Source: an optimization exercise on an open RTL-to-GDS flow (aim: small area). Production flows keep margins and buffers that such runs may drop.
Only simulation tests tie the RTL to the original design; equivalence was not proved.
The series may have gaps, and a smaller design here may also do less where the tests do not look.
In runs 5 to 10 the design's own scripts or RTL, not TritonCTS, make the clock network.
No driver is modelled on the clock port, so clock power and skew are understated where the tree is cut down; a real chip needs a root buffer or a tree.

$ cat config.mk
export PLATFORM = sky130hd
export DESIGN_NAME = main
export DESIGN_NICKNAME = main
export VERILOG_FILES = /design/flow/design.v
export SDC_FILE = /design/flow/constraint.sdc
export NUM_CORES = 4
export LEC_CHECK = 0
export CAP_MARGIN = 20
export CORE_MARGIN = 2
export CORE_UTILIZATION = 40
export SLEW_MARGIN = 20
$ cat constraint.sdc
create_clock -name core_clock -period 14.0 [get_ports {clk}]
set_input_delay 2.8000 -clock core_clock [delete_from_list [all_inputs] [get_ports {clk}]]
set_output_delay 2.8000 -clock core_clock [all_outputs]
set_load 0.01 [all_outputs]
$ cat design.v
`timescale 1ns / 1ps
module frequency_divider
    # ( parameter
        freq = 1000
    )
    (
        input  wire clk100MHz,  
        input  wire rst,        
        output reg  clk_div,    
        output wire tick        
    );
    localparam LOOP_COUNTER_AT = 100_000_000 / freq / 2 ;
    reg [clog2(LOOP_COUNTER_AT)-1:0] count;
    always @( posedge(clk100MHz) )
    begin
        if(rst)
        begin : counter_reset
            count   <= 0;
            clk_div <= 1'b0;
        end
        else
        begin : counter_operate
            if (count == (LOOP_COUNTER_AT - 1))
            begin : counter_loop
                count   <= 0;
                clk_div <= ~clk_div;
            end
            else
            begin : counter_increment
                count   <= count + 1;
                clk_div <= clk_div;
            end
        end
    end
    assign tick = (count == (LOOP_COUNTER_AT - 1)) && !clk_div;
    function integer clog2(input integer number);
        begin
            clog2 = 0;
            while (number)
            begin
                clog2  = clog2 + 1;
                number = number >> 1;
            end
        end
    endfunction
endmodule
`timescale 1ns / 1ps
module clock_managment_unit(
    input wire clk,
    input wire rst,
    output wire clk_100MHz,
    output wire clk_40MHz,
    output wire clk_1KHz,
    output wire tick_40MHz,   
    output wire tick_1KHz     
    );
    frequency_divider 
    #(
        .freq(1000000)   
    )    
    my_1K_divider(
        .clk100MHz(clk),
        .rst(rst),
        .clk_div(clk_1KHz),
        .tick(tick_1KHz)
    );
    frequency_divider 
    #(
        .freq(40000000)
    )    
    my_40M_divider(
        .clk100MHz(clk),
        .rst(rst),
        .clk_div(clk_40MHz),
        .tick(tick_40MHz)
    );
     assign clk_100MHz =clk;
endmodule
`timescale 1ns / 1ps
module sensor_handler(
    input wire clk,
    input wire rst,
    input wire [3:0] sensors,
    output reg [10:0] position
    );
reg [10:0] position_nxt;
always @(posedge clk) begin
    if(rst)
        position <= 0;
    else 
        position <= position_nxt;
end
always @(*) begin
    case(sensors)
    4'b1001:    position_nxt = 500;
    4'b0111:    position_nxt = 1000;
    4'b0011:    position_nxt = 750;
    4'b1110:    position_nxt = 1;
    4'b1100:    position_nxt = 250;
    4'b1011:    position_nxt = 625;
    4'b1101:    position_nxt = 375;
    4'b0001:    position_nxt = 666;
    4'b1000:    position_nxt = 333;
    default:    position_nxt = 1023;    
endcase
end
endmodule
`timescale 1ns / 1ps
module pid(
    input wire clk,
    input wire en,   
    input wire rst,
    input wire [10:0] position,
    input wire kp_sw, ki_sw, kd_sw,  
    output reg [10:0] pid_output
    );
reg signed [10:0] error, error_nxt, error_sum, error_sum_nxt, error_dif, error_dif_nxt, error_prev;
reg signed [12:0] p, p_nxt, i, i_nxt, d, d_nxt;
reg signed [10:0] output_loaded_nxt, output_buf, output_buf_nxt;
localparam  
    K_P      = 1,
    K_P_DEN  = 2,
    K_I      = 5,
    K_I_DEN  = 100,
    K_D      = 1,
    K_D_DEN  = 200,
    TIME_DIV = 100;
always @(posedge clk) begin
    if(rst) begin
        error         <= 0;
        error_sum     <= 0;
        error_dif     <= 0;
        error_prev    <= 0;
        p             <= 0;
        i             <= 0;
        d             <= 0;
        output_buf    <= 0;
        pid_output    <= 0;
    end
    else if(en) begin 
        error         <= error_nxt;
        error_sum     <= error_sum_nxt;
        error_dif     <= error_dif_nxt;
        error_prev    <= error;
        p             <= p_nxt;
        i             <= i_nxt;
        d             <= d_nxt;
        output_buf    <= output_buf_nxt;
        pid_output    <= output_loaded_nxt;
    end
end
always @(*) begin
    error_nxt = 500 - position;
    error_sum_nxt = (error == 0) ? 0 : (error_sum + error);
    error_dif_nxt = error - error_prev;
    p_nxt = kp_sw ? (K_P * error)/K_P_DEN : 0;
    i_nxt = ki_sw ? (K_I * error_sum)/(TIME_DIV * K_I_DEN) : 0;
    d_nxt = kd_sw ? (K_D * error_dif * TIME_DIV)/K_D_DEN : 0;
    output_buf_nxt = p + i + d + 500;
    if(output_buf < 0) output_loaded_nxt = 0;
    else if(output_buf > 1000) output_loaded_nxt = 0;
    else output_loaded_nxt = output_buf;
end
endmodule
`timescale 1ns / 1ps
module servo_handler(
    input  wire clk,
    input  wire en,   
    input  wire rst,
    input  wire [10:0] pid_output,
    output reg  [7:0] servo_l,
    output reg  [7:0] servo_r
    );
reg [7:0] servo_l_nxt;
reg [7:0] servo_r_nxt;
reg [3:0] state,state_nxt;
reg [20:0] counter,counter_nxt;
reg [10:0] pid_buf;
localparam        
    idle              = 3'b000,
    turn_left         = 3'b001,
    turn_right        = 3'b010,
    stop              = 3'b111,
    servo_l_on        = 8'd157,
    servo_r_on        = 8'd137,
    servo_off         = 1'd0;
always @(posedge clk) begin
    if(rst) begin
        servo_l <=0;
        servo_r <=0;
        state   <=0;
        counter <=0;
        pid_buf <=0;
    end
    else if(en) begin
        servo_l <= servo_l_nxt;
        servo_r <= servo_r_nxt;
        state   <= state_nxt;
        counter <= counter_nxt;
        pid_buf <= pid_output;
    end
end
always @(*) begin
    servo_l_nxt = 0;
    servo_r_nxt = 0;
    counter_nxt = 0;
    case (state)
        idle: begin 
            counter_nxt=0;          
            if(pid_buf == 239) begin
                state_nxt =stop;
            end
            else if(pid_buf > 500) begin
                state_nxt=turn_left;
            end  
            else if(pid_buf < 500) begin
                state_nxt=turn_right;
            end
            else begin
                state_nxt=idle;
                servo_l_nxt = servo_l_on;
                servo_r_nxt = servo_r_on; 
            end    
        end      
        turn_right: begin
            counter_nxt=counter+1;
            servo_l_nxt = servo_l_on;
            servo_r_nxt =servo_off;
            if(counter >= pid_buf)
                state_nxt=idle;
            else
                state_nxt=turn_right;
        end
        turn_left: begin
            counter_nxt=counter+1;
            servo_l_nxt = servo_off;
            servo_r_nxt =servo_r_on;
            if(pid_buf < 500 || counter >= pid_buf - 500)
                state_nxt=idle;
            else
                state_nxt=turn_left;
        end
        stop: begin
            servo_l_nxt = servo_off;
            servo_r_nxt =servo_off;
            if(pid_buf == 239)
                state_nxt =stop;
            else 
                state_nxt=idle;
        end     
        default: state_nxt=idle;        
    endcase    
end
endmodule
`timescale 1ns / 1ps
module servo_to_PWM(
   input wire clk,
   input wire rst,
   input wire [7:0] servo_L,
   input wire [7:0] servo_R,
   output reg PWM_L,
   output reg PWM_R
   );
reg PWM_L_nxt;
reg PWM_R_nxt;
reg [19:0] counter,counter_nxt;
reg [20:0] servo_l_mul,servo_r_mul;
reg [7:0] servo_L_buf, servo_R_buf;
always@ (posedge clk) begin
   if(rst) begin
      counter <=0;
      PWM_L   <=0;
      PWM_R   <=0;
   end
   else begin
      counter <=counter_nxt;
      PWM_L   <=PWM_L_nxt;
      PWM_R   <=PWM_R_nxt;
   end
end 
always @* begin
   servo_l_mul =servo_L *1000;
   servo_r_mul =servo_R *1000;
   counter_nxt = counter+1;
   if(counter > 1000000) begin
      counter_nxt=0;
   end
   if(counter > servo_l_mul) begin
      PWM_L_nxt=0;
   end
   else begin
      PWM_L_nxt =1;
   end
   if(counter >servo_r_mul) begin
      PWM_R_nxt=0;
   end
   else begin
      PWM_R_nxt =1;
   end
end 
endmodule
`timescale 1ns / 1ps
module main(
    input wire clk,
    input wire rst,
    input wire [3:0] sensor,
    input wire [2:0] sw,
    output wire [1:0] servo
    );
wire [7:0] Servo_R;
wire [7:0] Servo_L;
wire clk_40MHz;
wire clk_1KHz;
wire clk_100MHz;
wire tick_40MHz;
wire tick_1KHz;
wire [10:0] pid_output, position;
servo_handler my_servo (
    .clk(clk_100MHz),
    .en(tick_1KHz),
    .rst(rst),
    .servo_l(Servo_L),
    .servo_r(Servo_R),
    .pid_output(pid_output)
);       
servo_to_PWM my_PWM(
    .clk(clk_100MHz),
    .rst(rst),
    .servo_L(Servo_L),
    .servo_R(Servo_R),
    .PWM_L(servo[0]),
    .PWM_R(servo[1])
);
clock_managment_unit my_clk(
.clk(clk),
.rst(rst),
.clk_100MHz(clk_100MHz),
.clk_40MHz(clk_40MHz),
.clk_1KHz(clk_1KHz),
.tick_40MHz(tick_40MHz),
.tick_1KHz(tick_1KHz)
);
pid my_pid(
    .kp_sw(sw[0]),
    .ki_sw(sw[1]),
    .kd_sw(sw[2]),
    .clk(clk_100MHz),
    .en(tick_40MHz),
    .rst(rst),
    .position(position),
    .pid_output(pid_output)
);
sensor_handler my_sensors(
    .clk(clk_100MHz),
    .rst(rst),
    .sensors(sensor),
    .position(position)
);
endmodule
$ cat run.sh
#!/bin/bash
# synth_recipe.tcl (not shown) runs the flow's synth.tcl, then flattens the netlist and writes it again
# the make line also repeats each setting of config.mk as NAME=value (left out here)
make -C /OpenROAD-flow-scripts/flow DESIGN_CONFIG=/design/flow/config.mk WORK_HOME=/design/flow/orfs CLKGATE_MAP_FILE= SYNTH_SCRIPT=/design/flow/synth_recipe.tcl finish
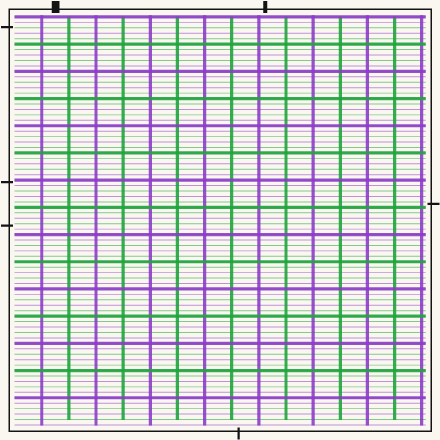
run_1/power_grid.png
(2 px per µm) Pins as bars on the die edge.
net	color
VDD	green
VSS	purple
met4 straps	15
met1 rails	76
rows	75
met5 straps	15
Die Span Y: 210 µm
Core ar.: 41900 µm²

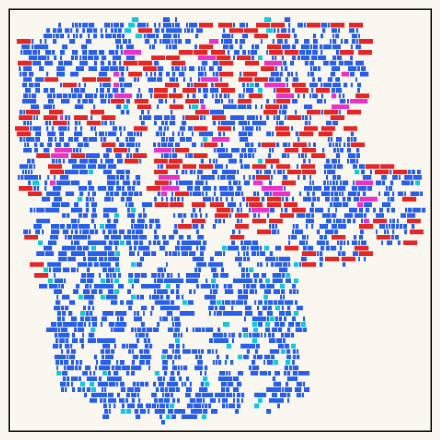
run_1/placement_by_type.png
(2 px per µm)
class	color	cells	share of their area
flops	red	175	19%
other buffers and delay cells	cyan	84	3.6%
combinational and other logic	blue	1873	74%
clock drivers and dummy loads	magenta	32	3.4%
Final Cell Area: 18900 µm²
site row count: 75
Seq/total area: 18.5%
Layout Utilization: 45.1%

==> flow_summary.json, run 1 <==
{
  "outcome": "finished clean",
  "via_count": 15800,
  "max_cap_viol_count": 0,
  "cts_root_buf": "clkbuf_16",
  "die_w_um": 210,
  "synth_commonest_cells": "231 x nand2_1, 186 x nor2_1, 175 x dfxtp_1",
  "diodes": 0,
  "period_needed_ns": 13.32,
  "seq_cells": 175,
  "grt_pass1_vias": 14500,
  "postRouteAntennaNets": 0,
  "endpoint_kind": "flop",
  "yosysTopAreaCell": "dfxtp_1",
  "dpl_worst_slack_ns": -0.0947,
  "hpwl_um": 34200,
  "critPathArrivalTime_ns": 13.61,
  "area_share_nonclk_buffers_pct": 3.46,
  "synth_top_family_by_area": "compound AO/OA/AOI/OAI gates",
  "relSlewSlack_pct": 42.2,
  "top_layer_used": "met4",
  "start_kind": "flop",
  "seq_area_um2": 3500,
  "pin_count": 11,
  "period_share_pct": 95.2,
  "htreeDepth": 4,
  "routed_wl_um": 45100,
  "slowest_stage": "or4_4",
  "grt_util_met1_pct": 28.2,
  "fin_nets": 2340,
  "worstPathRequired_ns": 14.29,
  "synth_area_um2": 17000,
  "drive_above_1_share_pct": 13.0,
  "antenna_found_initial": 0,
  "critPathMaxFanout": 11,
  "dpl.cell_count": 2659,
  "yosys.area_share.adder_pct": 14.3,
  "layout_commonest_cell": "nand2_1",
  "top_usage_layer": "met2",
  "tightest_slew_ns": 0.867,
  "drtPass1Iterations": 5,
  "signal_buffers": 84,
  "die_area_um2": 44200,
  "clk_pin_slew_ns": 0.07,
  "vias_per_cell": 5.83,
  "dr_wl_met3_um": 1790,
  "io_buffers": 10,
  "grt_use_met3_pct": 2.67,
  "clockBufferCount": 19,
  "nWellTaps": 539,
  "path_delay_family": "compound AO/OA/AOI/OAI gates",
  "async_flop_share_pct": 0,
  "crit_type": "flop to flop",
  "drt-initial-drc-count": 1151
}
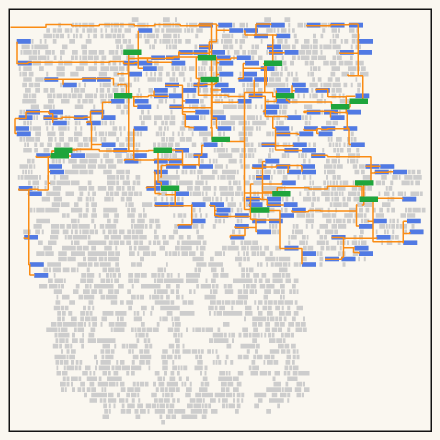
run_1/clk_routes.png
(2 px per µm)
[clock drivers] green | count: 17
[clock wires] orange | length: 2330 µm
[flip-flops] blue | count: 175
routed clock nets	18
worst skew pair latency: 0.44 ns
worst clock skew: 0.00930 ns

-- run 1: flip-flops by register name, indices dropped and copies added (netlist names), 6 cells and up --
signal / count
my_pid.error_dif: 11
my_pid.error: 11
my_pid.pid_output: 10
my_clk.my_1K_divider.count: 6
my_pid.output_buf: 11
my_servo.counter: 21
my_pid.error_prev: 11
my_pid.error_sum: 11
my_sensors.position: 10
my_servo.pid_buf: 10
my_pid.i: 11
my_pid.p: 11
my_pid.d: 11
my_PWM.counter: 20
-- run 1: final timing paths --
check,slack (ns),depth (start not counted),start,end
max,0.68,48,my_pid.error_dif[8]$_SDFFE_PP0P_,my_pid.d[10]$_SDFFE_PP0P_
min,0.45,2,my_pid.d[7]$_SDFFE_PP0P_,my_pid.d[7]$_SDFFE_PP0P_
max reg2reg,0.68,48,my_pid.error_dif[8]$_SDFFE_PP0P_,my_pid.d[10]$_SDFFE_PP0P_
min reg2reg,0.45,2,my_pid.d[7]$_SDFFE_PP0P_,my_pid.d[7]$_SDFFE_PP0P_
run_1/clocks.png
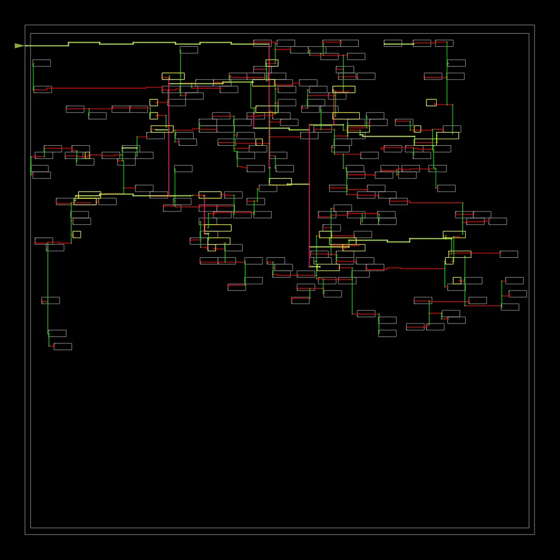

## Run 2: files that changed since run 1, shown whole
==> design.v <==
`timescale 1ns / 1ps
module main(
    input  wire       clk,
    input  wire       rst,
    input  wire [3:0] sensor,
    input  wire [2:0] sw,
    output wire [1:0] servo
    );
localparam [1:0] IDLE = 2'd0, RIGHT = 2'd1, LEFT = 2'd2, STOP = 2'd3;
reg  [6:0] ph;
wire ph_end = ph[6] & ph[5] & ph[1] & ph[0];    
always @(posedge clk)
    if (rst || ph_end) ph <= 7'd0;
    else               ph <= ph + 7'd1;
wire tick  = (ph == 7'd49);                      
wire first = (ph == 7'd81);                      
wire last  = (ph == 7'd91);
wire [3:0] idx = ph[3:0];                        
reg [3:0] sa, sb, sc;        
reg       kp, kd;            
always @(posedge clk) begin
    if (ph == 7'd37) sa <= sensor;
    if (ph == 7'd39) sb <= sensor;
    if (ph == 7'd41) sc <= sensor;
    if (ph == 7'd44) begin kp <= sw[0]; kd <= sw[2]; end
end
function [10:0] err;
    input [3:0] s;
    err = (s == 4'b1001) ? 11'd0    :
          (s == 4'b0111) ? 11'd1548 :    
          (s == 4'b0011) ? 11'd1798 :    
          (s == 4'b1110) ? 11'd499  :
          (s == 4'b1100) ? 11'd250  :
          (s == 4'b1011) ? 11'd1923 :    
          (s == 4'b1101) ? 11'd125  :
          (s == 4'b0001) ? 11'd1882 :    
          (s == 4'b1000) ? 11'd167  : 11'd1525;   
endfunction
function [10:0] half;
    input [3:0] s;
    half = (s == 4'b1001) ? 11'd0    :
           (s == 4'b0111) ? 11'd1798 :   
           (s == 4'b0011) ? 11'd1923 :   
           (s == 4'b1110) ? 11'd249  :
           (s == 4'b1100) ? 11'd125  :
           (s == 4'b1011) ? 11'd1986 :   
           (s == 4'b1101) ? 11'd62   :
           (s == 4'b0001) ? 11'd1965 :   
           (s == 4'b1000) ? 11'd83   : 11'd1787;   
endfunction
function [3:0] rank;
    input [3:0] s;
    rank = (s == 4'b0111) ? 4'd1 :
           (s == 4'b0011) ? 4'd2 :
           (s == 4'b0001) ? 4'd3 :
           (s == 4'b1011) ? 4'd4 :
           (s == 4'b1001) ? 4'd5 :
           (s == 4'b1101) ? 4'd6 :
           (s == 4'b1000) ? 4'd7 :
           (s == 4'b1100) ? 4'd8 :
           (s == 4'b1110) ? 4'd9 : 4'd0;
endfunction
wire [10:0] ea_v = err(sa);
wire [10:0] eb_v = err(sb);
wire [10:0] pc_v = half(sc);
wire [11:0] ea_x = {ea_v[10], ea_v};
wire [11:0] eb_x = {eb_v[10], eb_v};
wire ea = ea_x[idx];                 
wire eb = eb_x[idx];
wire pc = pc_v[idx - 4'd1];          
wire odd_d  = ea_v[0] ^ eb_v[0];
wire corr_d = odd_d && (rank(sb) < rank(sa));    
reg c1, c2, c3, c4, c5, ck, f0, f239;
reg [9:0] kr;                
reg [1:0] st, nx;            
reg       sl, sr;            
localparam [10:0] C500 = 11'd500, C1000 = 11'd1000, CM261 = 11'd1787;
wire c500  = C500[idx - 4'd1];
wire c1000 = C1000[idx - 4'd1];
wire cm261 = CM261[idx - 4'd1];
wire c1e = first ? (eb_v[0] | ~ea_v[0]) : c1;
wire xb  = eb ^ ~ea ^ c1e;
wire c1n = (eb & ~ea) | (eb & c1e) | (~ea & c1e);
wire dj  = kd & xb;
wire pj  = kp & pc;
wire c2e = first ? (kd & corr_d) : c2;
wire qj  = pj ^ dj ^ c2e;
wire c2n = (pj & dj) | (pj & c2e) | (dj & c2e);
wire c3e = first ? 1'b0 : c3;
wire bj  = qj ^ c500 ^ c3e;
wire c3n = (qj & c500) | (qj & c3e) | (c500 & c3e);
wire cont = sl ^ sr;
wire cke  = first | ck;
wire kh   = kr[0];
wire knew = cont ? (kh ^ cke) : ((st == LEFT) & c500);
wire ckn  = kh & cke;
wire kj   = last ? 1'b0 : knew;
wire c4e = first | c4;
wire c4n = (kj & ~bj) | (kj & c4e) | (~bj & c4e);
wire c5e = first | c5;
wire c5n = (c1000 & ~bj) | (c1000 & c5e) | (~bj & c5e);
wire f0n   = (first | f0) & ~qj;
wire f239n = (first | f239) & (qj == cm261);
always @(posedge clk) begin
    c1 <= c1n; c2 <= c2n; c3 <= c3n; c4 <= c4n; c5 <= c5n; ck <= ckn;
    f0 <= f0n; f239 <= f239n;
    kr <= {(first | (ph > 7'd81 && ph < 7'd91)) ? knew : kh, kr[9:1]};
end
wire in_range = ~bj & c5n;
reg  [1:0] nx_new;
always @(*) begin
    case (st)
        IDLE:    nx_new = f239n ? STOP : f0n ? IDLE : (in_range & ~qj) ? LEFT : RIGHT;
        RIGHT:   nx_new = (~in_range | c4n) ? IDLE : RIGHT;
        LEFT:    nx_new = (~in_range | c4n) ? IDLE : LEFT;
        default: nx_new = f239n ? STOP : IDLE;
    endcase
end
always @(posedge clk)
    if (rst)       nx <= RIGHT;      
    else if (last) nx <= nx_new;
always @(posedge clk)
    if (rst) begin
        st <= IDLE;
        sl <= 1'b0;
        sr <= 1'b0;
    end
    else if (tick) begin
        st <= nx;
        sl <= (st == RIGHT) || (st == IDLE && nx == IDLE);
        sr <= (st == LEFT)  || (st == IDLE && nx == IDLE);
    end
reg  [19:0] n;           
wire n_end = n[19] & n[18] & n[17] & n[16] & n[14] & n[9] & n[6] & n[0];  
always @(posedge clk)
    if (rst || n_end) n <= 20'd0;
    else              n <= n + 20'd1;
reg pwm_l, pwm_r;
always @(posedge clk)
    if (rst) begin
        pwm_l <= 1'b0;
        pwm_r <= 1'b0;
    end
    else begin
        pwm_l <= (n == 20'd0) || (sl && n <= 20'd157000);
        pwm_r <= (n == 20'd0) || (sr && n <= 20'd137000);
    end
assign servo = {pwm_r, pwm_l};
endmodule
==> config.mk <==
export PLATFORM = sky130hd
export DESIGN_NAME = main
export DESIGN_NICKNAME = main
export VERILOG_FILES = /design/flow/design.v
export SDC_FILE = /design/flow/constraint.sdc
export NUM_CORES = 4
export LEC_CHECK = 0
export ABC_AREA = 1
export CAP_MARGIN = 20
export CORE_MARGIN = 2
export CORE_UTILIZATION = 40
export CTS_BUF_LIST = sky130_fd_sc_hd__clkbuf_8
export CTS_CLUSTER_DIAMETER = 200
export CTS_CLUSTER_SIZE = 50
export SLEW_MARGIN = 20
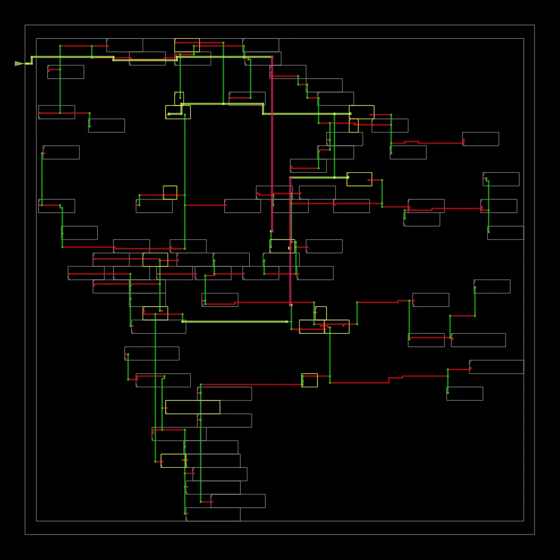
run_2/clocks.png
clkbuf count: 10
Num CTS Buffers: 9
worst clock skew: 0.0136 ns

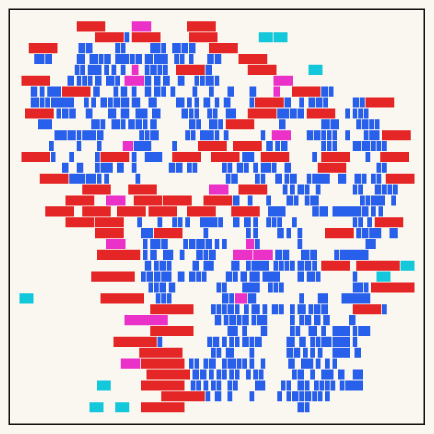
run_2/placement_by_type.png
(4 px per µm)
Layout Utilization: 45.0%
site row count: 36
Final Cell Area: 4360 µm²
Core ar.: 9680 µm²

==> run 2 against run 1 <==
  * Maximum frequency rose to 2.9 times the previous value
  * Via count down 77%
  * Non-clock buffer count fell by 75
  * Synthesized cell count is 74% lower
  * Synthesized area fell by 77%
  * Critical endpoint is now nx[0]$_SDFFE_PP1P_
  * Setup slack better by 8.8 ns
  * Largest cell class unchanged
  * Critical path depth is 27 lower
  * Count of clock-buffer cells in the layout decreased by 9
==> flow_summary.json, run 2 <==
{
  "die_h_um": 103,
  "endpoint": "nx[0]$_SDFFE_PP1P_",
  "drtPass1Iterations": 5,
  "largest_reg_flops": 20,
  "rrSetupSlack_ns": 9.45,
  "crit_type": "flop to flop",
  "period_share_pct": 32.5,
  "max_cap_viol_count": 0,
  "top_layer_used": "met4",
  "io_buffers": 9,
  "startpoint": "ph[0]$_SDFF_PP0_",
  "antenna_found_initial": 0,
  "hpwl_um": 6810,
  "top_regs": "n (20), kr (10), ph (7)",
  "clk_pin_slew_ns": 0.08,
  "via_count": 3603,
  "tightest_slew_ns": 0.986,
  "grt_util_met1_pct": 26.0,
  "fin_nets": 597,
  "endpoint_kind": "flop",
  "synth_top_family_by_area": "simple AND/OR/NAND/NOR gates",
  "yosys.area_share.adder_pct": 5.32,
  "dpl_worst_slack_ns": 9.43,
  "r2r_end": "nx[0]$_SDFFE_PP1P_",
  "dr_wl_met3_um": 416,
  "start_kind": "flop",
  "htreeDepth": 3,
  "diodes": 0,
  "pin_count": 11,
  "largest_register": "n",
  "postRouteAntennaNets": 0,
  "drt-initial-drc-count": 228,
  "outcome": "finished clean",
  "cts_root_buf": "clkbuf_8",
  "top_usage_layer": "met2",
  "rr_worst_depth": 21,
  "path_delay_family": "adder cells",
  "vias_per_cell": 5.07,
  "grt_use_met3_pct": 3.83,
  "clkLatencyLatePin_ns": 0.35,
  "synth_commonest_cells": "113 x nand2_1, 86 x inv_1, 61 x nor2_1",
  "drive_above_1_share_pct": 8.30,
  "worstPathRequired_ns": 14.29,
  "yosysTopAreaCell": "dfxtp_1",
  "async_flop_share_pct": 0,
  "cp_num_cells": 21,
  "period_needed_ns": 4.55
}
==> run 2: changes by cell type after synthesis, moves of 28 or more <==
cell,before,now
a21o_1,38,1
ha_1,157,12
nand3_1,75,35
xnor2_1,99,0
dfxtp_1,175,53
xor2_1,58,4
nand2_1,231,113
nor2_1,186,61
a21oi_1,170,36
clkbuf_1,51,2
a22oi_1,29,1
o21ai_0,73,33
==> run 2: worst min-delay path by stage <==
stage                  startpoint            end  slack [ns]  cells past startpoint
floorplan           kr[1]$_DFF_P_  kr[0]$_DFF_P_        0.31                      0
global placement    kr[3]$_DFF_P_  kr[2]$_DFF_P_        0.31                      0
detailed placement  kr[3]$_DFF_P_  kr[2]$_DFF_P_        0.31                      0
CTS                 kr[2]$_DFF_P_  kr[1]$_DFF_P_        0.33                      0
global route        kr[6]$_DFF_P_  kr[5]$_DFF_P_        0.34                      0
finish              kr[2]$_DFF_P_  kr[1]$_DFF_P_        0.32                      0
==> run 2: final cells by class <==
class	count	area [µm²]	area share, %
clock buffers	10	138	3.16
clock inverters	6	62.6	1.44
inverters	95	357	8.18
multi-input cells	391	2060	47.4
flip-flops and latches	67	1480	34.0
well taps	133	166	3.82
repair buffers	9	90.1	2.07
run_2/clk_routes.png
(4 px per µm)
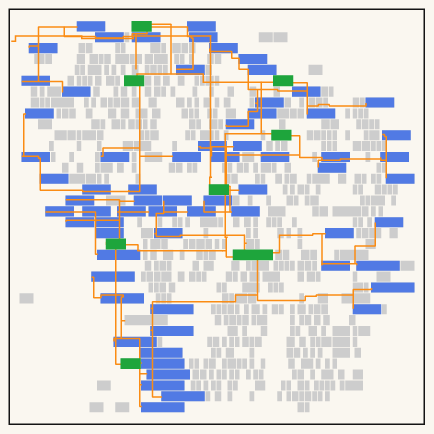

==> run 2 -> run 3 <==
--- a/config.mk
+++ b/config.mk
@@ -9,7 +9,4 @@
 export CAP_MARGIN = 20
 export CORE_MARGIN = 2
 export CORE_UTILIZATION = 40
-export CTS_BUF_LIST = sky130_fd_sc_hd__clkbuf_8
-export CTS_CLUSTER_DIAMETER = 200
-export CTS_CLUSTER_SIZE = 50
 export SLEW_MARGIN = 20
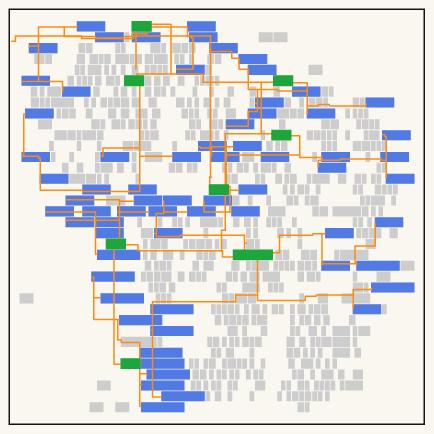
run_3/clk_routes.png
(4 px per µm)
[clock drivers] green | count: 9
[flip-flops] blue | count: 67
[clock wires] orange | length: 995 µm
flops lie	spread over the die
worst clock skew: 0.0146 ns
worst skew pair latency: 0.35 ns

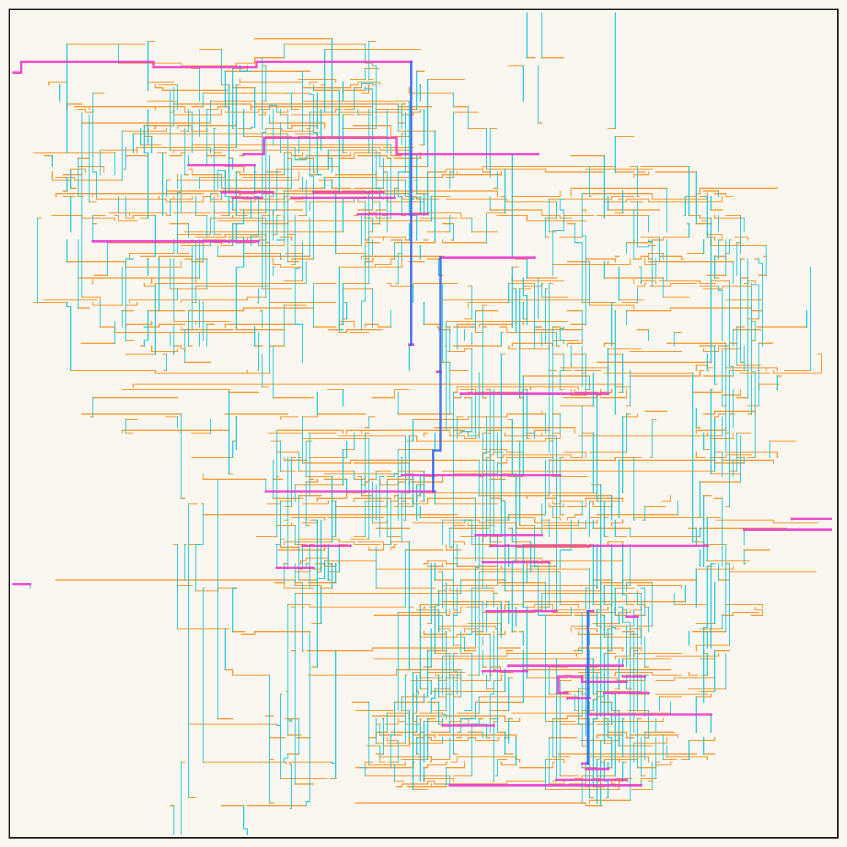
run_3/wires.png
(8 px per µm)
layer	color	wire length
metal 3	magenta	418 µm
metal 1	orange	4660 µm
metal 2	cyan	3880 µm
metal 4	blue	84.6 µm

==> run 3 against run 2 <==
  * Setup slack better by 0.0026 ns
  * Final area shrank 0.11%
  * Routed wire length barely moved
  * Still clean on timing, DRC and antenna
  * Critical path depth did not move
  * Clock skew up 0.0010 ns
  * Via count is essentially flat
  * Utilization is 0.052 points lower
  * Die area did not move
  * Synthesized area unchanged
  * Hold slack about the same
==> flow_summary.json, run 3 <==
{
  "outcome": "finished clean",
  "largest_register": "n",
  "yosys.area_share.adder_pct": 5.32,
  "top_regs": "n (20), kr (10), ph (7)",
  "antenna_found_initial": 0,
  "multi_input_area_share_pct": 47.4,
  "postRouteAntennaNets": 0,
  "pin_count": 11,
  "yosysTopAreaCell": "dfxtp_1",
  "area_share_nonclk_buffers_pct": 2.07,
  "async_flop_share_pct": 0,
  "max_cap_viol_count": 0,
  "seq_share_pct": 34.0,
  "nWellTaps": 133,
  "io_buffers": 9,
  "crit_type": "flop to flop",
  "synth_commonest_cells": "113 x nand2_1, 86 x inv_1, 61 x nor2_1",
  "multi_input_cells": 391,
  "synth_top_family_by_area": "simple AND/OR/NAND/NOR gates",
  "core_um2": 9680,
  "vias_per_cell": 5.07,
  "die_w_um": 103,
  "clk_pin_slew_ns": 0.08,
  "period_share_pct": 32.4,
  "multi_input_area_um2": 2060,
  "diodes": 0,
  "drive_above_1_share_pct": 8.30,
  "path_delay_family": "adder cells",
  "hpwl_um": 6810,
  "start_kind": "flop",
  "period_needed_ns": 4.54,
  "num-nonclk-inverters": 95,
  "signal_buffers": 9,
  "rows": 36,
  "worstPathRequired_ns": 14.29,
  "clockBufferCount": 11,
  "cts_root_buf": "clkbuf_8",
  "endpoint_kind": "flop",
  "drt-initial-drc-count": 229,
  "htreeDepth": 3,
  "drtPass1Iterations": 5,
  "fin_nets": 597,
  "largestClassByArea": "multi-input combinational cells",
  "tightest_slew_ns": 0.964,
  "numCtsBuffers": 9,
  "fin_area_um2": 4350,
  "clock_cell_area_share_pct": 4.48,
  "seq_cells": 67
}
run 3: cell count changes in the layout (fill, tap and decap cells not counted), sizes merged:
| cell | change |
|---|---|
| clkbuf | +1 |
| bufinv | -1 |
run 3: per-stage QoR:
stage	hold WS (ns)	utilization (%)	setup slack [ns]	instances
finish	0.320	45.0	9.46	711
global route	0.337	45.0	9.02	711
CTS	0.326	45.0	9.47	711
detailed placement	0.313	42.9	9.43	695
global placement	0.313	42.9	9.39	695
floorplan	0.310	-	10.14	562
run 3: path summary, 6_finish.rpt:
kind | startpoint | to | slack, ns | depth (start not counted)
worst max register to register | ph[0]$_SDFF_PP0_ | nx[0]$_SDFFE_PP1P_ | 9.46 | 21
worst min-delay path | kr[2]$_DFF_P_ | kr[1]$_DFF_P_ | 0.32 | 0
worst max-delay path | ph[0]$_SDFF_PP0_ | nx[0]$_SDFFE_PP1P_ | 9.46 | 21
worst min register to register | kr[2]$_DFF_P_ | kr[1]$_DFF_P_ | 0.32 | 0
run 3: routing by layer:
metal | global-route usage, % | share of wire, %
met3 | 3.83 | 4.6
met4 | 5.26 | 0.93
met5 | 0 | 0
met1 | 25.9 | 51
met2 | 28.4 | 43
run_3/placement_by_type.png
(4 px per µm)
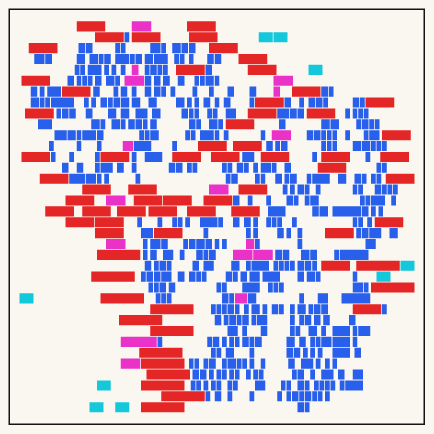

==> run 3 -> run 4 <==
--- a/config.mk
+++ b/config.mk
@@ -9,4 +9,7 @@
 export CAP_MARGIN = 20
 export CORE_MARGIN = 2
 export CORE_UTILIZATION = 40
+export CTS_BUF_LIST = sky130_fd_sc_hd__clkbuf_16
+export CTS_CLUSTER_DIAMETER = 500
+export CTS_CLUSTER_SIZE = 100
 export SLEW_MARGIN = 20
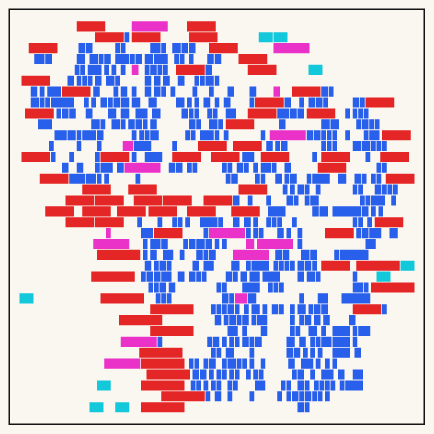
run_4/placement_by_type.png
(4 px per µm)
class	color	cells	share of their area
flops	red	67	35%
other buffers and delay cells	cyan	9	2.1%
combinational and other logic	blue	486	57%
clock drivers and dummy loads	magenta	16	6.7%
Layout Utilization: 45.9%
Final Cell Area: 4450 µm²
Seq/total area: 33.3%

==> run 4 against run 3 <==
  * Critical path depth unchanged
  * Synthesized area is the same
  * Clock skew is 0.0081 ns lower
  * Global-route usage rose by 0.11 points
  * Die area unchanged
  * Maximum frequency increased by 0.24%
  * Register-to-register slack is essentially flat
  * Largest cell class unchanged
  * Setup slack gained 0.011 ns
  * Critical path type unchanged
  * Non-clock buffer count stayed put
  * Highest routed layer unchanged
  * Hold slack better by 0.0011 ns
==> flow_summary.json, run 4 <==
{
  "place.gp.congestion": 0.877,
  "vias_per_cell": 5.05,
  "rr_worst_depth": 21,
  "top_usage_layer": "met2",
  "syn_inst": 562,
  "htreeDepth": 3,
  "hpwl_um": 6810,
  "syn-num-nets": 586,
  "multi_input_area_um2": 2060,
  "rows": 36,
  "period_share_pct": 32.4,
  "grt_util_met1_pct": 26.1,
  "r2r_start": "ph[0]$_SDFF_PP0_",
  "synth-xor-area-share_pct": 0.887,
  "grt_pass1_vias": 3354,
  "hold-worst-slack_ns": 0.321,
  "synth_area_um2": 3950,
  "synth_commonest_cells": "113 x nand2_1, 86 x inv_1, 61 x nor2_1",
  "dpl.cell_count": 695,
  "dpl_worst_slack_ns": 9.43,
  "crit_type": "flop to flop",
  "rrSetupSlack_ns": 9.47,
  "drtPass1Iterations": 4,
  "start_kind": "flop",
  "max_cap_viol_count": 0,
  "wirelength_met1_um": 4590,
  "yosysTopAreaCell": "dfxtp_1",
  "clk_pin_slew_ns": 0.06,
  "postRouteAntennaNets": 0,
  "finalClockSkew_ns": 0.00649,
  "worstPathRequired_ns": 14.28,
  "worstHoldStart": "kr[2]$_DFF_P_",
  "via_count": 3590,
  "dr_wl_met3_um": 437,
  "clkLatencyLatePin_ns": 0.33,
  "fin_ws_ns": 9.47,
  "yosysTopAreaCellShare_pct": 26.9,
  "period_needed_ns": 4.53,
  "synth_top_family_by_area": "simple AND/OR/NAND/NOR gates",
  "hp-class": "flop to flop",
  "largest_register": "n",
  "fin_nets": 597,
  "critPathMaxFanout": 14,
  "endpoint_kind": "flop",
  "post_cts_buffers": 0,
  "yosys.area_share.adder_pct": 5.32,
  "startpoint": "ph[0]$_SDFF_PP0_",
  "min_to": "kr[1]$_DFF_P_",
  "yosysSeqAreaShare_pct": 37.5,
  "pin_count": 11,
  "top_layer_used": "met4",
  "instances_no_fill": 711,
  "drt-initial-drc-count": 224,
  "drc": 0,
  "grt_use_met2_pct": 28.2,
  "die_area_um2": 10700,
  "io_buffers": 9,
  "numCtsBuffers": 9,
  "postCtsResizedCells": 0,
  "die_w_um": 103,
  "wl_per_cell_um": 12.7,
  "outcome": "finished clean",
  "endpoint": "nx[0]$_SDFFE_PP1P_",
  "grt_use_met3_pct": 3.43,
  "tightest_slew_ns": 0.953,
  "top_regs": "n (20), kr (10), ph (7)",
  "core_um2": 9680,
  "holdPathStages": 0,
  "antenna_found_initial": 0,
  "diodes": 0,
  "cts_buffer_depth": 2,
  "wl_met2_um": 3860,
  "async_flop_share_pct": 0,
  "r2r_end": "nx[0]$_SDFFE_PP1P_",
  "drive_above_1_share_pct": 8.13,
  "cts_root_buf": "clkbuf_16"
}
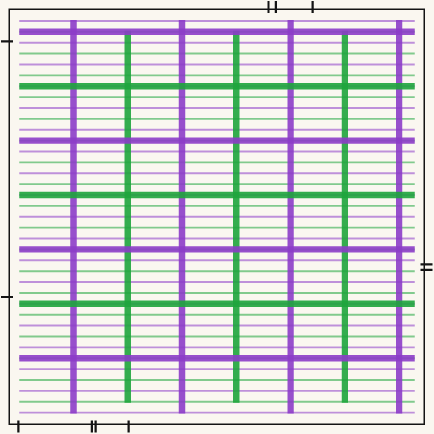
run_4/power_grid.png
(4 px per µm) Pins as bars on the die edge.
net	color
VSS	purple
VDD	green
met1 rails	37
rows	36
met5 straps	7
signal pins	11

-- run 4: logic make-up (layout without fill, tap and decap cells) --
group                    Yosys count  in the layout
flip-flops                        67             67
AND/OR/NAND/NOR                  274            274
AO/OA/AOI/OAI                     98             98
buffers and inverters            104            120
XOR/XNOR                           4              4
adder cells (fa/ha/maj)           15             15
-- run 4: area by class of cell --
cell class / instances / area share (%)
clock buffers: 10 / 5.63
flip-flops and latches: 67 / 33.3
clock inverters: 6 / 0.816
repair buffers: 9 / 2.03
multi-input cells: 391 / 46.4
inverters: 95 / 8.02
well taps: 133 / 3.74
-- run 4: critical path, stage by stage (launching register included) --
cell and delay [ns]:
dfxtp_1 0.67, inv_1 0.37, ha_1 0.47, nand2_1 0.10, inv_1 0.08, nor3_1 0.18, a21oi_1 0.06, o31ai_1 0.29
nand3_1 0.17, fa_1 0.63, inv_1 0.10, fa_1 0.63, inv_1 0.07, o21ai_0 0.15, inv_1 0.05, nand2_1 0.10
nand4_1 0.09, nand2_1 0.07, inv_1 0.03, nand2_1 0.05, nand2_1 0.05, nand2_1 0.06
run_4/clk_routes.png
(4 px per µm)
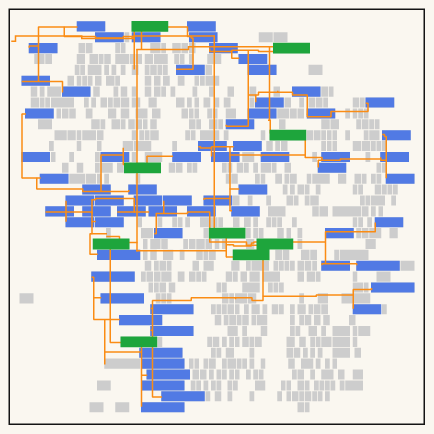

==> run 4 -> run 5 <==
==> flow/run.sh (new file) <==
#!/bin/bash
# Own layout flow:
#  2. the combinational logic between the registers, which stay untouched, is
#     re-mapped by ABC with an area-oriented script;
#  3. ORFS floorplan .. finish, with buf_1 port buffers and one clock buffer
#     in place of TritonCTS's tree (flow/cts_pre.tcl).
# Each tool writes its full output to a log file of its own in this folder.
set -euo pipefail
W=$(pwd)
F=$W/flow
R=$W/orfs/results/${FLOW_PLATFORM:-sky130hd}/main/base
LIB=$FLOW_HOME/platforms/sky130hd/lib/sky130_fd_sc_hd__tt_025C_1v80.lib

bash standard.sh synth > $W/log_1_synth.txt 2>&1
cp $R/1_2_yosys.v $W/std_synth.v

sed -e "s|@LIB@|$LIB|g" -e "s|@IN@|$W/std_synth.v|g" -e "s|@OUT@|$W/remap.v|g" \
    $F/remap.ys > $W/remap_run.ys
yosys -s $W/remap_run.ys > $W/log_2_remap.txt 2>&1
cp $W/remap.v $R/1_2_yosys.v
rm -f $R/1_synth.odb

export OWN_CLK_BUF=sky130_fd_sc_hd__clkbuf_8
export OWN_CLK_GROUPS=4
export OWN_CLK_PORT=clk
bash standard.sh "BUFFER_PORTS_ARGS=-buffer_cell sky130_fd_sc_hd__buf_1" \
    "PRE_CTS_TCL=$F/cts_pre.tcl" finish > $W/log_3_layout.txt 2>&1
==> flow/cts_pre.tcl (new file) <==
# PRE_CTS hook: replace TritonCTS's H-tree by a one-level clock tree. The
# register clock pins are split into OWN_CLK_GROUPS groups by position (halves
# by x median, then by y median); each group gets one clock buffer at its
# centre, driven straight from the clock port. Every register sees the same
# single buffer stage. The rest of ORFS's cts.tcl (placement legalisation,
# repair_timing) runs unchanged.
rename clock_tree_synthesis orfs_clock_tree_synthesis

proc own_split { pts axis } {
  # pts: list of {iterm x y}; split into two halves by the median on axis
  set idx [expr {$axis == "x" ? 1 : 2}]
  set s [lsort -integer -index $idx $pts]
  set h [expr {[llength $s] / 2}]
  return [list [lrange $s 0 [expr {$h - 1}]] [lrange $s $h end]]
}

proc clock_tree_synthesis { args } {
  set db [ord::get_db]
  set block [ord::get_db_block]
  set clk_net [$block findNet $::env(OWN_CLK_PORT)]
  set master [$db findMaster $::env(OWN_CLK_BUF)]
  $clk_net setSigType CLOCK
  set pts {}
  foreach iterm [$clk_net getITerms] {
    set box [[$iterm getInst] getBBox]
    lappend pts [list $iterm [expr {([$box xMin] + [$box xMax]) / 2}] [expr {([$box yMin] + [$box yMax]) / 2}]]
  }
  set groups [list $pts]
  set n $::env(OWN_CLK_GROUPS)
  set axis x
  while {[llength $groups] < $n} {
    set ng {}
    foreach g $groups {
      foreach h [own_split $g $axis] { lappend ng $h }
    }
    set groups $ng
    set axis [expr {$axis == "x" ? "y" : "x"}]
  }
  set k 0
  foreach g $groups {
    set inst [odb::dbInst_create $block $master clkbuf_own_$k]
    set net [odb::dbNet_create $block clknet_own_$k]
    $net setSigType CLOCK
    set sx 0; set sy 0
    foreach p $g {
      set it [lindex $p 0]
      $it disconnect
      $it connect $net
      set sx [expr {$sx + [lindex $p 1]}]
      set sy [expr {$sy + [lindex $p 2]}]
    }
    [$inst findITerm A] connect $clk_net
    [$inst findITerm X] connect $net
    $inst setLocation [expr {$sx / [llength $g]}] [expr {$sy / [llength $g]}]
    $inst setPlacementStatus PLACED
    puts "own CTS: $::env(OWN_CLK_BUF) clkbuf_own_$k drives [llength $g] clock sinks"
    incr k
  }
}
==> flow/remap.ys (new file) <==
read_liberty -ignore_miss_func @LIB@
read_verilog @IN@
hierarchy -top main
# registers (and any sequential or delay cell) stay as instances
setattr -mod -set keep_hierarchy 1 sky130_fd_sc_hd__*df* sky130_fd_sc_hd__*dl* sky130_fd_sc_hd__conb*
flatten
opt -purge
abc -liberty @LIB@ -dont_use sky130_fd_sc_hd__probe_p_8 -dont_use sky130_fd_sc_hd__probec_p_8 -dont_use sky130_fd_sc_hd__lpflow_* -script +strash;&get,-n;&deepsyn,-T,30;&put;dch,-f;amap;topo
opt_clean -purge
setundef -zero
hilomap -singleton -hicell sky130_fd_sc_hd__conb_1 HI -locell sky130_fd_sc_hd__conb_1 LO
insbuf -buf sky130_fd_sc_hd__buf_4 A X
splitnets
opt_clean -purge
setattr -mod -set blackbox 1 sky130_fd_sc_hd__*
stat
write_verilog -noattr -nohex -nodec @OUT@
==> standard.sh (new file) <==
#!/bin/bash
# synth_recipe.tcl (not shown) runs the flow's synth.tcl, then flattens the netlist and writes it again
# the make line also repeats each setting of config.mk as NAME=value (left out here)
make -C /OpenROAD-flow-scripts/flow DESIGN_CONFIG=/design/flow/config.mk WORK_HOME=/design/flow/orfs CLKGATE_MAP_FILE= SYNTH_SCRIPT=/design/flow/synth_recipe.tcl "${@:-finish}"
==> config.mk (replaced) <==
export PLATFORM = sky130hd
export DESIGN_NAME = main
export DESIGN_NICKNAME = main
export VERILOG_FILES = /design/flow/design.v
export SDC_FILE = /design/flow/constraint.sdc
export NUM_CORES = 4
export LEC_CHECK = 0
export CAP_MARGIN = 20
export CORE_MARGIN = 2
export CORE_UTILIZATION = 40
export SLEW_MARGIN = 20
removed: run.sh
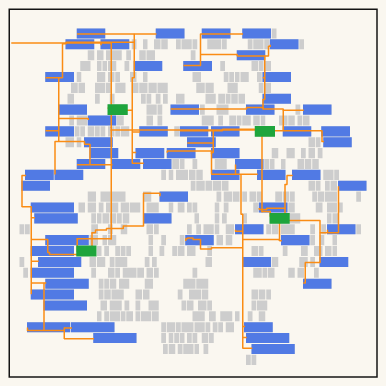
run_5/clk_routes.png
(4 px per µm)
worst clock skew: 0.0127 ns
worst skew pair latency: 0.16 ns

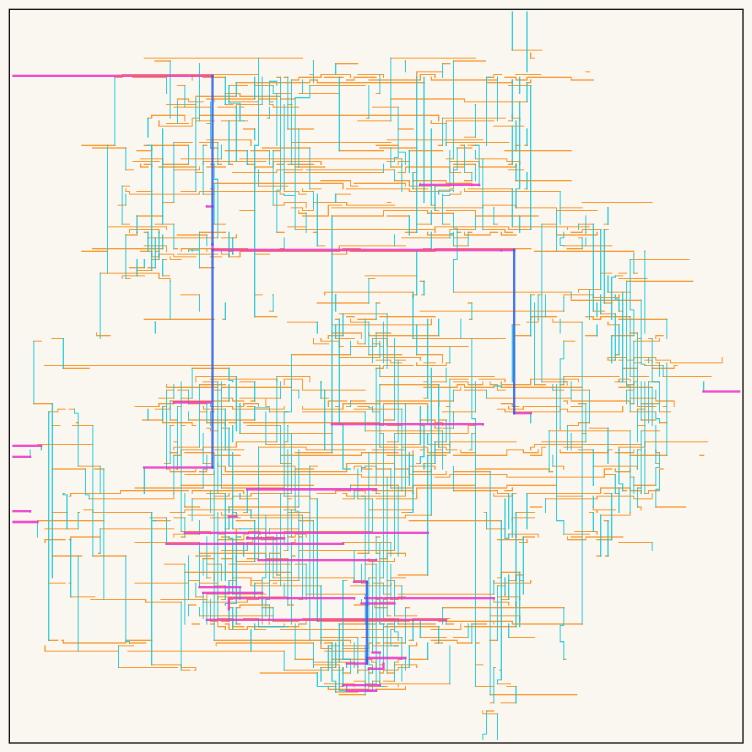
run_5/wires.png
(8 px per µm)
layer	color	wire length
metal 1	orange	3430 µm
metal 3	magenta	310 µm
metal 4	blue	78.9 µm
metal 2	cyan	2640 µm
GRT Total Usage: 16.1%
wire per inst: 13.0 µm
Post-Route WL: 6460 µm
via count: 2600

==> run 5 against run 4 <==
  * Register-to-register slack worse by 0.56 ns
  * Critical endpoint is now nx[1]$_SDFFE_PP0P_
  * Highest routed layer unchanged
==> flow_summary.json, run 5 <==
{
  "outcome": "finished clean",
  "startpoint": "ph[0]$_SDFF_PP0_",
  "holdPathStages": 0,
  "grt_use_met2_pct": 23.8,
  "critPathMaxStageDelay_ns": 0.61,
  "antenna_found_initial": 0,
  "period_needed_ns": 5.09,
  "die_w_um": 91.5,
  "drt-initial-drc-count": 267,
  "io_buffers": 9,
  "rr_worst_depth": 20,
  "largest_register": "n",
  "cp_num_buf_inv": 3,
  "core_um2": 7330,
  "syn_inst": 385,
  "r2r_start": "ph[0]$_SDFF_PP0_",
  "die_area_um2": 8380,
  "synth_area_um2": 3070,
  "place.gp.congestion": 0.913,
  "period_share_pct": 36.4,
  "drc": 0,
  "top_regs": "n (20), kr (10), ph (7)",
  "wirelength_met1_um": 3430,
  "fin_nets": 407,
  "crit_type": "flop to flop",
  "dr_wl_met3_um": 310,
  "rrSetupSlack_ns": 8.91,
  "critPathMostFrequentCell": "nor2_1",
  "critPathMaxFanout": 11,
  "top_layer_used": "met4",
  "endpoint_kind": "flop",
  "worstHoldStart": "kr[1]$_DFF_P_",
  "grt_pass1_vias": 2407,
  "postRouteAntennaNets": 0,
  "top_usage_layer": "met1",
  "grt_use_met3_pct": 0.830,
  "grt_util_met1_pct": 26.2,
  "cp_num_cells": 20,
  "path_cells": "clkinv_1, nor2_1, clkinv_1, o32ai_1, clkinv_1, o211ai_1, a31oi_1, nor2_1, a21oi_1, o211ai_1, nor2_1, a21oi_1, nor2_1, a21oi_1, nor2_1, a31oi_1, nor2_1, nor3_1, a311oi_1, nor3_1",
  "rows": 31,
  "diodes": 0,
  "drtPass1Iterations": 4,
  "syn-num-nets": 394,
  "worstPathRequired_ns": 14.10,
  "pin_count": 11,
  "vias_per_cell": 5.25
}
[run 5: per-stage QoR]
| step | hold WS (ns) | utilization [%] | instance area [µm²] | setup slack [ns] | std cells |
|---|---|---|---|---|---|
| floorplan | 0.310 | - | 3070 | 9.89 | 385 |
| global placement | 0.311 | 43.8 | 3210 | 9.06 | 491 |
| detailed placement | 0.312 | 43.8 | 3210 | 9.04 | 491 |
| CTS | 0.312 | 44.5 | 3260 | 9.01 | 495 |
| global route | 0.340 | 44.5 | 3260 | 8.33 | 495 |
| finish | 0.327 | 44.5 | 3260 | 8.91 | 495 |
[run 5: final cells by class]
class                   instances  share of cell area (%)
multi-input cells             268                    42.6
plain buffers                   4                    1.69
inverters                      48                    5.52
flip-flops and latches         67                    45.4
repair buffers                  9                    1.04
well taps                      99                    3.80
[run 5: final timing paths]
check | endpoint
max | nx[1]$_SDFFE_PP0P_
min | kr[0]$_DFF_P_
max reg2reg | nx[1]$_SDFFE_PP0P_
min reg2reg | kr[0]$_DFF_P_
run_5/placement_by_type.png
(4 px per µm)
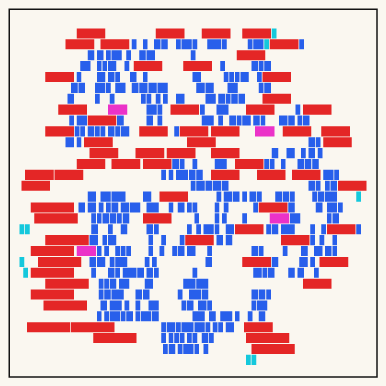

==> run 5 -> run 6 <==
--- a/design.v
+++ b/design.v
@@ -130,20 +130,21 @@
         sl <= (st == RIGHT) || (st == IDLE && nx == IDLE);
         sr <= (st == LEFT)  || (st == IDLE && nx == IDLE);
     end
-reg  [19:0] n;           
-wire n_end = n[19] & n[18] & n[17] & n[16] & n[14] & n[9] & n[6] & n[0];  
+localparam [19:0] L0 = 20'hfffff, L137K = 20'h9338b, L157K = 20'hb510f, LEND = 20'hf142b;
+reg  [19:0] l;
+wire ld = rst | (l == LEND);
 always @(posedge clk)
-    if (rst || n_end) n <= 20'd0;
-    else              n <= n + 20'd1;
+    l <= ld ? L0 : {l[18:0], l[19] ^ l[16]};
+reg n0, le137, le157;
+always @(posedge clk) begin
+    n0    <= ld;
+    le137 <= ld | (le137 & (l != L137K));
+    le157 <= ld | (le157 & (l != L157K));
+end
 reg pwm_l, pwm_r;
-always @(posedge clk)
-    if (rst) begin
-        pwm_l <= 1'b0;
-        pwm_r <= 1'b0;
-    end
-    else begin
-        pwm_l <= (n == 20'd0) || (sl && n <= 20'd157000);
-        pwm_r <= (n == 20'd0) || (sr && n <= 20'd137000);
-    end
+always @(posedge clk) begin
+    pwm_l <= !rst & (n0 | (sl & le157));
+    pwm_r <= !rst & (n0 | (sr & le137));
+end
 assign servo = {pwm_r, pwm_l};
 endmodule
--- a/flow/run.sh
+++ b/flow/run.sh
@@ -20,8 +20,8 @@
 cp $W/remap.v $R/1_2_yosys.v
 rm -f $R/1_synth.odb
 
-export OWN_CLK_BUF=sky130_fd_sc_hd__clkbuf_8
-export OWN_CLK_GROUPS=4
+export OWN_CLK_BUF=${OWN_CLK_BUF:-sky130_fd_sc_hd__clkbuf_8}
+export OWN_CLK_GROUPS=${OWN_CLK_GROUPS:-4}
 export OWN_CLK_PORT=clk
 bash standard.sh "BUFFER_PORTS_ARGS=-buffer_cell sky130_fd_sc_hd__buf_1" \
     "PRE_CTS_TCL=$F/cts_pre.tcl" finish > $W/log_3_layout.txt 2>&1
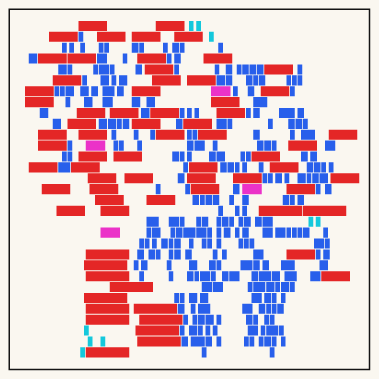
run_6/placement_by_type.png
(4 px per µm)
class	color	cells	share of their area
flops	red	70	51%
combinational and other logic	blue	281	46%
other buffers and delay cells	cyan	9	1.1%
clock drivers	magenta	4	1.8%

==> run 6 against run 5 <==
  * Still clean on timing, DRC and antenna
  * Utilization down 0.85 points
  * Clock skew rose by 0.0017 ns
  * Synthesized area down 4.2%
==> flow_summary.json, run 6 <==
{
  "outcome": "finished clean",
  "grt-ovfl-total": 0,
  "period_share_pct": 31.7,
  "postRouteAntennaNets": 0,
  "rsz0062_at_grt": "false",
  "die_area_um2": 8040,
  "start_util_pct": 40.9,
  "grt_use_met2_pct": 24.7,
  "path_cells": "clkinv_1, nor2_1, a21oi_1, o32a_1, nor2_1, nor3_1, nor3_1, nand2_1, o21ai_0, nor2_1, a211oi_1, nor2_1, a21oi_1, clkinv_1, a21oi_1, a21oi_1, nor2_1, nand2b_1, o2111a_1, o21ai_0",
  "via_count": 2437,
  "synth_area_um2": 2940,
  "io_buffers": 9,
  "grt_max_degree": 19,
  "place.gp.congestion": 0.870,
  "fin_area_um2": 3130,
  "instances_no_fill": 463,
  "vias_per_cell": 5.26,
  "drtPass1Iterations": 6,
  "grt_use_met3_pct": 0.914,
  "relSlewSlack_pct": 41.5,
  "fmax_ghz": 0.225,
  "hold-worst-slack_ns": 0.336,
  "placed_area_um2": 3080,
  "largest_reg_flops": 20,
  "pin_count": 11,
  "max_cap_viol_count": 0,
  "period_needed_ns": 4.44,
  "antenna_found_initial": 0,
  "cp_num_buf_inv": 2,
  "wl_per_cell_um": 12.8,
  "top_regs": "l (20), kr (10), ph (7)",
  "critPathMaxStageDelay_ns": 0.65,
  "grt_pass1_vias": 2191,
  "fin_ws_ns": 9.56,
  "rows": 31,
  "crit_type": "flop to flop",
  "largest_register": "l",
  "postCtsResizedCells": 0,
  "critPathMaxFanout": 13,
  "layout_commonest_cell": "nor2_1",
  "drt-initial-drc-count": 310,
  "clkLatencyLatePin_ns": 0.16,
  "worstPathRequired_ns": 14.10,
  "drv_slew": 0,
  "start_kind": "flop",
  "critPathMostFrequentCell": "nor2_1",
  "finalClockSkew_ns": 0.0145,
  "diodes": 0,
  "dpl_worst_slack_ns": 9.34,
  "hp-class": "flop to flop",
  "grt.total_usage_pct": 15.1,
  "report.final.setup_viol": 0,
  "syn_inst": 353,
  "slowest_stage": "dfxtp_1",
  "endpoint_kind": "flop",
  "syn-num-nets": 362,
  "post_cts_hold_buffer_count": 0,
  "syn_to_final_growth_pct": 6.73,
  "fin_nets": 375,
  "final_hold_viol_count": 0,
  "drc": 0,
  "hpwl_um": 4480,
  "fin_setup_tns_ns": 0,
  "post_cts_buffers": 0,
  "final_util_pct": 43.7,
  "top_usage_layer": "met2",
  "dpl.cell_count": 459,
  "yosysWarnings": 1,
  "drive_above_1_share_pct": 1.10,
  "grt_util_met1_pct": 22.4,
  "routed_wl_um": 5910
}
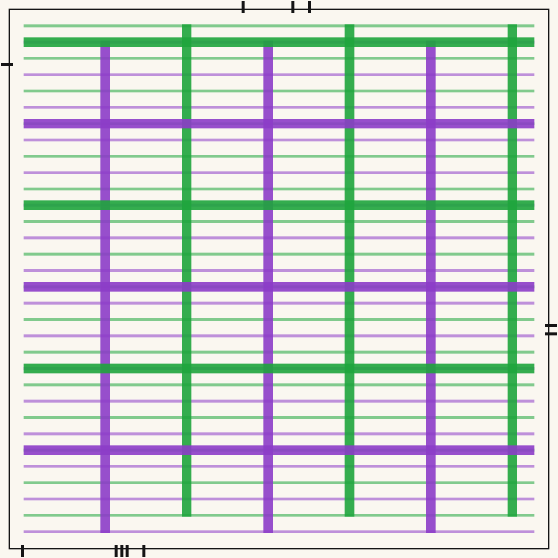
run_6/power_grid.png
(6 px per µm) Pins as bars on the die edge.
Core ar.: 7180 µm²
Die Span Y: 89.7 µm
Die X: 89.7 µm

## run 6: per-layer routing
metal  up-vias  share of wire (%)
met5         -                  0
met4         0                1.3
met1      1123                 50
met2        51                 45
li1       1255                  -
met3         8                3.8
## run 6: final cells by class
class,instances,area (µm²)
Timing Repair Buffer,9,33.8
Multi-Input combinational cell,233,1200
Buffer,4,55.1
Fill cell,723,4040
Inverter,48,180
Sequential cell,70,1540
Tap cell,99,124
## run 6: final timing paths
kind | startpoint | end | slack, ns | cells after the start
setup / recovery | ph[0]$_SDFF_PP0_ | nx[0]$_SDFFE_PP1P_ | 9.56 | 20
hold reg to reg | kr[1]$_DFF_P_ | kr[0]$_DFF_P_ | 0.34 | 0
hold / removal | kr[1]$_DFF_P_ | kr[0]$_DFF_P_ | 0.34 | 0
setup reg to reg | ph[0]$_SDFF_PP0_ | nx[0]$_SDFFE_PP1P_ | 9.56 | 20
run_6/clk_routes.png
(6 px per µm)
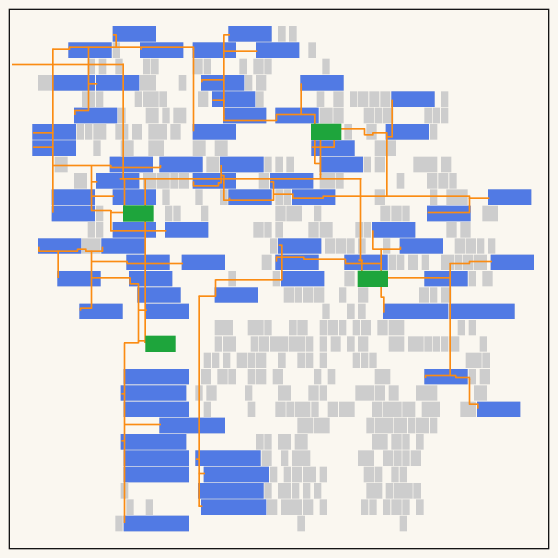

==> run 6 -> run 7 <==
--- a/design.v
+++ b/design.v
@@ -36,17 +36,17 @@
           (s == 4'b0001) ? 11'd1882 :    
           (s == 4'b1000) ? 11'd167  : 11'd1525;   
 endfunction
-function [10:0] half;
+function [10:0] half5;
     input [3:0] s;
-    half = (s == 4'b1001) ? 11'd0    :
-           (s == 4'b0111) ? 11'd1798 :   
-           (s == 4'b0011) ? 11'd1923 :   
-           (s == 4'b1110) ? 11'd249  :
-           (s == 4'b1100) ? 11'd125  :
-           (s == 4'b1011) ? 11'd1986 :   
-           (s == 4'b1101) ? 11'd62   :
-           (s == 4'b0001) ? 11'd1965 :   
-           (s == 4'b1000) ? 11'd83   : 11'd1787;   
+    half5 = (s == 4'b1001) ? 11'd500 :
+            (s == 4'b0111) ? 11'd250 :
+            (s == 4'b0011) ? 11'd375 :
+            (s == 4'b1110) ? 11'd749 :
+            (s == 4'b1100) ? 11'd625 :
+            (s == 4'b1011) ? 11'd438 :
+            (s == 4'b1101) ? 11'd562 :
+            (s == 4'b0001) ? 11'd417 :
+            (s == 4'b1000) ? 11'd583 : 11'd239;
 endfunction
 function [3:0] rank;
     input [3:0] s;
@@ -62,7 +62,7 @@
 endfunction
 wire [10:0] ea_v = err(sa);
 wire [10:0] eb_v = err(sb);
-wire [10:0] pc_v = half(sc);
+wire [10:0] pc_v = half5(sc);
 wire [11:0] ea_x = {ea_v[10], ea_v};
 wire [11:0] eb_x = {eb_v[10], eb_v};
 wire ea = ea_x[idx];                 
@@ -70,47 +70,44 @@
 wire pc = pc_v[idx - 4'd1];          
 wire odd_d  = ea_v[0] ^ eb_v[0];
 wire corr_d = odd_d && (rank(sb) < rank(sa));    
-reg c1, c2, c3, c4, c5, ck, f0, f239;
+reg c1, c2, c4, c5, ck, f500, f239;
 reg [9:0] kr;                
 reg [1:0] st, nx;            
 reg       sl, sr;            
-localparam [10:0] C500 = 11'd500, C1000 = 11'd1000, CM261 = 11'd1787;
+localparam [10:0] C500 = 11'd500, C1000 = 11'd1000, C239 = 11'd239;
 wire c500  = C500[idx - 4'd1];
 wire c1000 = C1000[idx - 4'd1];
-wire cm261 = CM261[idx - 4'd1];
+wire c239  = C239[idx - 4'd1];
 wire c1e = first ? (eb_v[0] | ~ea_v[0]) : c1;
 wire xb  = eb ^ ~ea ^ c1e;
 wire c1n = (eb & ~ea) | (eb & c1e) | (~ea & c1e);
 wire dj  = kd & xb;
-wire pj  = kp & pc;
+wire pj  = kp ? pc : c500;
 wire c2e = first ? (kd & corr_d) : c2;
-wire qj  = pj ^ dj ^ c2e;
+wire bj  = pj ^ dj ^ c2e;
 wire c2n = (pj & dj) | (pj & c2e) | (dj & c2e);
-wire c3e = first ? 1'b0 : c3;
-wire bj  = qj ^ c500 ^ c3e;
-wire c3n = (qj & c500) | (qj & c3e) | (c500 & c3e);
-wire cont = sl ^ sr;
+wire cont = (sl ^ sr) & (st[0] ^ st[1]);
 wire cke  = first | ck;
 wire kh   = kr[0];
-wire knew = cont ? (kh ^ cke) : ((st == LEFT) & c500);
+wire knew = cont ? (kh ^ cke) : ((st != RIGHT) & c500);
 wire ckn  = kh & cke;
 wire kj   = last ? 1'b0 : knew;
 wire c4e = first | c4;
 wire c4n = (kj & ~bj) | (kj & c4e) | (~bj & c4e);
 wire c5e = first | c5;
 wire c5n = (c1000 & ~bj) | (c1000 & c5e) | (~bj & c5e);
-wire f0n   = (first | f0) & ~qj;
-wire f239n = (first | f239) & (qj == cm261);
+wire f500n = (first | f500) & (bj == c500);
+wire f239n = (first | f239) & (bj == c239);
 always @(posedge clk) begin
-    c1 <= c1n; c2 <= c2n; c3 <= c3n; c4 <= c4n; c5 <= c5n; ck <= ckn;
-    f0 <= f0n; f239 <= f239n;
+    c1 <= c1n; c2 <= c2n; c4 <= c4n; c5 <= c5n; ck <= ckn;
+    f500 <= f500n; f239 <= f239n;
     kr <= {(first | (ph > 7'd81 && ph < 7'd91)) ? knew : kh, kr[9:1]};
 end
 wire in_range = ~bj & c5n;
 reg  [1:0] nx_new;
 always @(*) begin
     case (st)
-        IDLE:    nx_new = f239n ? STOP : f0n ? IDLE : (in_range & ~qj) ? LEFT : RIGHT;
+        IDLE:    nx_new = f239n ? STOP : f500n ? IDLE : (in_range & ~c4n) ? LEFT : RIGHT;
         RIGHT:   nx_new = (~in_range | c4n) ? IDLE : RIGHT;
         LEFT:    nx_new = (~in_range | c4n) ? IDLE : LEFT;
         default: nx_new = f239n ? STOP : IDLE;
--- a/flow/run.sh
+++ b/flow/run.sh
@@ -14,9 +14,32 @@
 bash standard.sh synth > $W/log_1_synth.txt 2>&1
 cp $R/1_2_yosys.v $W/std_synth.v
 
-sed -e "s|@LIB@|$LIB|g" -e "s|@IN@|$W/std_synth.v|g" -e "s|@OUT@|$W/remap.v|g" \
-    $F/remap.ys > $W/remap_run.ys
-yosys -s $W/remap_run.ys > $W/log_2_remap.txt 2>&1
+# several ABC seeds in parallel; keep the smallest result
+for S in 1 2 3 4; do
+  sed -e "s|@LIB@|$LIB|g" -e "s|@IN@|$W/std_synth.v|g" -e "s|@OUT@|$W/remap_$S.v|g" \
+      -e "s|@SEED@|$S|g" $F/remap.ys > $W/remap_run_$S.ys
+  yosys -s $W/remap_run_$S.ys > $W/log_2_remap_$S.txt 2>&1 &
+done
+wait
+# order the seeds by area; use the smallest result that yosys proves
+# equivalent to the standard synthesis (same registers), else the latter
+for S in 1 2 3 4; do
+  a=$(grep "Chip area for module" $W/log_2_remap_$S.txt | tail -1 | awk '{print $NF}')
+  echo "${a:-999999} $S"
+done | sort -g > $W/remap_order.txt
+sed 's/^module main(/module gold(/' $W/std_synth.v > $W/eq_gold.v
+cp $W/std_synth.v $W/remap.v
+while read -r a S; do
+  sed -e 's/^module main(/module gate(/' -e 's/\b_\([0-9][0-9]*\)_\b/rr_\1_/g' $W/remap_$S.v > $W/eq_gate_$S.v
+  sed -e "s|@LIB@|$LIB|g" -e "s|@GOLD@|$W/eq_gold.v|g" -e "s|@GATE@|$W/eq_gate_$S.v|g" \
+      $F/equiv.ys > $W/equiv_run_$S.ys
+  if yosys -s $W/equiv_run_$S.ys > $W/log_2_equiv_$S.txt 2>&1; then
+    echo "chosen seed $S (area $a)" >> $W/log_2_remap_choice.txt
+    cp $W/remap_$S.v $W/remap.v
+    break
+  fi
+  echo "seed $S not proven equivalent" >> $W/log_2_remap_choice.txt
+done < $W/remap_order.txt
 cp $W/remap.v $R/1_2_yosys.v
 rm -f $R/1_synth.odb
 
==> flow/equiv.ys (new file) <==
read_liberty -ignore_miss_func @LIB@
read_verilog @GOLD@
read_verilog @GATE@
hierarchy -check
flatten gold gate
opt_clean
equiv_make gold gate equiv
equiv_simple -seq 2
equiv_induct
equiv_status -assert
==> flow/remap.ys (replaced) <==
read_liberty -ignore_miss_func @LIB@
read_verilog @IN@
hierarchy -top main
# registers (and any sequential or delay cell) stay as instances
setattr -mod -set keep_hierarchy 1 sky130_fd_sc_hd__*df* sky130_fd_sc_hd__*dl* sky130_fd_sc_hd__conb*
flatten
opt -purge
abc -liberty @LIB@ -dont_use sky130_fd_sc_hd__probe_p_8 -dont_use sky130_fd_sc_hd__probec_p_8 -dont_use sky130_fd_sc_hd__lpflow_* -script +strash;&get,-n;&deepsyn,-T,30,-S,@SEED@;&put;dch,-f;amap;topo
opt_clean -purge
setundef -zero
hilomap -singleton -hicell sky130_fd_sc_hd__conb_1 HI -locell sky130_fd_sc_hd__conb_1 LO
insbuf -buf sky130_fd_sc_hd__buf_4 A X
splitnets
opt_clean -purge
setattr -mod -set blackbox 1 sky130_fd_sc_hd__*
stat -liberty @LIB@
write_verilog -noattr -nohex -nodec @OUT@
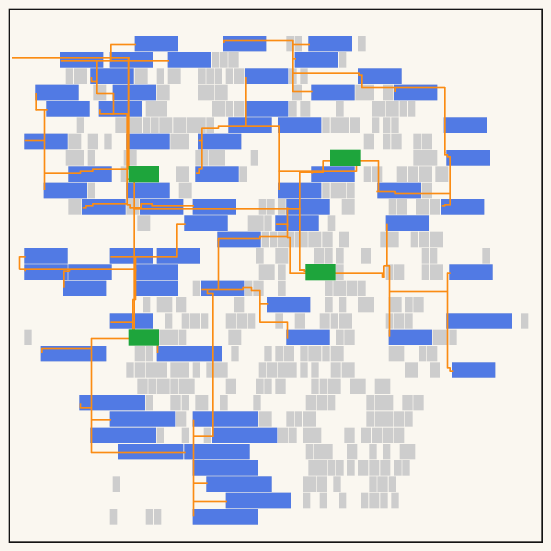
run_7/clk_routes.png
(6 px per µm)
worst clock skew: 0.0110 ns

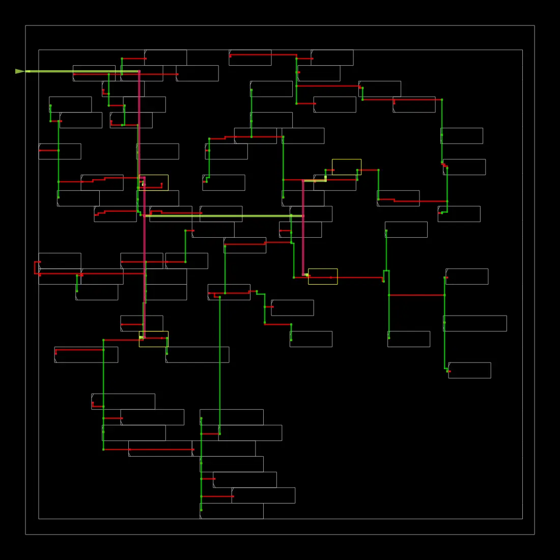
run_7/clocks.png
seq_cells: 69

==> run 7 against run 6 <==
  * Still clean
  * Routed wire length unchanged
  * Synthesized cell count decreased by 5.4%
  * First-iteration DRC count decreased by 46%
  * Maximum frequency decreased by 0.46%
  * Clock skew decreased by 0.0035 ns
  * Setup slack got worse by 0.020 ns
  * Critical endpoint unchanged
==> flow_summary.json, run 7 <==
{
  "outcome": "finished clean",
  "fillCellCount": 650,
  "max_cap_viol_count": 0,
  "worstHoldStart": "kr[8]$_DFF_P_",
  "drc": 0,
  "drt-initial-drc-count": 166,
  "relSlewSlack_pct": 56.8,
  "num-nonclk-inverters": 49,
  "syn-num-nets": 343,
  "fin_setup_tns_ns": 0,
  "report.final.setup_viol": 0,
  "multi_input_cells": 214,
  "multi_input_area_um2": 1140,
  "postCtsResizedCells": 0,
  "layout_commonest_cell": "dfxtp_1",
  "holdPathStages": 0,
  "drtPass1Iterations": 4,
  "hp-class": "flop to flop",
  "hold-worst-slack_ns": 0.336,
  "rsz0062_at_grt": "false",
  "fin_area_um2": 3060,
  "top_regs": "l (20), kr (10), ph (7)",
  "critPathMostFrequentCell": "nor2_1",
  "min_to": "kr[7]$_DFF_P_",
  "syn_inst": 334,
  "multi_input_area_share_pct": 37.2,
  "dpl_worst_slack_ns": 9.56,
  "period_share_pct": 31.9,
  "grt-ovfl-total": 0,
  "rr_worst_depth": 20,
  "largestClassByArea": "flip-flops and latches",
  "final_util_pct": 44.6,
  "largest_register": "l",
  "drive_above_1_share_pct": 1.45,
  "cp_num_buf_inv": 3,
  "instances_no_fill": 442,
  "drv_slew": 0,
  "placed_area_um2": 3010,
  "endpoint_kind": "flop",
  "r2r_start": "ph[0]$_SDFF_PP0_",
  "grt_max_degree": 19,
  "io_buffers": 9,
  "syn_to_final_growth_pct": 7.04,
  "via_count": 2282,
  "grt_pass1_vias": 2129,
  "critPathMaxFanout": 13,
  "clkLatencyLatePin_ns": 0.16,
  "synth_area_um2": 2860,
  "fmax_ghz": 0.224,
  "grt.total_usage_pct": 15.5,
  "yosysWarnings": 1
}
## run 7: cell count changes in the layout (fill, tap and decap cells not counted), moves of 4 or more
cell      change
a211oi_1      -4
or4_1         -4
or2_0         +5
a31oi_1       +5
o22ai_1       +4
nor2_1       -13
nor3_1       -10
nand2_1       -8
## run 7: worst max-delay path by stage
stage	startpoint	end	slack, ns	cells after the start
2_1_floorplan	rst	st[1]$_SDFFE_PP0N_	10.14	6
3_3_place_gp	ph[0]$_SDFF_PP0_	nx[0]$_SDFFE_PP1P_	9.52	20
3_5_place_dp	rst	sl$_SDFFE_PP0N_	9.56	7
4_1_cts	rst	sl$_SDFFE_PP0N_	9.56	7
5_1_grt	ph[0]$_SDFF_PP0_	nx[0]$_SDFFE_PP1P_	8.91	20
6_report	ph[0]$_SDFF_PP0_	nx[0]$_SDFFE_PP1P_	9.54	20
## run 7: routing by layer
layer  vias to the layer above  part of all wire (%)  track usage (%)
met5                         -                     0                0
met2                        46                    42             24.1
met4                         0                   1.1             1.65
li1                       1210                     -                -
met1                      1019                    52             24.6
met3                         7                   4.4            0.746
run_7/wires.png
(8 px per µm)
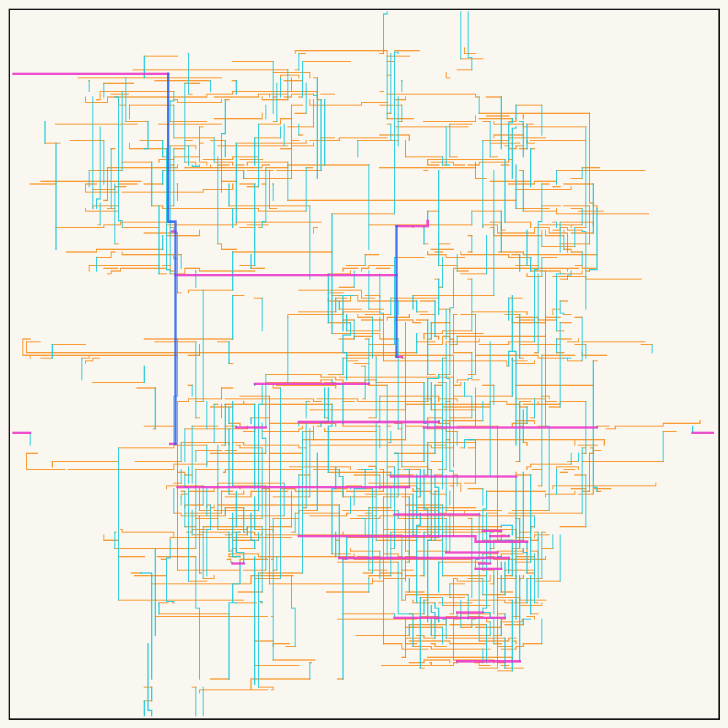

==> run 7 -> run 8 <==
--- a/design.v
+++ b/design.v
@@ -17,12 +17,13 @@
 wire last  = (ph == 7'd91);
 wire [3:0] idx = ph[3:0];                        
 reg [3:0] sa, sb, sc;        
-reg       kp, kd;            
+wire cap = (ph == 7'd37) || (ph == 7'd39) || (ph == 7'd41);
+wire sws = (ph == 7'd44);
 always @(posedge clk) begin
-    if (ph == 7'd37) sa <= sensor;
-    if (ph == 7'd39) sb <= sensor;
-    if (ph == 7'd41) sc <= sensor;
-    if (ph == 7'd44) begin kp <= sw[0]; kd <= sw[2]; end
+    if (cap || (sws && !sw[2])) sa <= sb;
+    if (cap) sb <= sc;
+    if (cap) sc <= sensor;
+    else if (sws && !sw[0]) sc <= 4'b1001;
 end
 function [10:0] err;
     input [3:0] s;
@@ -81,9 +82,9 @@
 wire c1e = first ? (eb_v[0] | ~ea_v[0]) : c1;
 wire xb  = eb ^ ~ea ^ c1e;
 wire c1n = (eb & ~ea) | (eb & c1e) | (~ea & c1e);
-wire dj  = kd & xb;
-wire pj  = kp ? pc : c500;
-wire c2e = first ? (kd & corr_d) : c2;
+wire dj  = xb;
+wire pj  = pc;
+wire c2e = first ? corr_d : c2;
 wire bj  = pj ^ dj ^ c2e;
 wire c2n = (pj & dj) | (pj & c2e) | (dj & c2e);
 wire cont = (sl ^ sr) & (st[0] ^ st[1]);
==> flow/remap.ys (replaced) <==
read_liberty -ignore_miss_func @LIB@
read_verilog @IN@
hierarchy -top main
# registers (and any sequential or delay cell) stay as instances
setattr -mod -set keep_hierarchy 1 sky130_fd_sc_hd__*df* sky130_fd_sc_hd__*dl* sky130_fd_sc_hd__conb*
flatten
opt -purge
abc -liberty @LIB@ -dont_use sky130_fd_sc_hd__probe_p_8 -dont_use sky130_fd_sc_hd__probec_p_8 -dont_use sky130_fd_sc_hd__lpflow_* -script +strash;&get,-n;&deepsyn,-T,120,-S,@SEED@;&put;dch,-f;amap;topo
opt_clean -purge
setundef -zero
hilomap -singleton -hicell sky130_fd_sc_hd__conb_1 HI -locell sky130_fd_sc_hd__conb_1 LO
rename -hide w:*.*
opt_clean -purge
splitnets
opt_clean -purge
setattr -mod -set blackbox 1 sky130_fd_sc_hd__*
stat -liberty @LIB@
write_verilog -noattr -nohex -nodec @OUT@
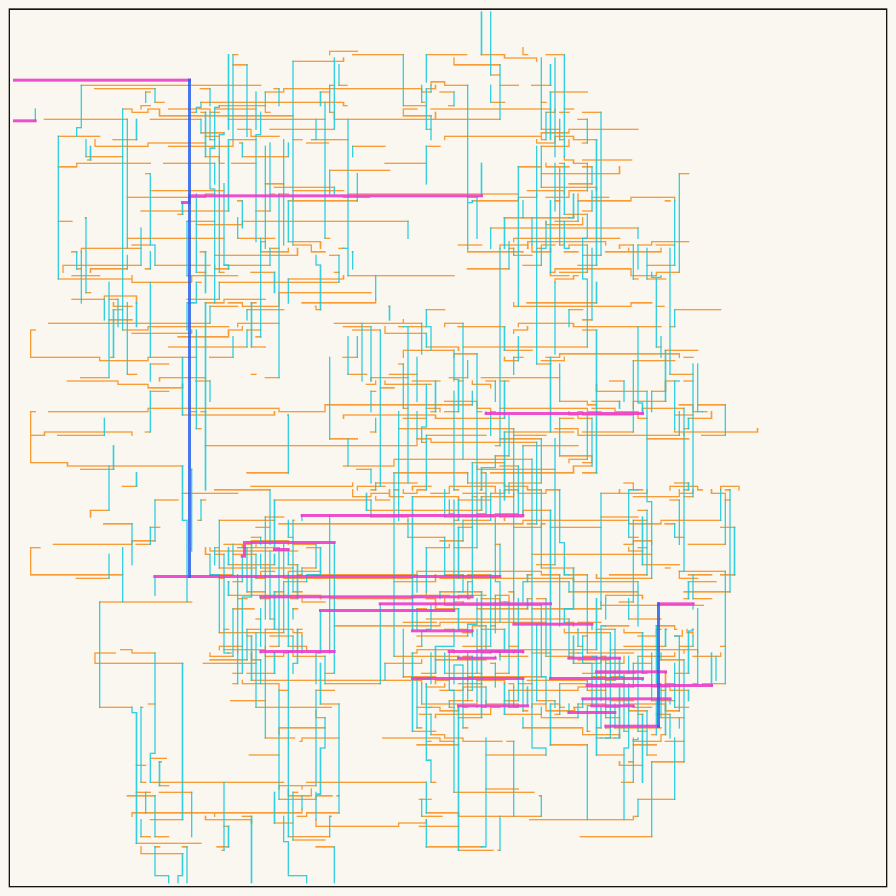
run_8/wires.png
(10 px per µm)
wire per inst: 12.5 µm
GRT Total Usage: 15.2%
via count: 2305
Post-Route WL: 5570 µm

==> run 8 against run 7 <==
  * Via count up 1.0%
  * Maximum frequency down 7.3%
  * Die area down 2.2%
  * Global-route usage down 0.29 points
  * Critical path type unchanged
  * Routed wire length down 5.8%
  * Clock skew up 0.0082 ns
  * Highest routed layer unchanged
  * First-iteration DRC count up 24%
==> flow_summary.json, run 8 <==
{
  "dpl.cell_count": 440,
  "final_util_pct": 44.2,
  "dpl_worst_slack_ns": 9.17,
  "path_delay_family": "compound AO/OA/AOI/OAI gates",
  "fin_setup_tns_ns": 0,
  "top_usage_layer": "met2",
  "cp_num_buf_inv": 3,
  "die_w_um": 87.6,
  "pin_count": 11,
  "slowest_stage": "o41ai_1",
  "layout_commonest_cell": "dfxtp_1",
  "fin_nets": 359,
  "start_util_pct": 41.1,
  "grt_max_degree": 19,
  "core_um2": 6790,
  "synth_area_um2": 2800,
  "die_h_um": 87.6,
  "report.final.setup_viol": 0,
  "grt-ovfl-total": 0,
  "critPathMaxFanout": 9,
  "wl_met2_um": 2460,
  "placed_area_um2": 2950,
  "relSlewSlack_pct": 48.1,
  "period_share_pct": 34.4,
  "drc": 0,
  "die_area_um2": 7670,
  "outcome": "finished clean",
  "drive_above_1_share_pct": 1.15,
  "grt_use_met2_pct": 24.4,
  "post_cts_hold_buffer_count": 0,
  "grt_pass1_wl_um": 9830,
  "critPathMaxStageDelay_ns": 0.67,
  "largest_register": "l",
  "largest_reg_flops": 20,
  "hold-worst-slack_ns": 0.334,
  "final_hold_viol_count": 0,
  "grt_use_met3_pct": 1.32,
  "place.gp.congestion": 0.836,
  "start_kind": "flop",
  "postRouteAntennaNets": 0,
  "rsz0062_at_grt": "false",
  "layout_common_cells": "55 x dfxtp_1, 53 x nor2_1, 51 x clkinv_1, 31 x o21ai_0, 23 x nand2_1",
  "fillCellCount": 667,
  "wirelength_met1_um": 2750,
  "tightest_slew_ns": 0.778,
  "syn-num-nets": 344,
  "top_regs": "l (20), kr (10), ph (7)",
  "syn_inst": 335,
  "top_layer_used": "met4",
  "yosysWarnings": 1,
  "diodes": 0,
  "grt_pass1_vias": 2150,
  "post_cts_buffers": 0,
  "postCtsResizedCells": 0,
  "clk_pin_slew_ns": 0.11,
  "hp-class": "flop to flop",
  "instances_no_fill": 444,
  "drt-initial-drc-count": 206,
  "crit_type": "flop to flop",
  "fmax_ghz": 0.208,
  "worstPathRequired_ns": 14.06,
  "io_buffers": 9,
  "hpwl_um": 4130,
  "dr_wl_met3_um": 295,
  "max_cap_viol_count": 0,
  "drv_slew": 0,
  "grt_util_met1_pct": 23.2,
  "endpoint_kind": "flop",
  "fin_area_um2": 3000,
  "period_needed_ns": 4.82,
  "syn_to_final_growth_pct": 7.48,
  "drtPass1Iterations": 4,
  "path_cells": "clkinv_1, nor2_1, nor2_1, o32ai_1, clkinv_1, o41ai_1, nor2_1, a21o_1, a21oi_1, clkinv_1, a221oi_1, o21ai_0, a31o_1, o21a_1, or2_0"
}
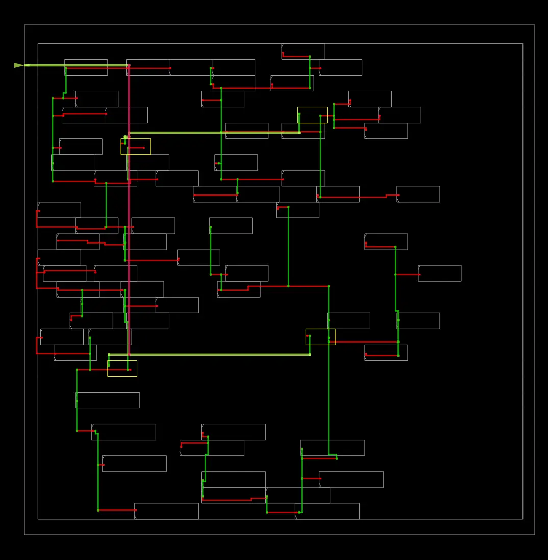
run_8/clocks.png
seq_cells: 67
worst clock skew: 0.0192 ns
worst skew pair latency: 0.17 ns

run 8: cell types whose count changed in the layout (fill, tap and decap cells not counted), moves of 4 or more:
| cell | change |
|---|---|
| a31oi_1 | -4 |
| nand2_1 | -4 |
| nand3_1 | -4 |
| nor2_1 | +6 |
| nor3_1 | +4 |
| o22ai_1 | -4 |
run 8: area by class of cell:
type	instances	area, µm²	share of cell area, %
plain buffers	4	55.1	1.83
inverters	51	191	6.37
multi-input cells	217	1140	38.0
flip-flops and latches	67	1460	48.6
well taps	96	120	4.00
repair buffers	9	33.8	1.12
run 8: final timing paths:
check                                 startpoint            endpoint  slack, ns  depth (start not counted)
worst max-delay path            ph[1]$_SDFF_PP0_  nx[0]$_SDFFE_PP1P_       9.18                         15
worst min-delay path               kr[7]$_DFF_P_       kr[6]$_DFF_P_       0.33                          0
worst max register to register  ph[1]$_SDFF_PP0_  nx[0]$_SDFFE_PP1P_       9.18                         15
worst min register to register     kr[7]$_DFF_P_       kr[6]$_DFF_P_       0.33                          0
run_8/placement_by_type.png
(4 px per µm)
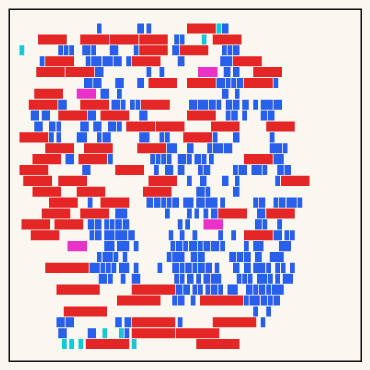

==> run 8 -> run 9 <==
--- a/design.v
+++ b/design.v
@@ -129,10 +129,12 @@
         sr <= (st == LEFT)  || (st == IDLE && nx == IDLE);
     end
 localparam [19:0] L0 = 20'hfffff, L137K = 20'h9338b, L157K = 20'hb510f, LEND = 20'hf142b;
-reg  [19:0] l;
+localparam [19:0] LM = 20'haaaaa;
+reg  [19:0] ls;
+wire [19:0] l = ls ^ LM;
 wire ld = rst | (l == LEND);
 always @(posedge clk)
-    l <= ld ? L0 : {l[18:0], l[19] ^ l[16]};
+    ls <= (ld ? L0 : {l[18:0], l[19] ^ l[16]}) ^ LM;
 reg n0, le137, le157;
 always @(posedge clk) begin
     n0    <= ld;
--- a/flow/run.sh
+++ b/flow/run.sh
@@ -15,7 +15,7 @@
 cp $R/1_2_yosys.v $W/std_synth.v
 
 # several ABC seeds in parallel; keep the smallest result
-for S in 1 2 3 4; do
+for S in 1 2 3 4 5 6 7 8; do
   sed -e "s|@LIB@|$LIB|g" -e "s|@IN@|$W/std_synth.v|g" -e "s|@OUT@|$W/remap_$S.v|g" \
       -e "s|@SEED@|$S|g" $F/remap.ys > $W/remap_run_$S.ys
   yosys -s $W/remap_run_$S.ys > $W/log_2_remap_$S.txt 2>&1 &
@@ -23,7 +23,7 @@
 wait
 # order the seeds by area; use the smallest result that yosys proves
 # equivalent to the standard synthesis (same registers), else the latter
-for S in 1 2 3 4; do
+for S in 1 2 3 4 5 6 7 8; do
   a=$(grep "Chip area for module" $W/log_2_remap_$S.txt | tail -1 | awk '{print $NF}')
   echo "${a:-999999} $S"
 done | sort -g > $W/remap_order.txt
--- a/flow/remap.ys
+++ b/flow/remap.ys
@@ -5,7 +5,7 @@
 setattr -mod -set keep_hierarchy 1 sky130_fd_sc_hd__*df* sky130_fd_sc_hd__*dl* sky130_fd_sc_hd__conb*
 flatten
 opt -purge
-abc -liberty @LIB@ -dont_use sky130_fd_sc_hd__probe_p_8 -dont_use sky130_fd_sc_hd__probec_p_8 -dont_use sky130_fd_sc_hd__lpflow_* -script +strash;&get,-n;&deepsyn,-T,120,-S,@SEED@;&put;dch,-f;amap;topo
+abc -liberty @LIB@ -dont_use sky130_fd_sc_hd__probe_p_8 -dont_use sky130_fd_sc_hd__probec_p_8 -dont_use sky130_fd_sc_hd__lpflow_* -script +strash;&get,-n;&deepsyn,-T,150,-S,@SEED@;&put;dch,-f;amap;topo
 opt_clean -purge
 setundef -zero
 hilomap -singleton -hicell sky130_fd_sc_hd__conb_1 HI -locell sky130_fd_sc_hd__conb_1 LO
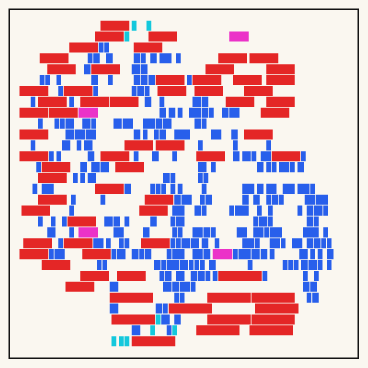
run_9/placement_by_type.png
(4 px per µm)
class	color	cells	share of their area
flops	red	67	52%
clock drivers	magenta	4	1.9%
combinational and other logic	blue	256	45%
other buffers and delay cells	cyan	9	1.2%
Layout Utilization: 43.7%
Final Cell Area: 2940 µm²

==> run 9 against run 8 <==
  * Setup slack better by 0.30 ns
  * Global-route usage is 0.45 points higher
  * Via count is 1.8% lower
  * Maximum frequency is 6.7% higher
  * Sequential cell count stayed put
  * Critical path depth is 2 higher
  * Clock skew is 0.0051 ns lower
  * Final cell count is 6.3% lower
  * Final area is 2.2% lower
  * Synthesized area is 1.7% lower
==> flow_summary.json, run 9 <==
{
  "wirelength_met1_um": 2440,
  "top_usage_layer": "met2",
  "grt_use_met2_pct": 27.8,
  "report.final.setup_viol": 0,
  "postRouteAntennaNets": 0,
  "io_buffers": 9,
  "layout_commonest_cell": "nor2_1",
  "fin_setup_tns_ns": 0,
  "dpl_worst_slack_ns": 9.54,
  "die_w_um": 86.9,
  "worstHoldStart": "kr[5]$_DFF_P_",
  "via_count": 2263,
  "post_cts_hold_buffer_count": 0,
  "outcome": "finished clean",
  "drc": 0,
  "syn-num-nets": 332,
  "grt.total_usage_pct": 15.6,
  "syn_to_final_growth_pct": 6.88,
  "grt-ovfl-total": 0,
  "max_cap_viol_count": 0,
  "largest_reg_flops": 20,
  "top_layer_used": "met4",
  "grt_max_degree": 18,
  "clk_pin_slew_ns": 0.11,
  "relSlewSlack_pct": 51.6,
  "worstPathRequired_ns": 14.05,
  "r2r_end": "nx[0]$_SDFFE_PP1P_",
  "holdPathStages": 0,
  "syn_inst": 323,
  "r2r_start": "ph[0]$_SDFF_PP0_",
  "fin_nets": 347,
  "grt_pass1_wl_um": 9980,
  "drive_above_1_share_pct": 1.19,
  "post_cts_buffers": 0,
  "grt_util_met1_pct": 20.9,
  "grt_use_met3_pct": 1.52,
  "period_share_pct": 32.2,
  "routed_wl_um": 5510,
  "final_hold_viol_count": 0,
  "drt-initial-drc-count": 160,
  "drtPass1Iterations": 4,
  "synth_area_um2": 2750,
  "endpoint": "nx[0]$_SDFFE_PP1P_",
  "period_needed_ns": 4.51,
  "pin_count": 11,
  "crit_type": "flop to flop",
  "start_kind": "flop",
  "min_to": "kr[4]$_DFF_P_",
  "hp-class": "flop to flop",
  "hpwl_um": 4200,
  "start_util_pct": 40.9,
  "rr_worst_depth": 17,
  "rrSetupSlack_ns": 9.49,
  "wl_per_cell_um": 13.3,
  "drv_slew": 0,
  "top_regs": "ls (20), kr (10), ph (7)",
  "layout_common_cells": "57 x nor2_1, 55 x dfxtp_1, 40 x clkinv_1, 28 x o21ai_0, 27 x nand2_1"
}
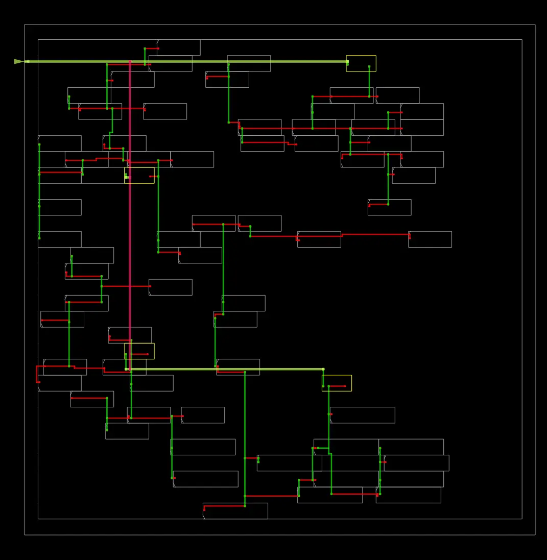
run_9/clocks.png
worst clock skew: 0.0141 ns
worst skew pair latency: 0.16 ns

run 9: through the flow:
stage / cell area (µm²) / std cells / util [%]
after global placement: 2880 / 412 / 42.9
after CTS: 2940 / 416 / 43.7
final: 2940 / 416 / 43.7
after global routing: 2940 / 416 / 43.7
after floorplan: 2750 / 323 / -
after detailed placement: 2880 / 412 / 42.9
run 9: cell type report:
cell class              count  area [µm²]
inverters                  40         150
well taps                  80         100
flip-flops and latches     67        1460
plain buffers               4        55.1
repair buffers              9        33.8
multi-input cells         216        1140
fillers                   678        3780
run 9: worst max-delay path, cell delays in order (launching register included):
cell and delay (ns):
dfxtp_1 0.57, clkinv_1 0.37, nor2_1 0.41, clkinv_1 0.27, nor2_1 0.30, o22ai_1 0.14
o21ai_0 0.26, nor2_1 0.10, a21o_1 0.17, nor2_1 0.12, a21oi_1 0.08, o21ai_0 0.62
o21ai_0 0.20, o21ai_0 0.15, o21ai_0 0.16, a31o_1 0.22, o21a_1 0.09, or2_0 0.18
run_9/wires.png
(10 px per µm)
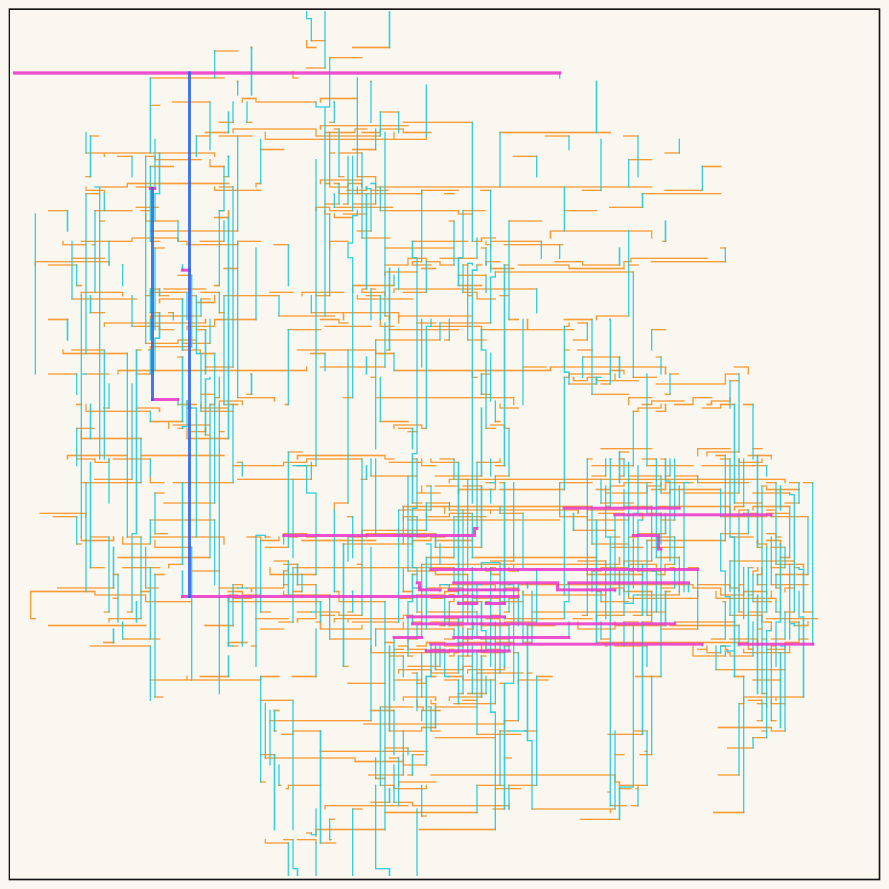

==> run 9 -> run 10 <==
--- a/design.v
+++ b/design.v
@@ -71,7 +71,7 @@
 wire pc = pc_v[idx - 4'd1];          
 wire odd_d  = ea_v[0] ^ eb_v[0];
 wire corr_d = odd_d && (rank(sb) < rank(sa));    
-reg c1, c2, c4, c5, ck, f500, f239;
+reg c1, c2, c4, c5b, ck, f500, f239;    
 reg [9:0] kr;                
 reg [1:0] st, nx;            
 reg       sl, sr;            
@@ -95,14 +95,14 @@
 wire kj   = last ? 1'b0 : knew;
 wire c4e = first | c4;
 wire c4n = (kj & ~bj) | (kj & c4e) | (~bj & c4e);
-wire c5e = first | c5;
+wire c5e = first | ~c5b;
 wire c5n = (c1000 & ~bj) | (c1000 & c5e) | (~bj & c5e);
 wire f500n = (first | f500) & (bj == c500);
 wire f239n = (first | f239) & (bj == c239);
 always @(posedge clk) begin
-    c1 <= c1n; c2 <= c2n; c4 <= c4n; c5 <= c5n; ck <= ckn;
+    c1 <= c1n; c2 <= c2n; c4 <= c4n; c5b <= ~c5n; ck <= ckn;
     f500 <= f500n; f239 <= f239n;
-    kr <= {(first | (ph > 7'd81 && ph < 7'd91)) ? knew : kh, kr[9:1]};
+    kr <= {(ph >= 7'd81 && ph <= 7'd91) ? knew : kh, kr[9:1]};
 end
 wire in_range = ~bj & c5n;
 reg  [1:0] nx_new;
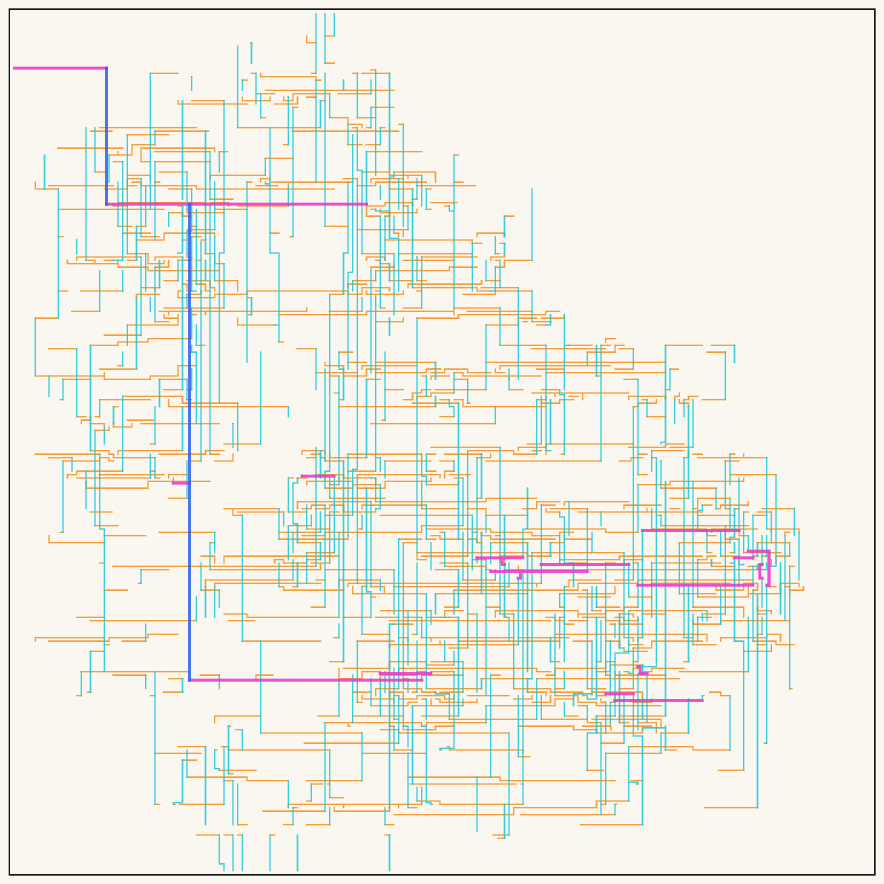
run_10/wires.png
(10 px per µm)
layer	color	wire length
metal 1	orange	2740 µm
metal 2	cyan	2440 µm
metal 4	blue	61.2 µm
metal 3	magenta	137 µm
via count: 2207
wire per inst: 13.1 µm

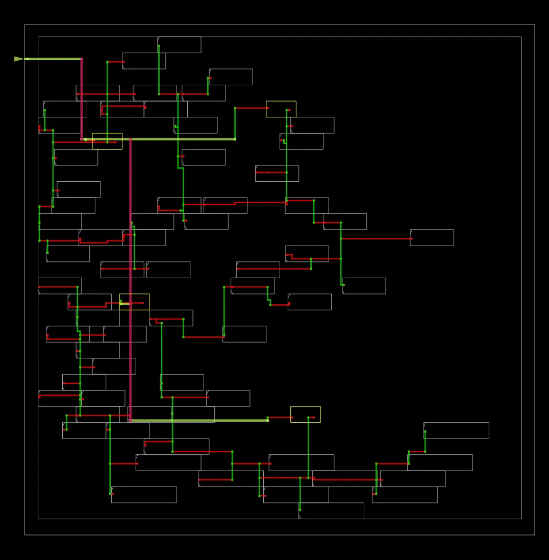
run_10/clocks.png
worst clock skew: 0.0158 ns

==> run 10 against run 9 <==
  * Clock skew increased by 0.0017 ns
  * Highest routed layer unchanged
  * Critical endpoint is now sl$_SDFFE_PP0N_
  * Maximum frequency up 3.3%
  * Hold slack worse by 0.017 ns
  * Final area fell by 0.81%
==> flow_summary.json, run 10 <==
{
  "dpl.cell_count": 406,
  "period_share_pct": 31.2,
  "routed_wl_um": 5380,
  "syn_to_final_growth_pct": 7.23,
  "max_cap_viol_count": 0,
  "path_delay_family": "simple AND/OR/NAND/NOR gates",
  "drtPass1Iterations": 5,
  "synth_area_um2": 2720,
  "die_w_um": 86.4,
  "multi_input_area_share_pct": 38.3,
  "post_cts_hold_buffer_count": 0,
  "hp-class": "flop to flop",
  "clk_pin_slew_ns": 0.11,
  "period_needed_ns": 4.37,
  "top_regs": "ls (20), kr (10), ph (7)",
  "postRouteAntennaNets": 0,
  "io_buffers": 9,
  "r2r_start": "ph[0]$_SDFF_PP0_",
  "path_cells": "buf_1, a31oi_1, o211ai_1, nor4_1, or2_0, o21ai_0",
  "syn_inst": 316,
  "grt_max_degree": 18,
  "multi_input_area_um2": 1120,
  "layout_commonest_cell": "nor2_1",
  "pin_count": 11,
  "layout_common_cells": "60 x nor2_1, 55 x dfxtp_1, 37 x clkinv_1, 24 x o21ai_0, 23 x nand2_1",
  "multi_input_cells": 212,
  "start_util_pct": 40.7,
  "worstPathRequired_ns": 14.05,
  "drc": 0,
  "drive_above_1_share_pct": 1.52,
  "syn-num-nets": 325,
  "final_util_pct": 43.6,
  "post_cts_buffers": 0,
  "fin_area_um2": 2910,
  "grt_pass1_wl_um": 9330,
  "relSlewSlack_pct": 44.4,
  "seq_cells": 67,
  "critPathMaxStageDelay_ns": 0.65,
  "fin_nets": 341,
  "outcome": "finished clean",
  "hpwl_um": 4000,
  "report.final.setup_viol": 0,
  "seq_share_pct": 50.2,
  "nWellTaps": 80,
  "worstHoldStart": "kr[1]$_DFF_P_",
  "instances_no_fill": 410,
  "fin_setup_tns_ns": 0,
  "slowest_stage": "nor4_1",
  "start_kind": "primary input",
  "seq_area_um2": 1460,
  "dpl_worst_slack_ns": 9.45,
  "drt-initial-drc-count": 145,
  "placed_area_um2": 2860,
  "fillCellCount": 663,
  "crit_type": "primary input to flop",
  "num-nonclk-inverters": 37,
  "largest_reg_flops": 20,
  "grt.total_usage_pct": 14.7
}
==> run 10: cell types whose count changed in the layout (fill, tap and decap cells not counted), sizes merged, moves of 3 or more <==
| cell | before | now |
|---|---|---|
| o22ai | 5 | 9 |
| nand4 | 4 | 1 |
| clkinv | 40 | 37 |
| o21ai | 28 | 24 |
| nand2 | 27 | 23 |
| a21oi | 11 | 17 |
| o21a | 7 | 1 |
| nor4 | 2 | 5 |
| a21boi | 0 | 3 |
| nor3 | 17 | 11 |
| o211ai | 6 | 3 |
| nor2 | 57 | 60 |
==> run 10: final timing paths <==
check             slack, ns            endpoint  cells past startpoint
setup / recovery       9.63     sl$_SDFFE_PP0N_                      6
hold / removal         0.32       kr[0]$_DFF_P_                      0
setup reg to reg       9.84  nx[0]$_SDFFE_PP1P_                     17
hold reg to reg        0.32       kr[0]$_DFF_P_                      0
==> run 10: layer usage <==
layer / routed length [µm] / share of wire (%) / vias to the layer above / GRT usage (%)
met5: 0 / 0 / - / 0
met4: 61 / 1.1 / 0 / 1.42
met3: 136 / 2.5 / 5 / 0.857
met2: 2440 / 45 / 34 / 25.1
met1: 2740 / 51 / 1021 / 21.5
li1: - / - / 1147 / -

==> screenshots <==
Clock network drawn from the DEF.
(6 px per µm)
(a)
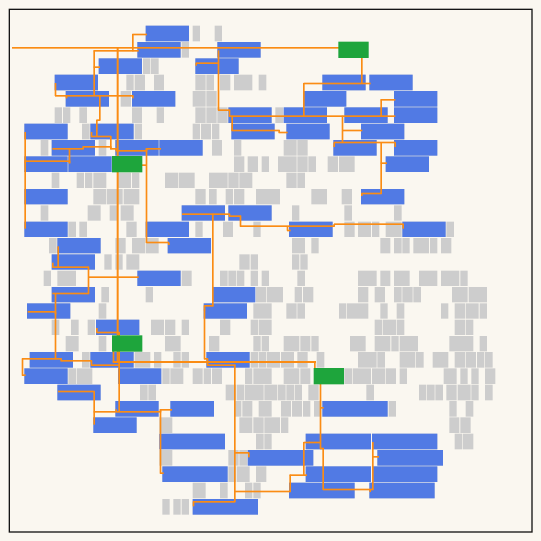
(b)
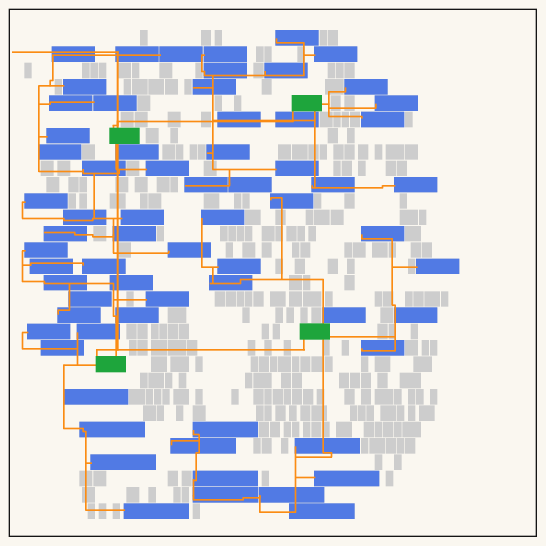
(c)
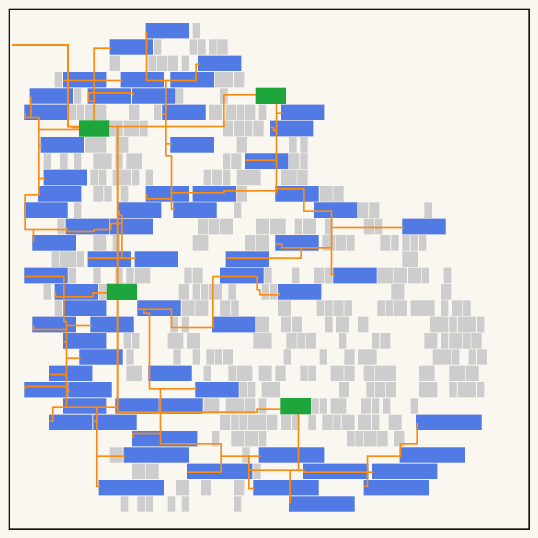
- (b) = run 8
- (c) = run 10
- (a) = run 9

[port drivers added, routing unchanged]
The results above use ideal ports. As a check the final layouts listed here were re-extracted and re-timed, cells and wires unchanged.
Step 1, drivers: a clkbuf_16 drives clk and a buf_2 each remaining input, both assumed.
Step 2 moves the port delays by t, midway between the first and last clock arrival at a register: inputs arrive t later, outputs are due t later. That takes back most of the time a late clock gives input paths.
a / b / c = ideal ports / drivers / drivers and shift; a / b = the first two.
| run | t (ns) | slack for setup (ns) | clock arrival spread, ns |
|---|---|---|---|
| run 1 | 0.490 | 0.676 / 0.676 / 0.676 | 0.009 / 0.010 |
| run 2 | 0.376 | 9.455 / 9.455 / 9.365 | 0.014 / 0.014 |
| run 3 | 0.376 | 9.457 / 9.457 / 9.366 | 0.015 / 0.015 |
| run 4 | 0.368 | 9.468 / 9.468 / 9.435 | 0.008 / 0.007 |
| run 5 | 0.214 | 8.908 / 8.908 / 8.908 | 0.013 / 0.013 |
| run 6 | 0.211 | 9.556 / 9.556 / 9.417 | 0.015 / 0.015 |
| run 7 | 0.211 | 9.536 / 9.536 / 9.536 | 0.012 / 0.012 |
| run 8 | 0.214 | 9.183 / 9.183 / 9.183 | 0.020 / 0.019 |
| run 9 | 0.215 | 9.485 / 9.485 / 9.485 | 0.014 / 0.014 |
| run 10 | 0.211 | 9.630 / 9.667 / 9.456 | 0.016 / 0.016 |
After both steps every run listed still meets setup and hold. For run 10, which loses most, drivers alone change the setup slack by +0.037 ns; drivers and shift together by -0.174 ns.
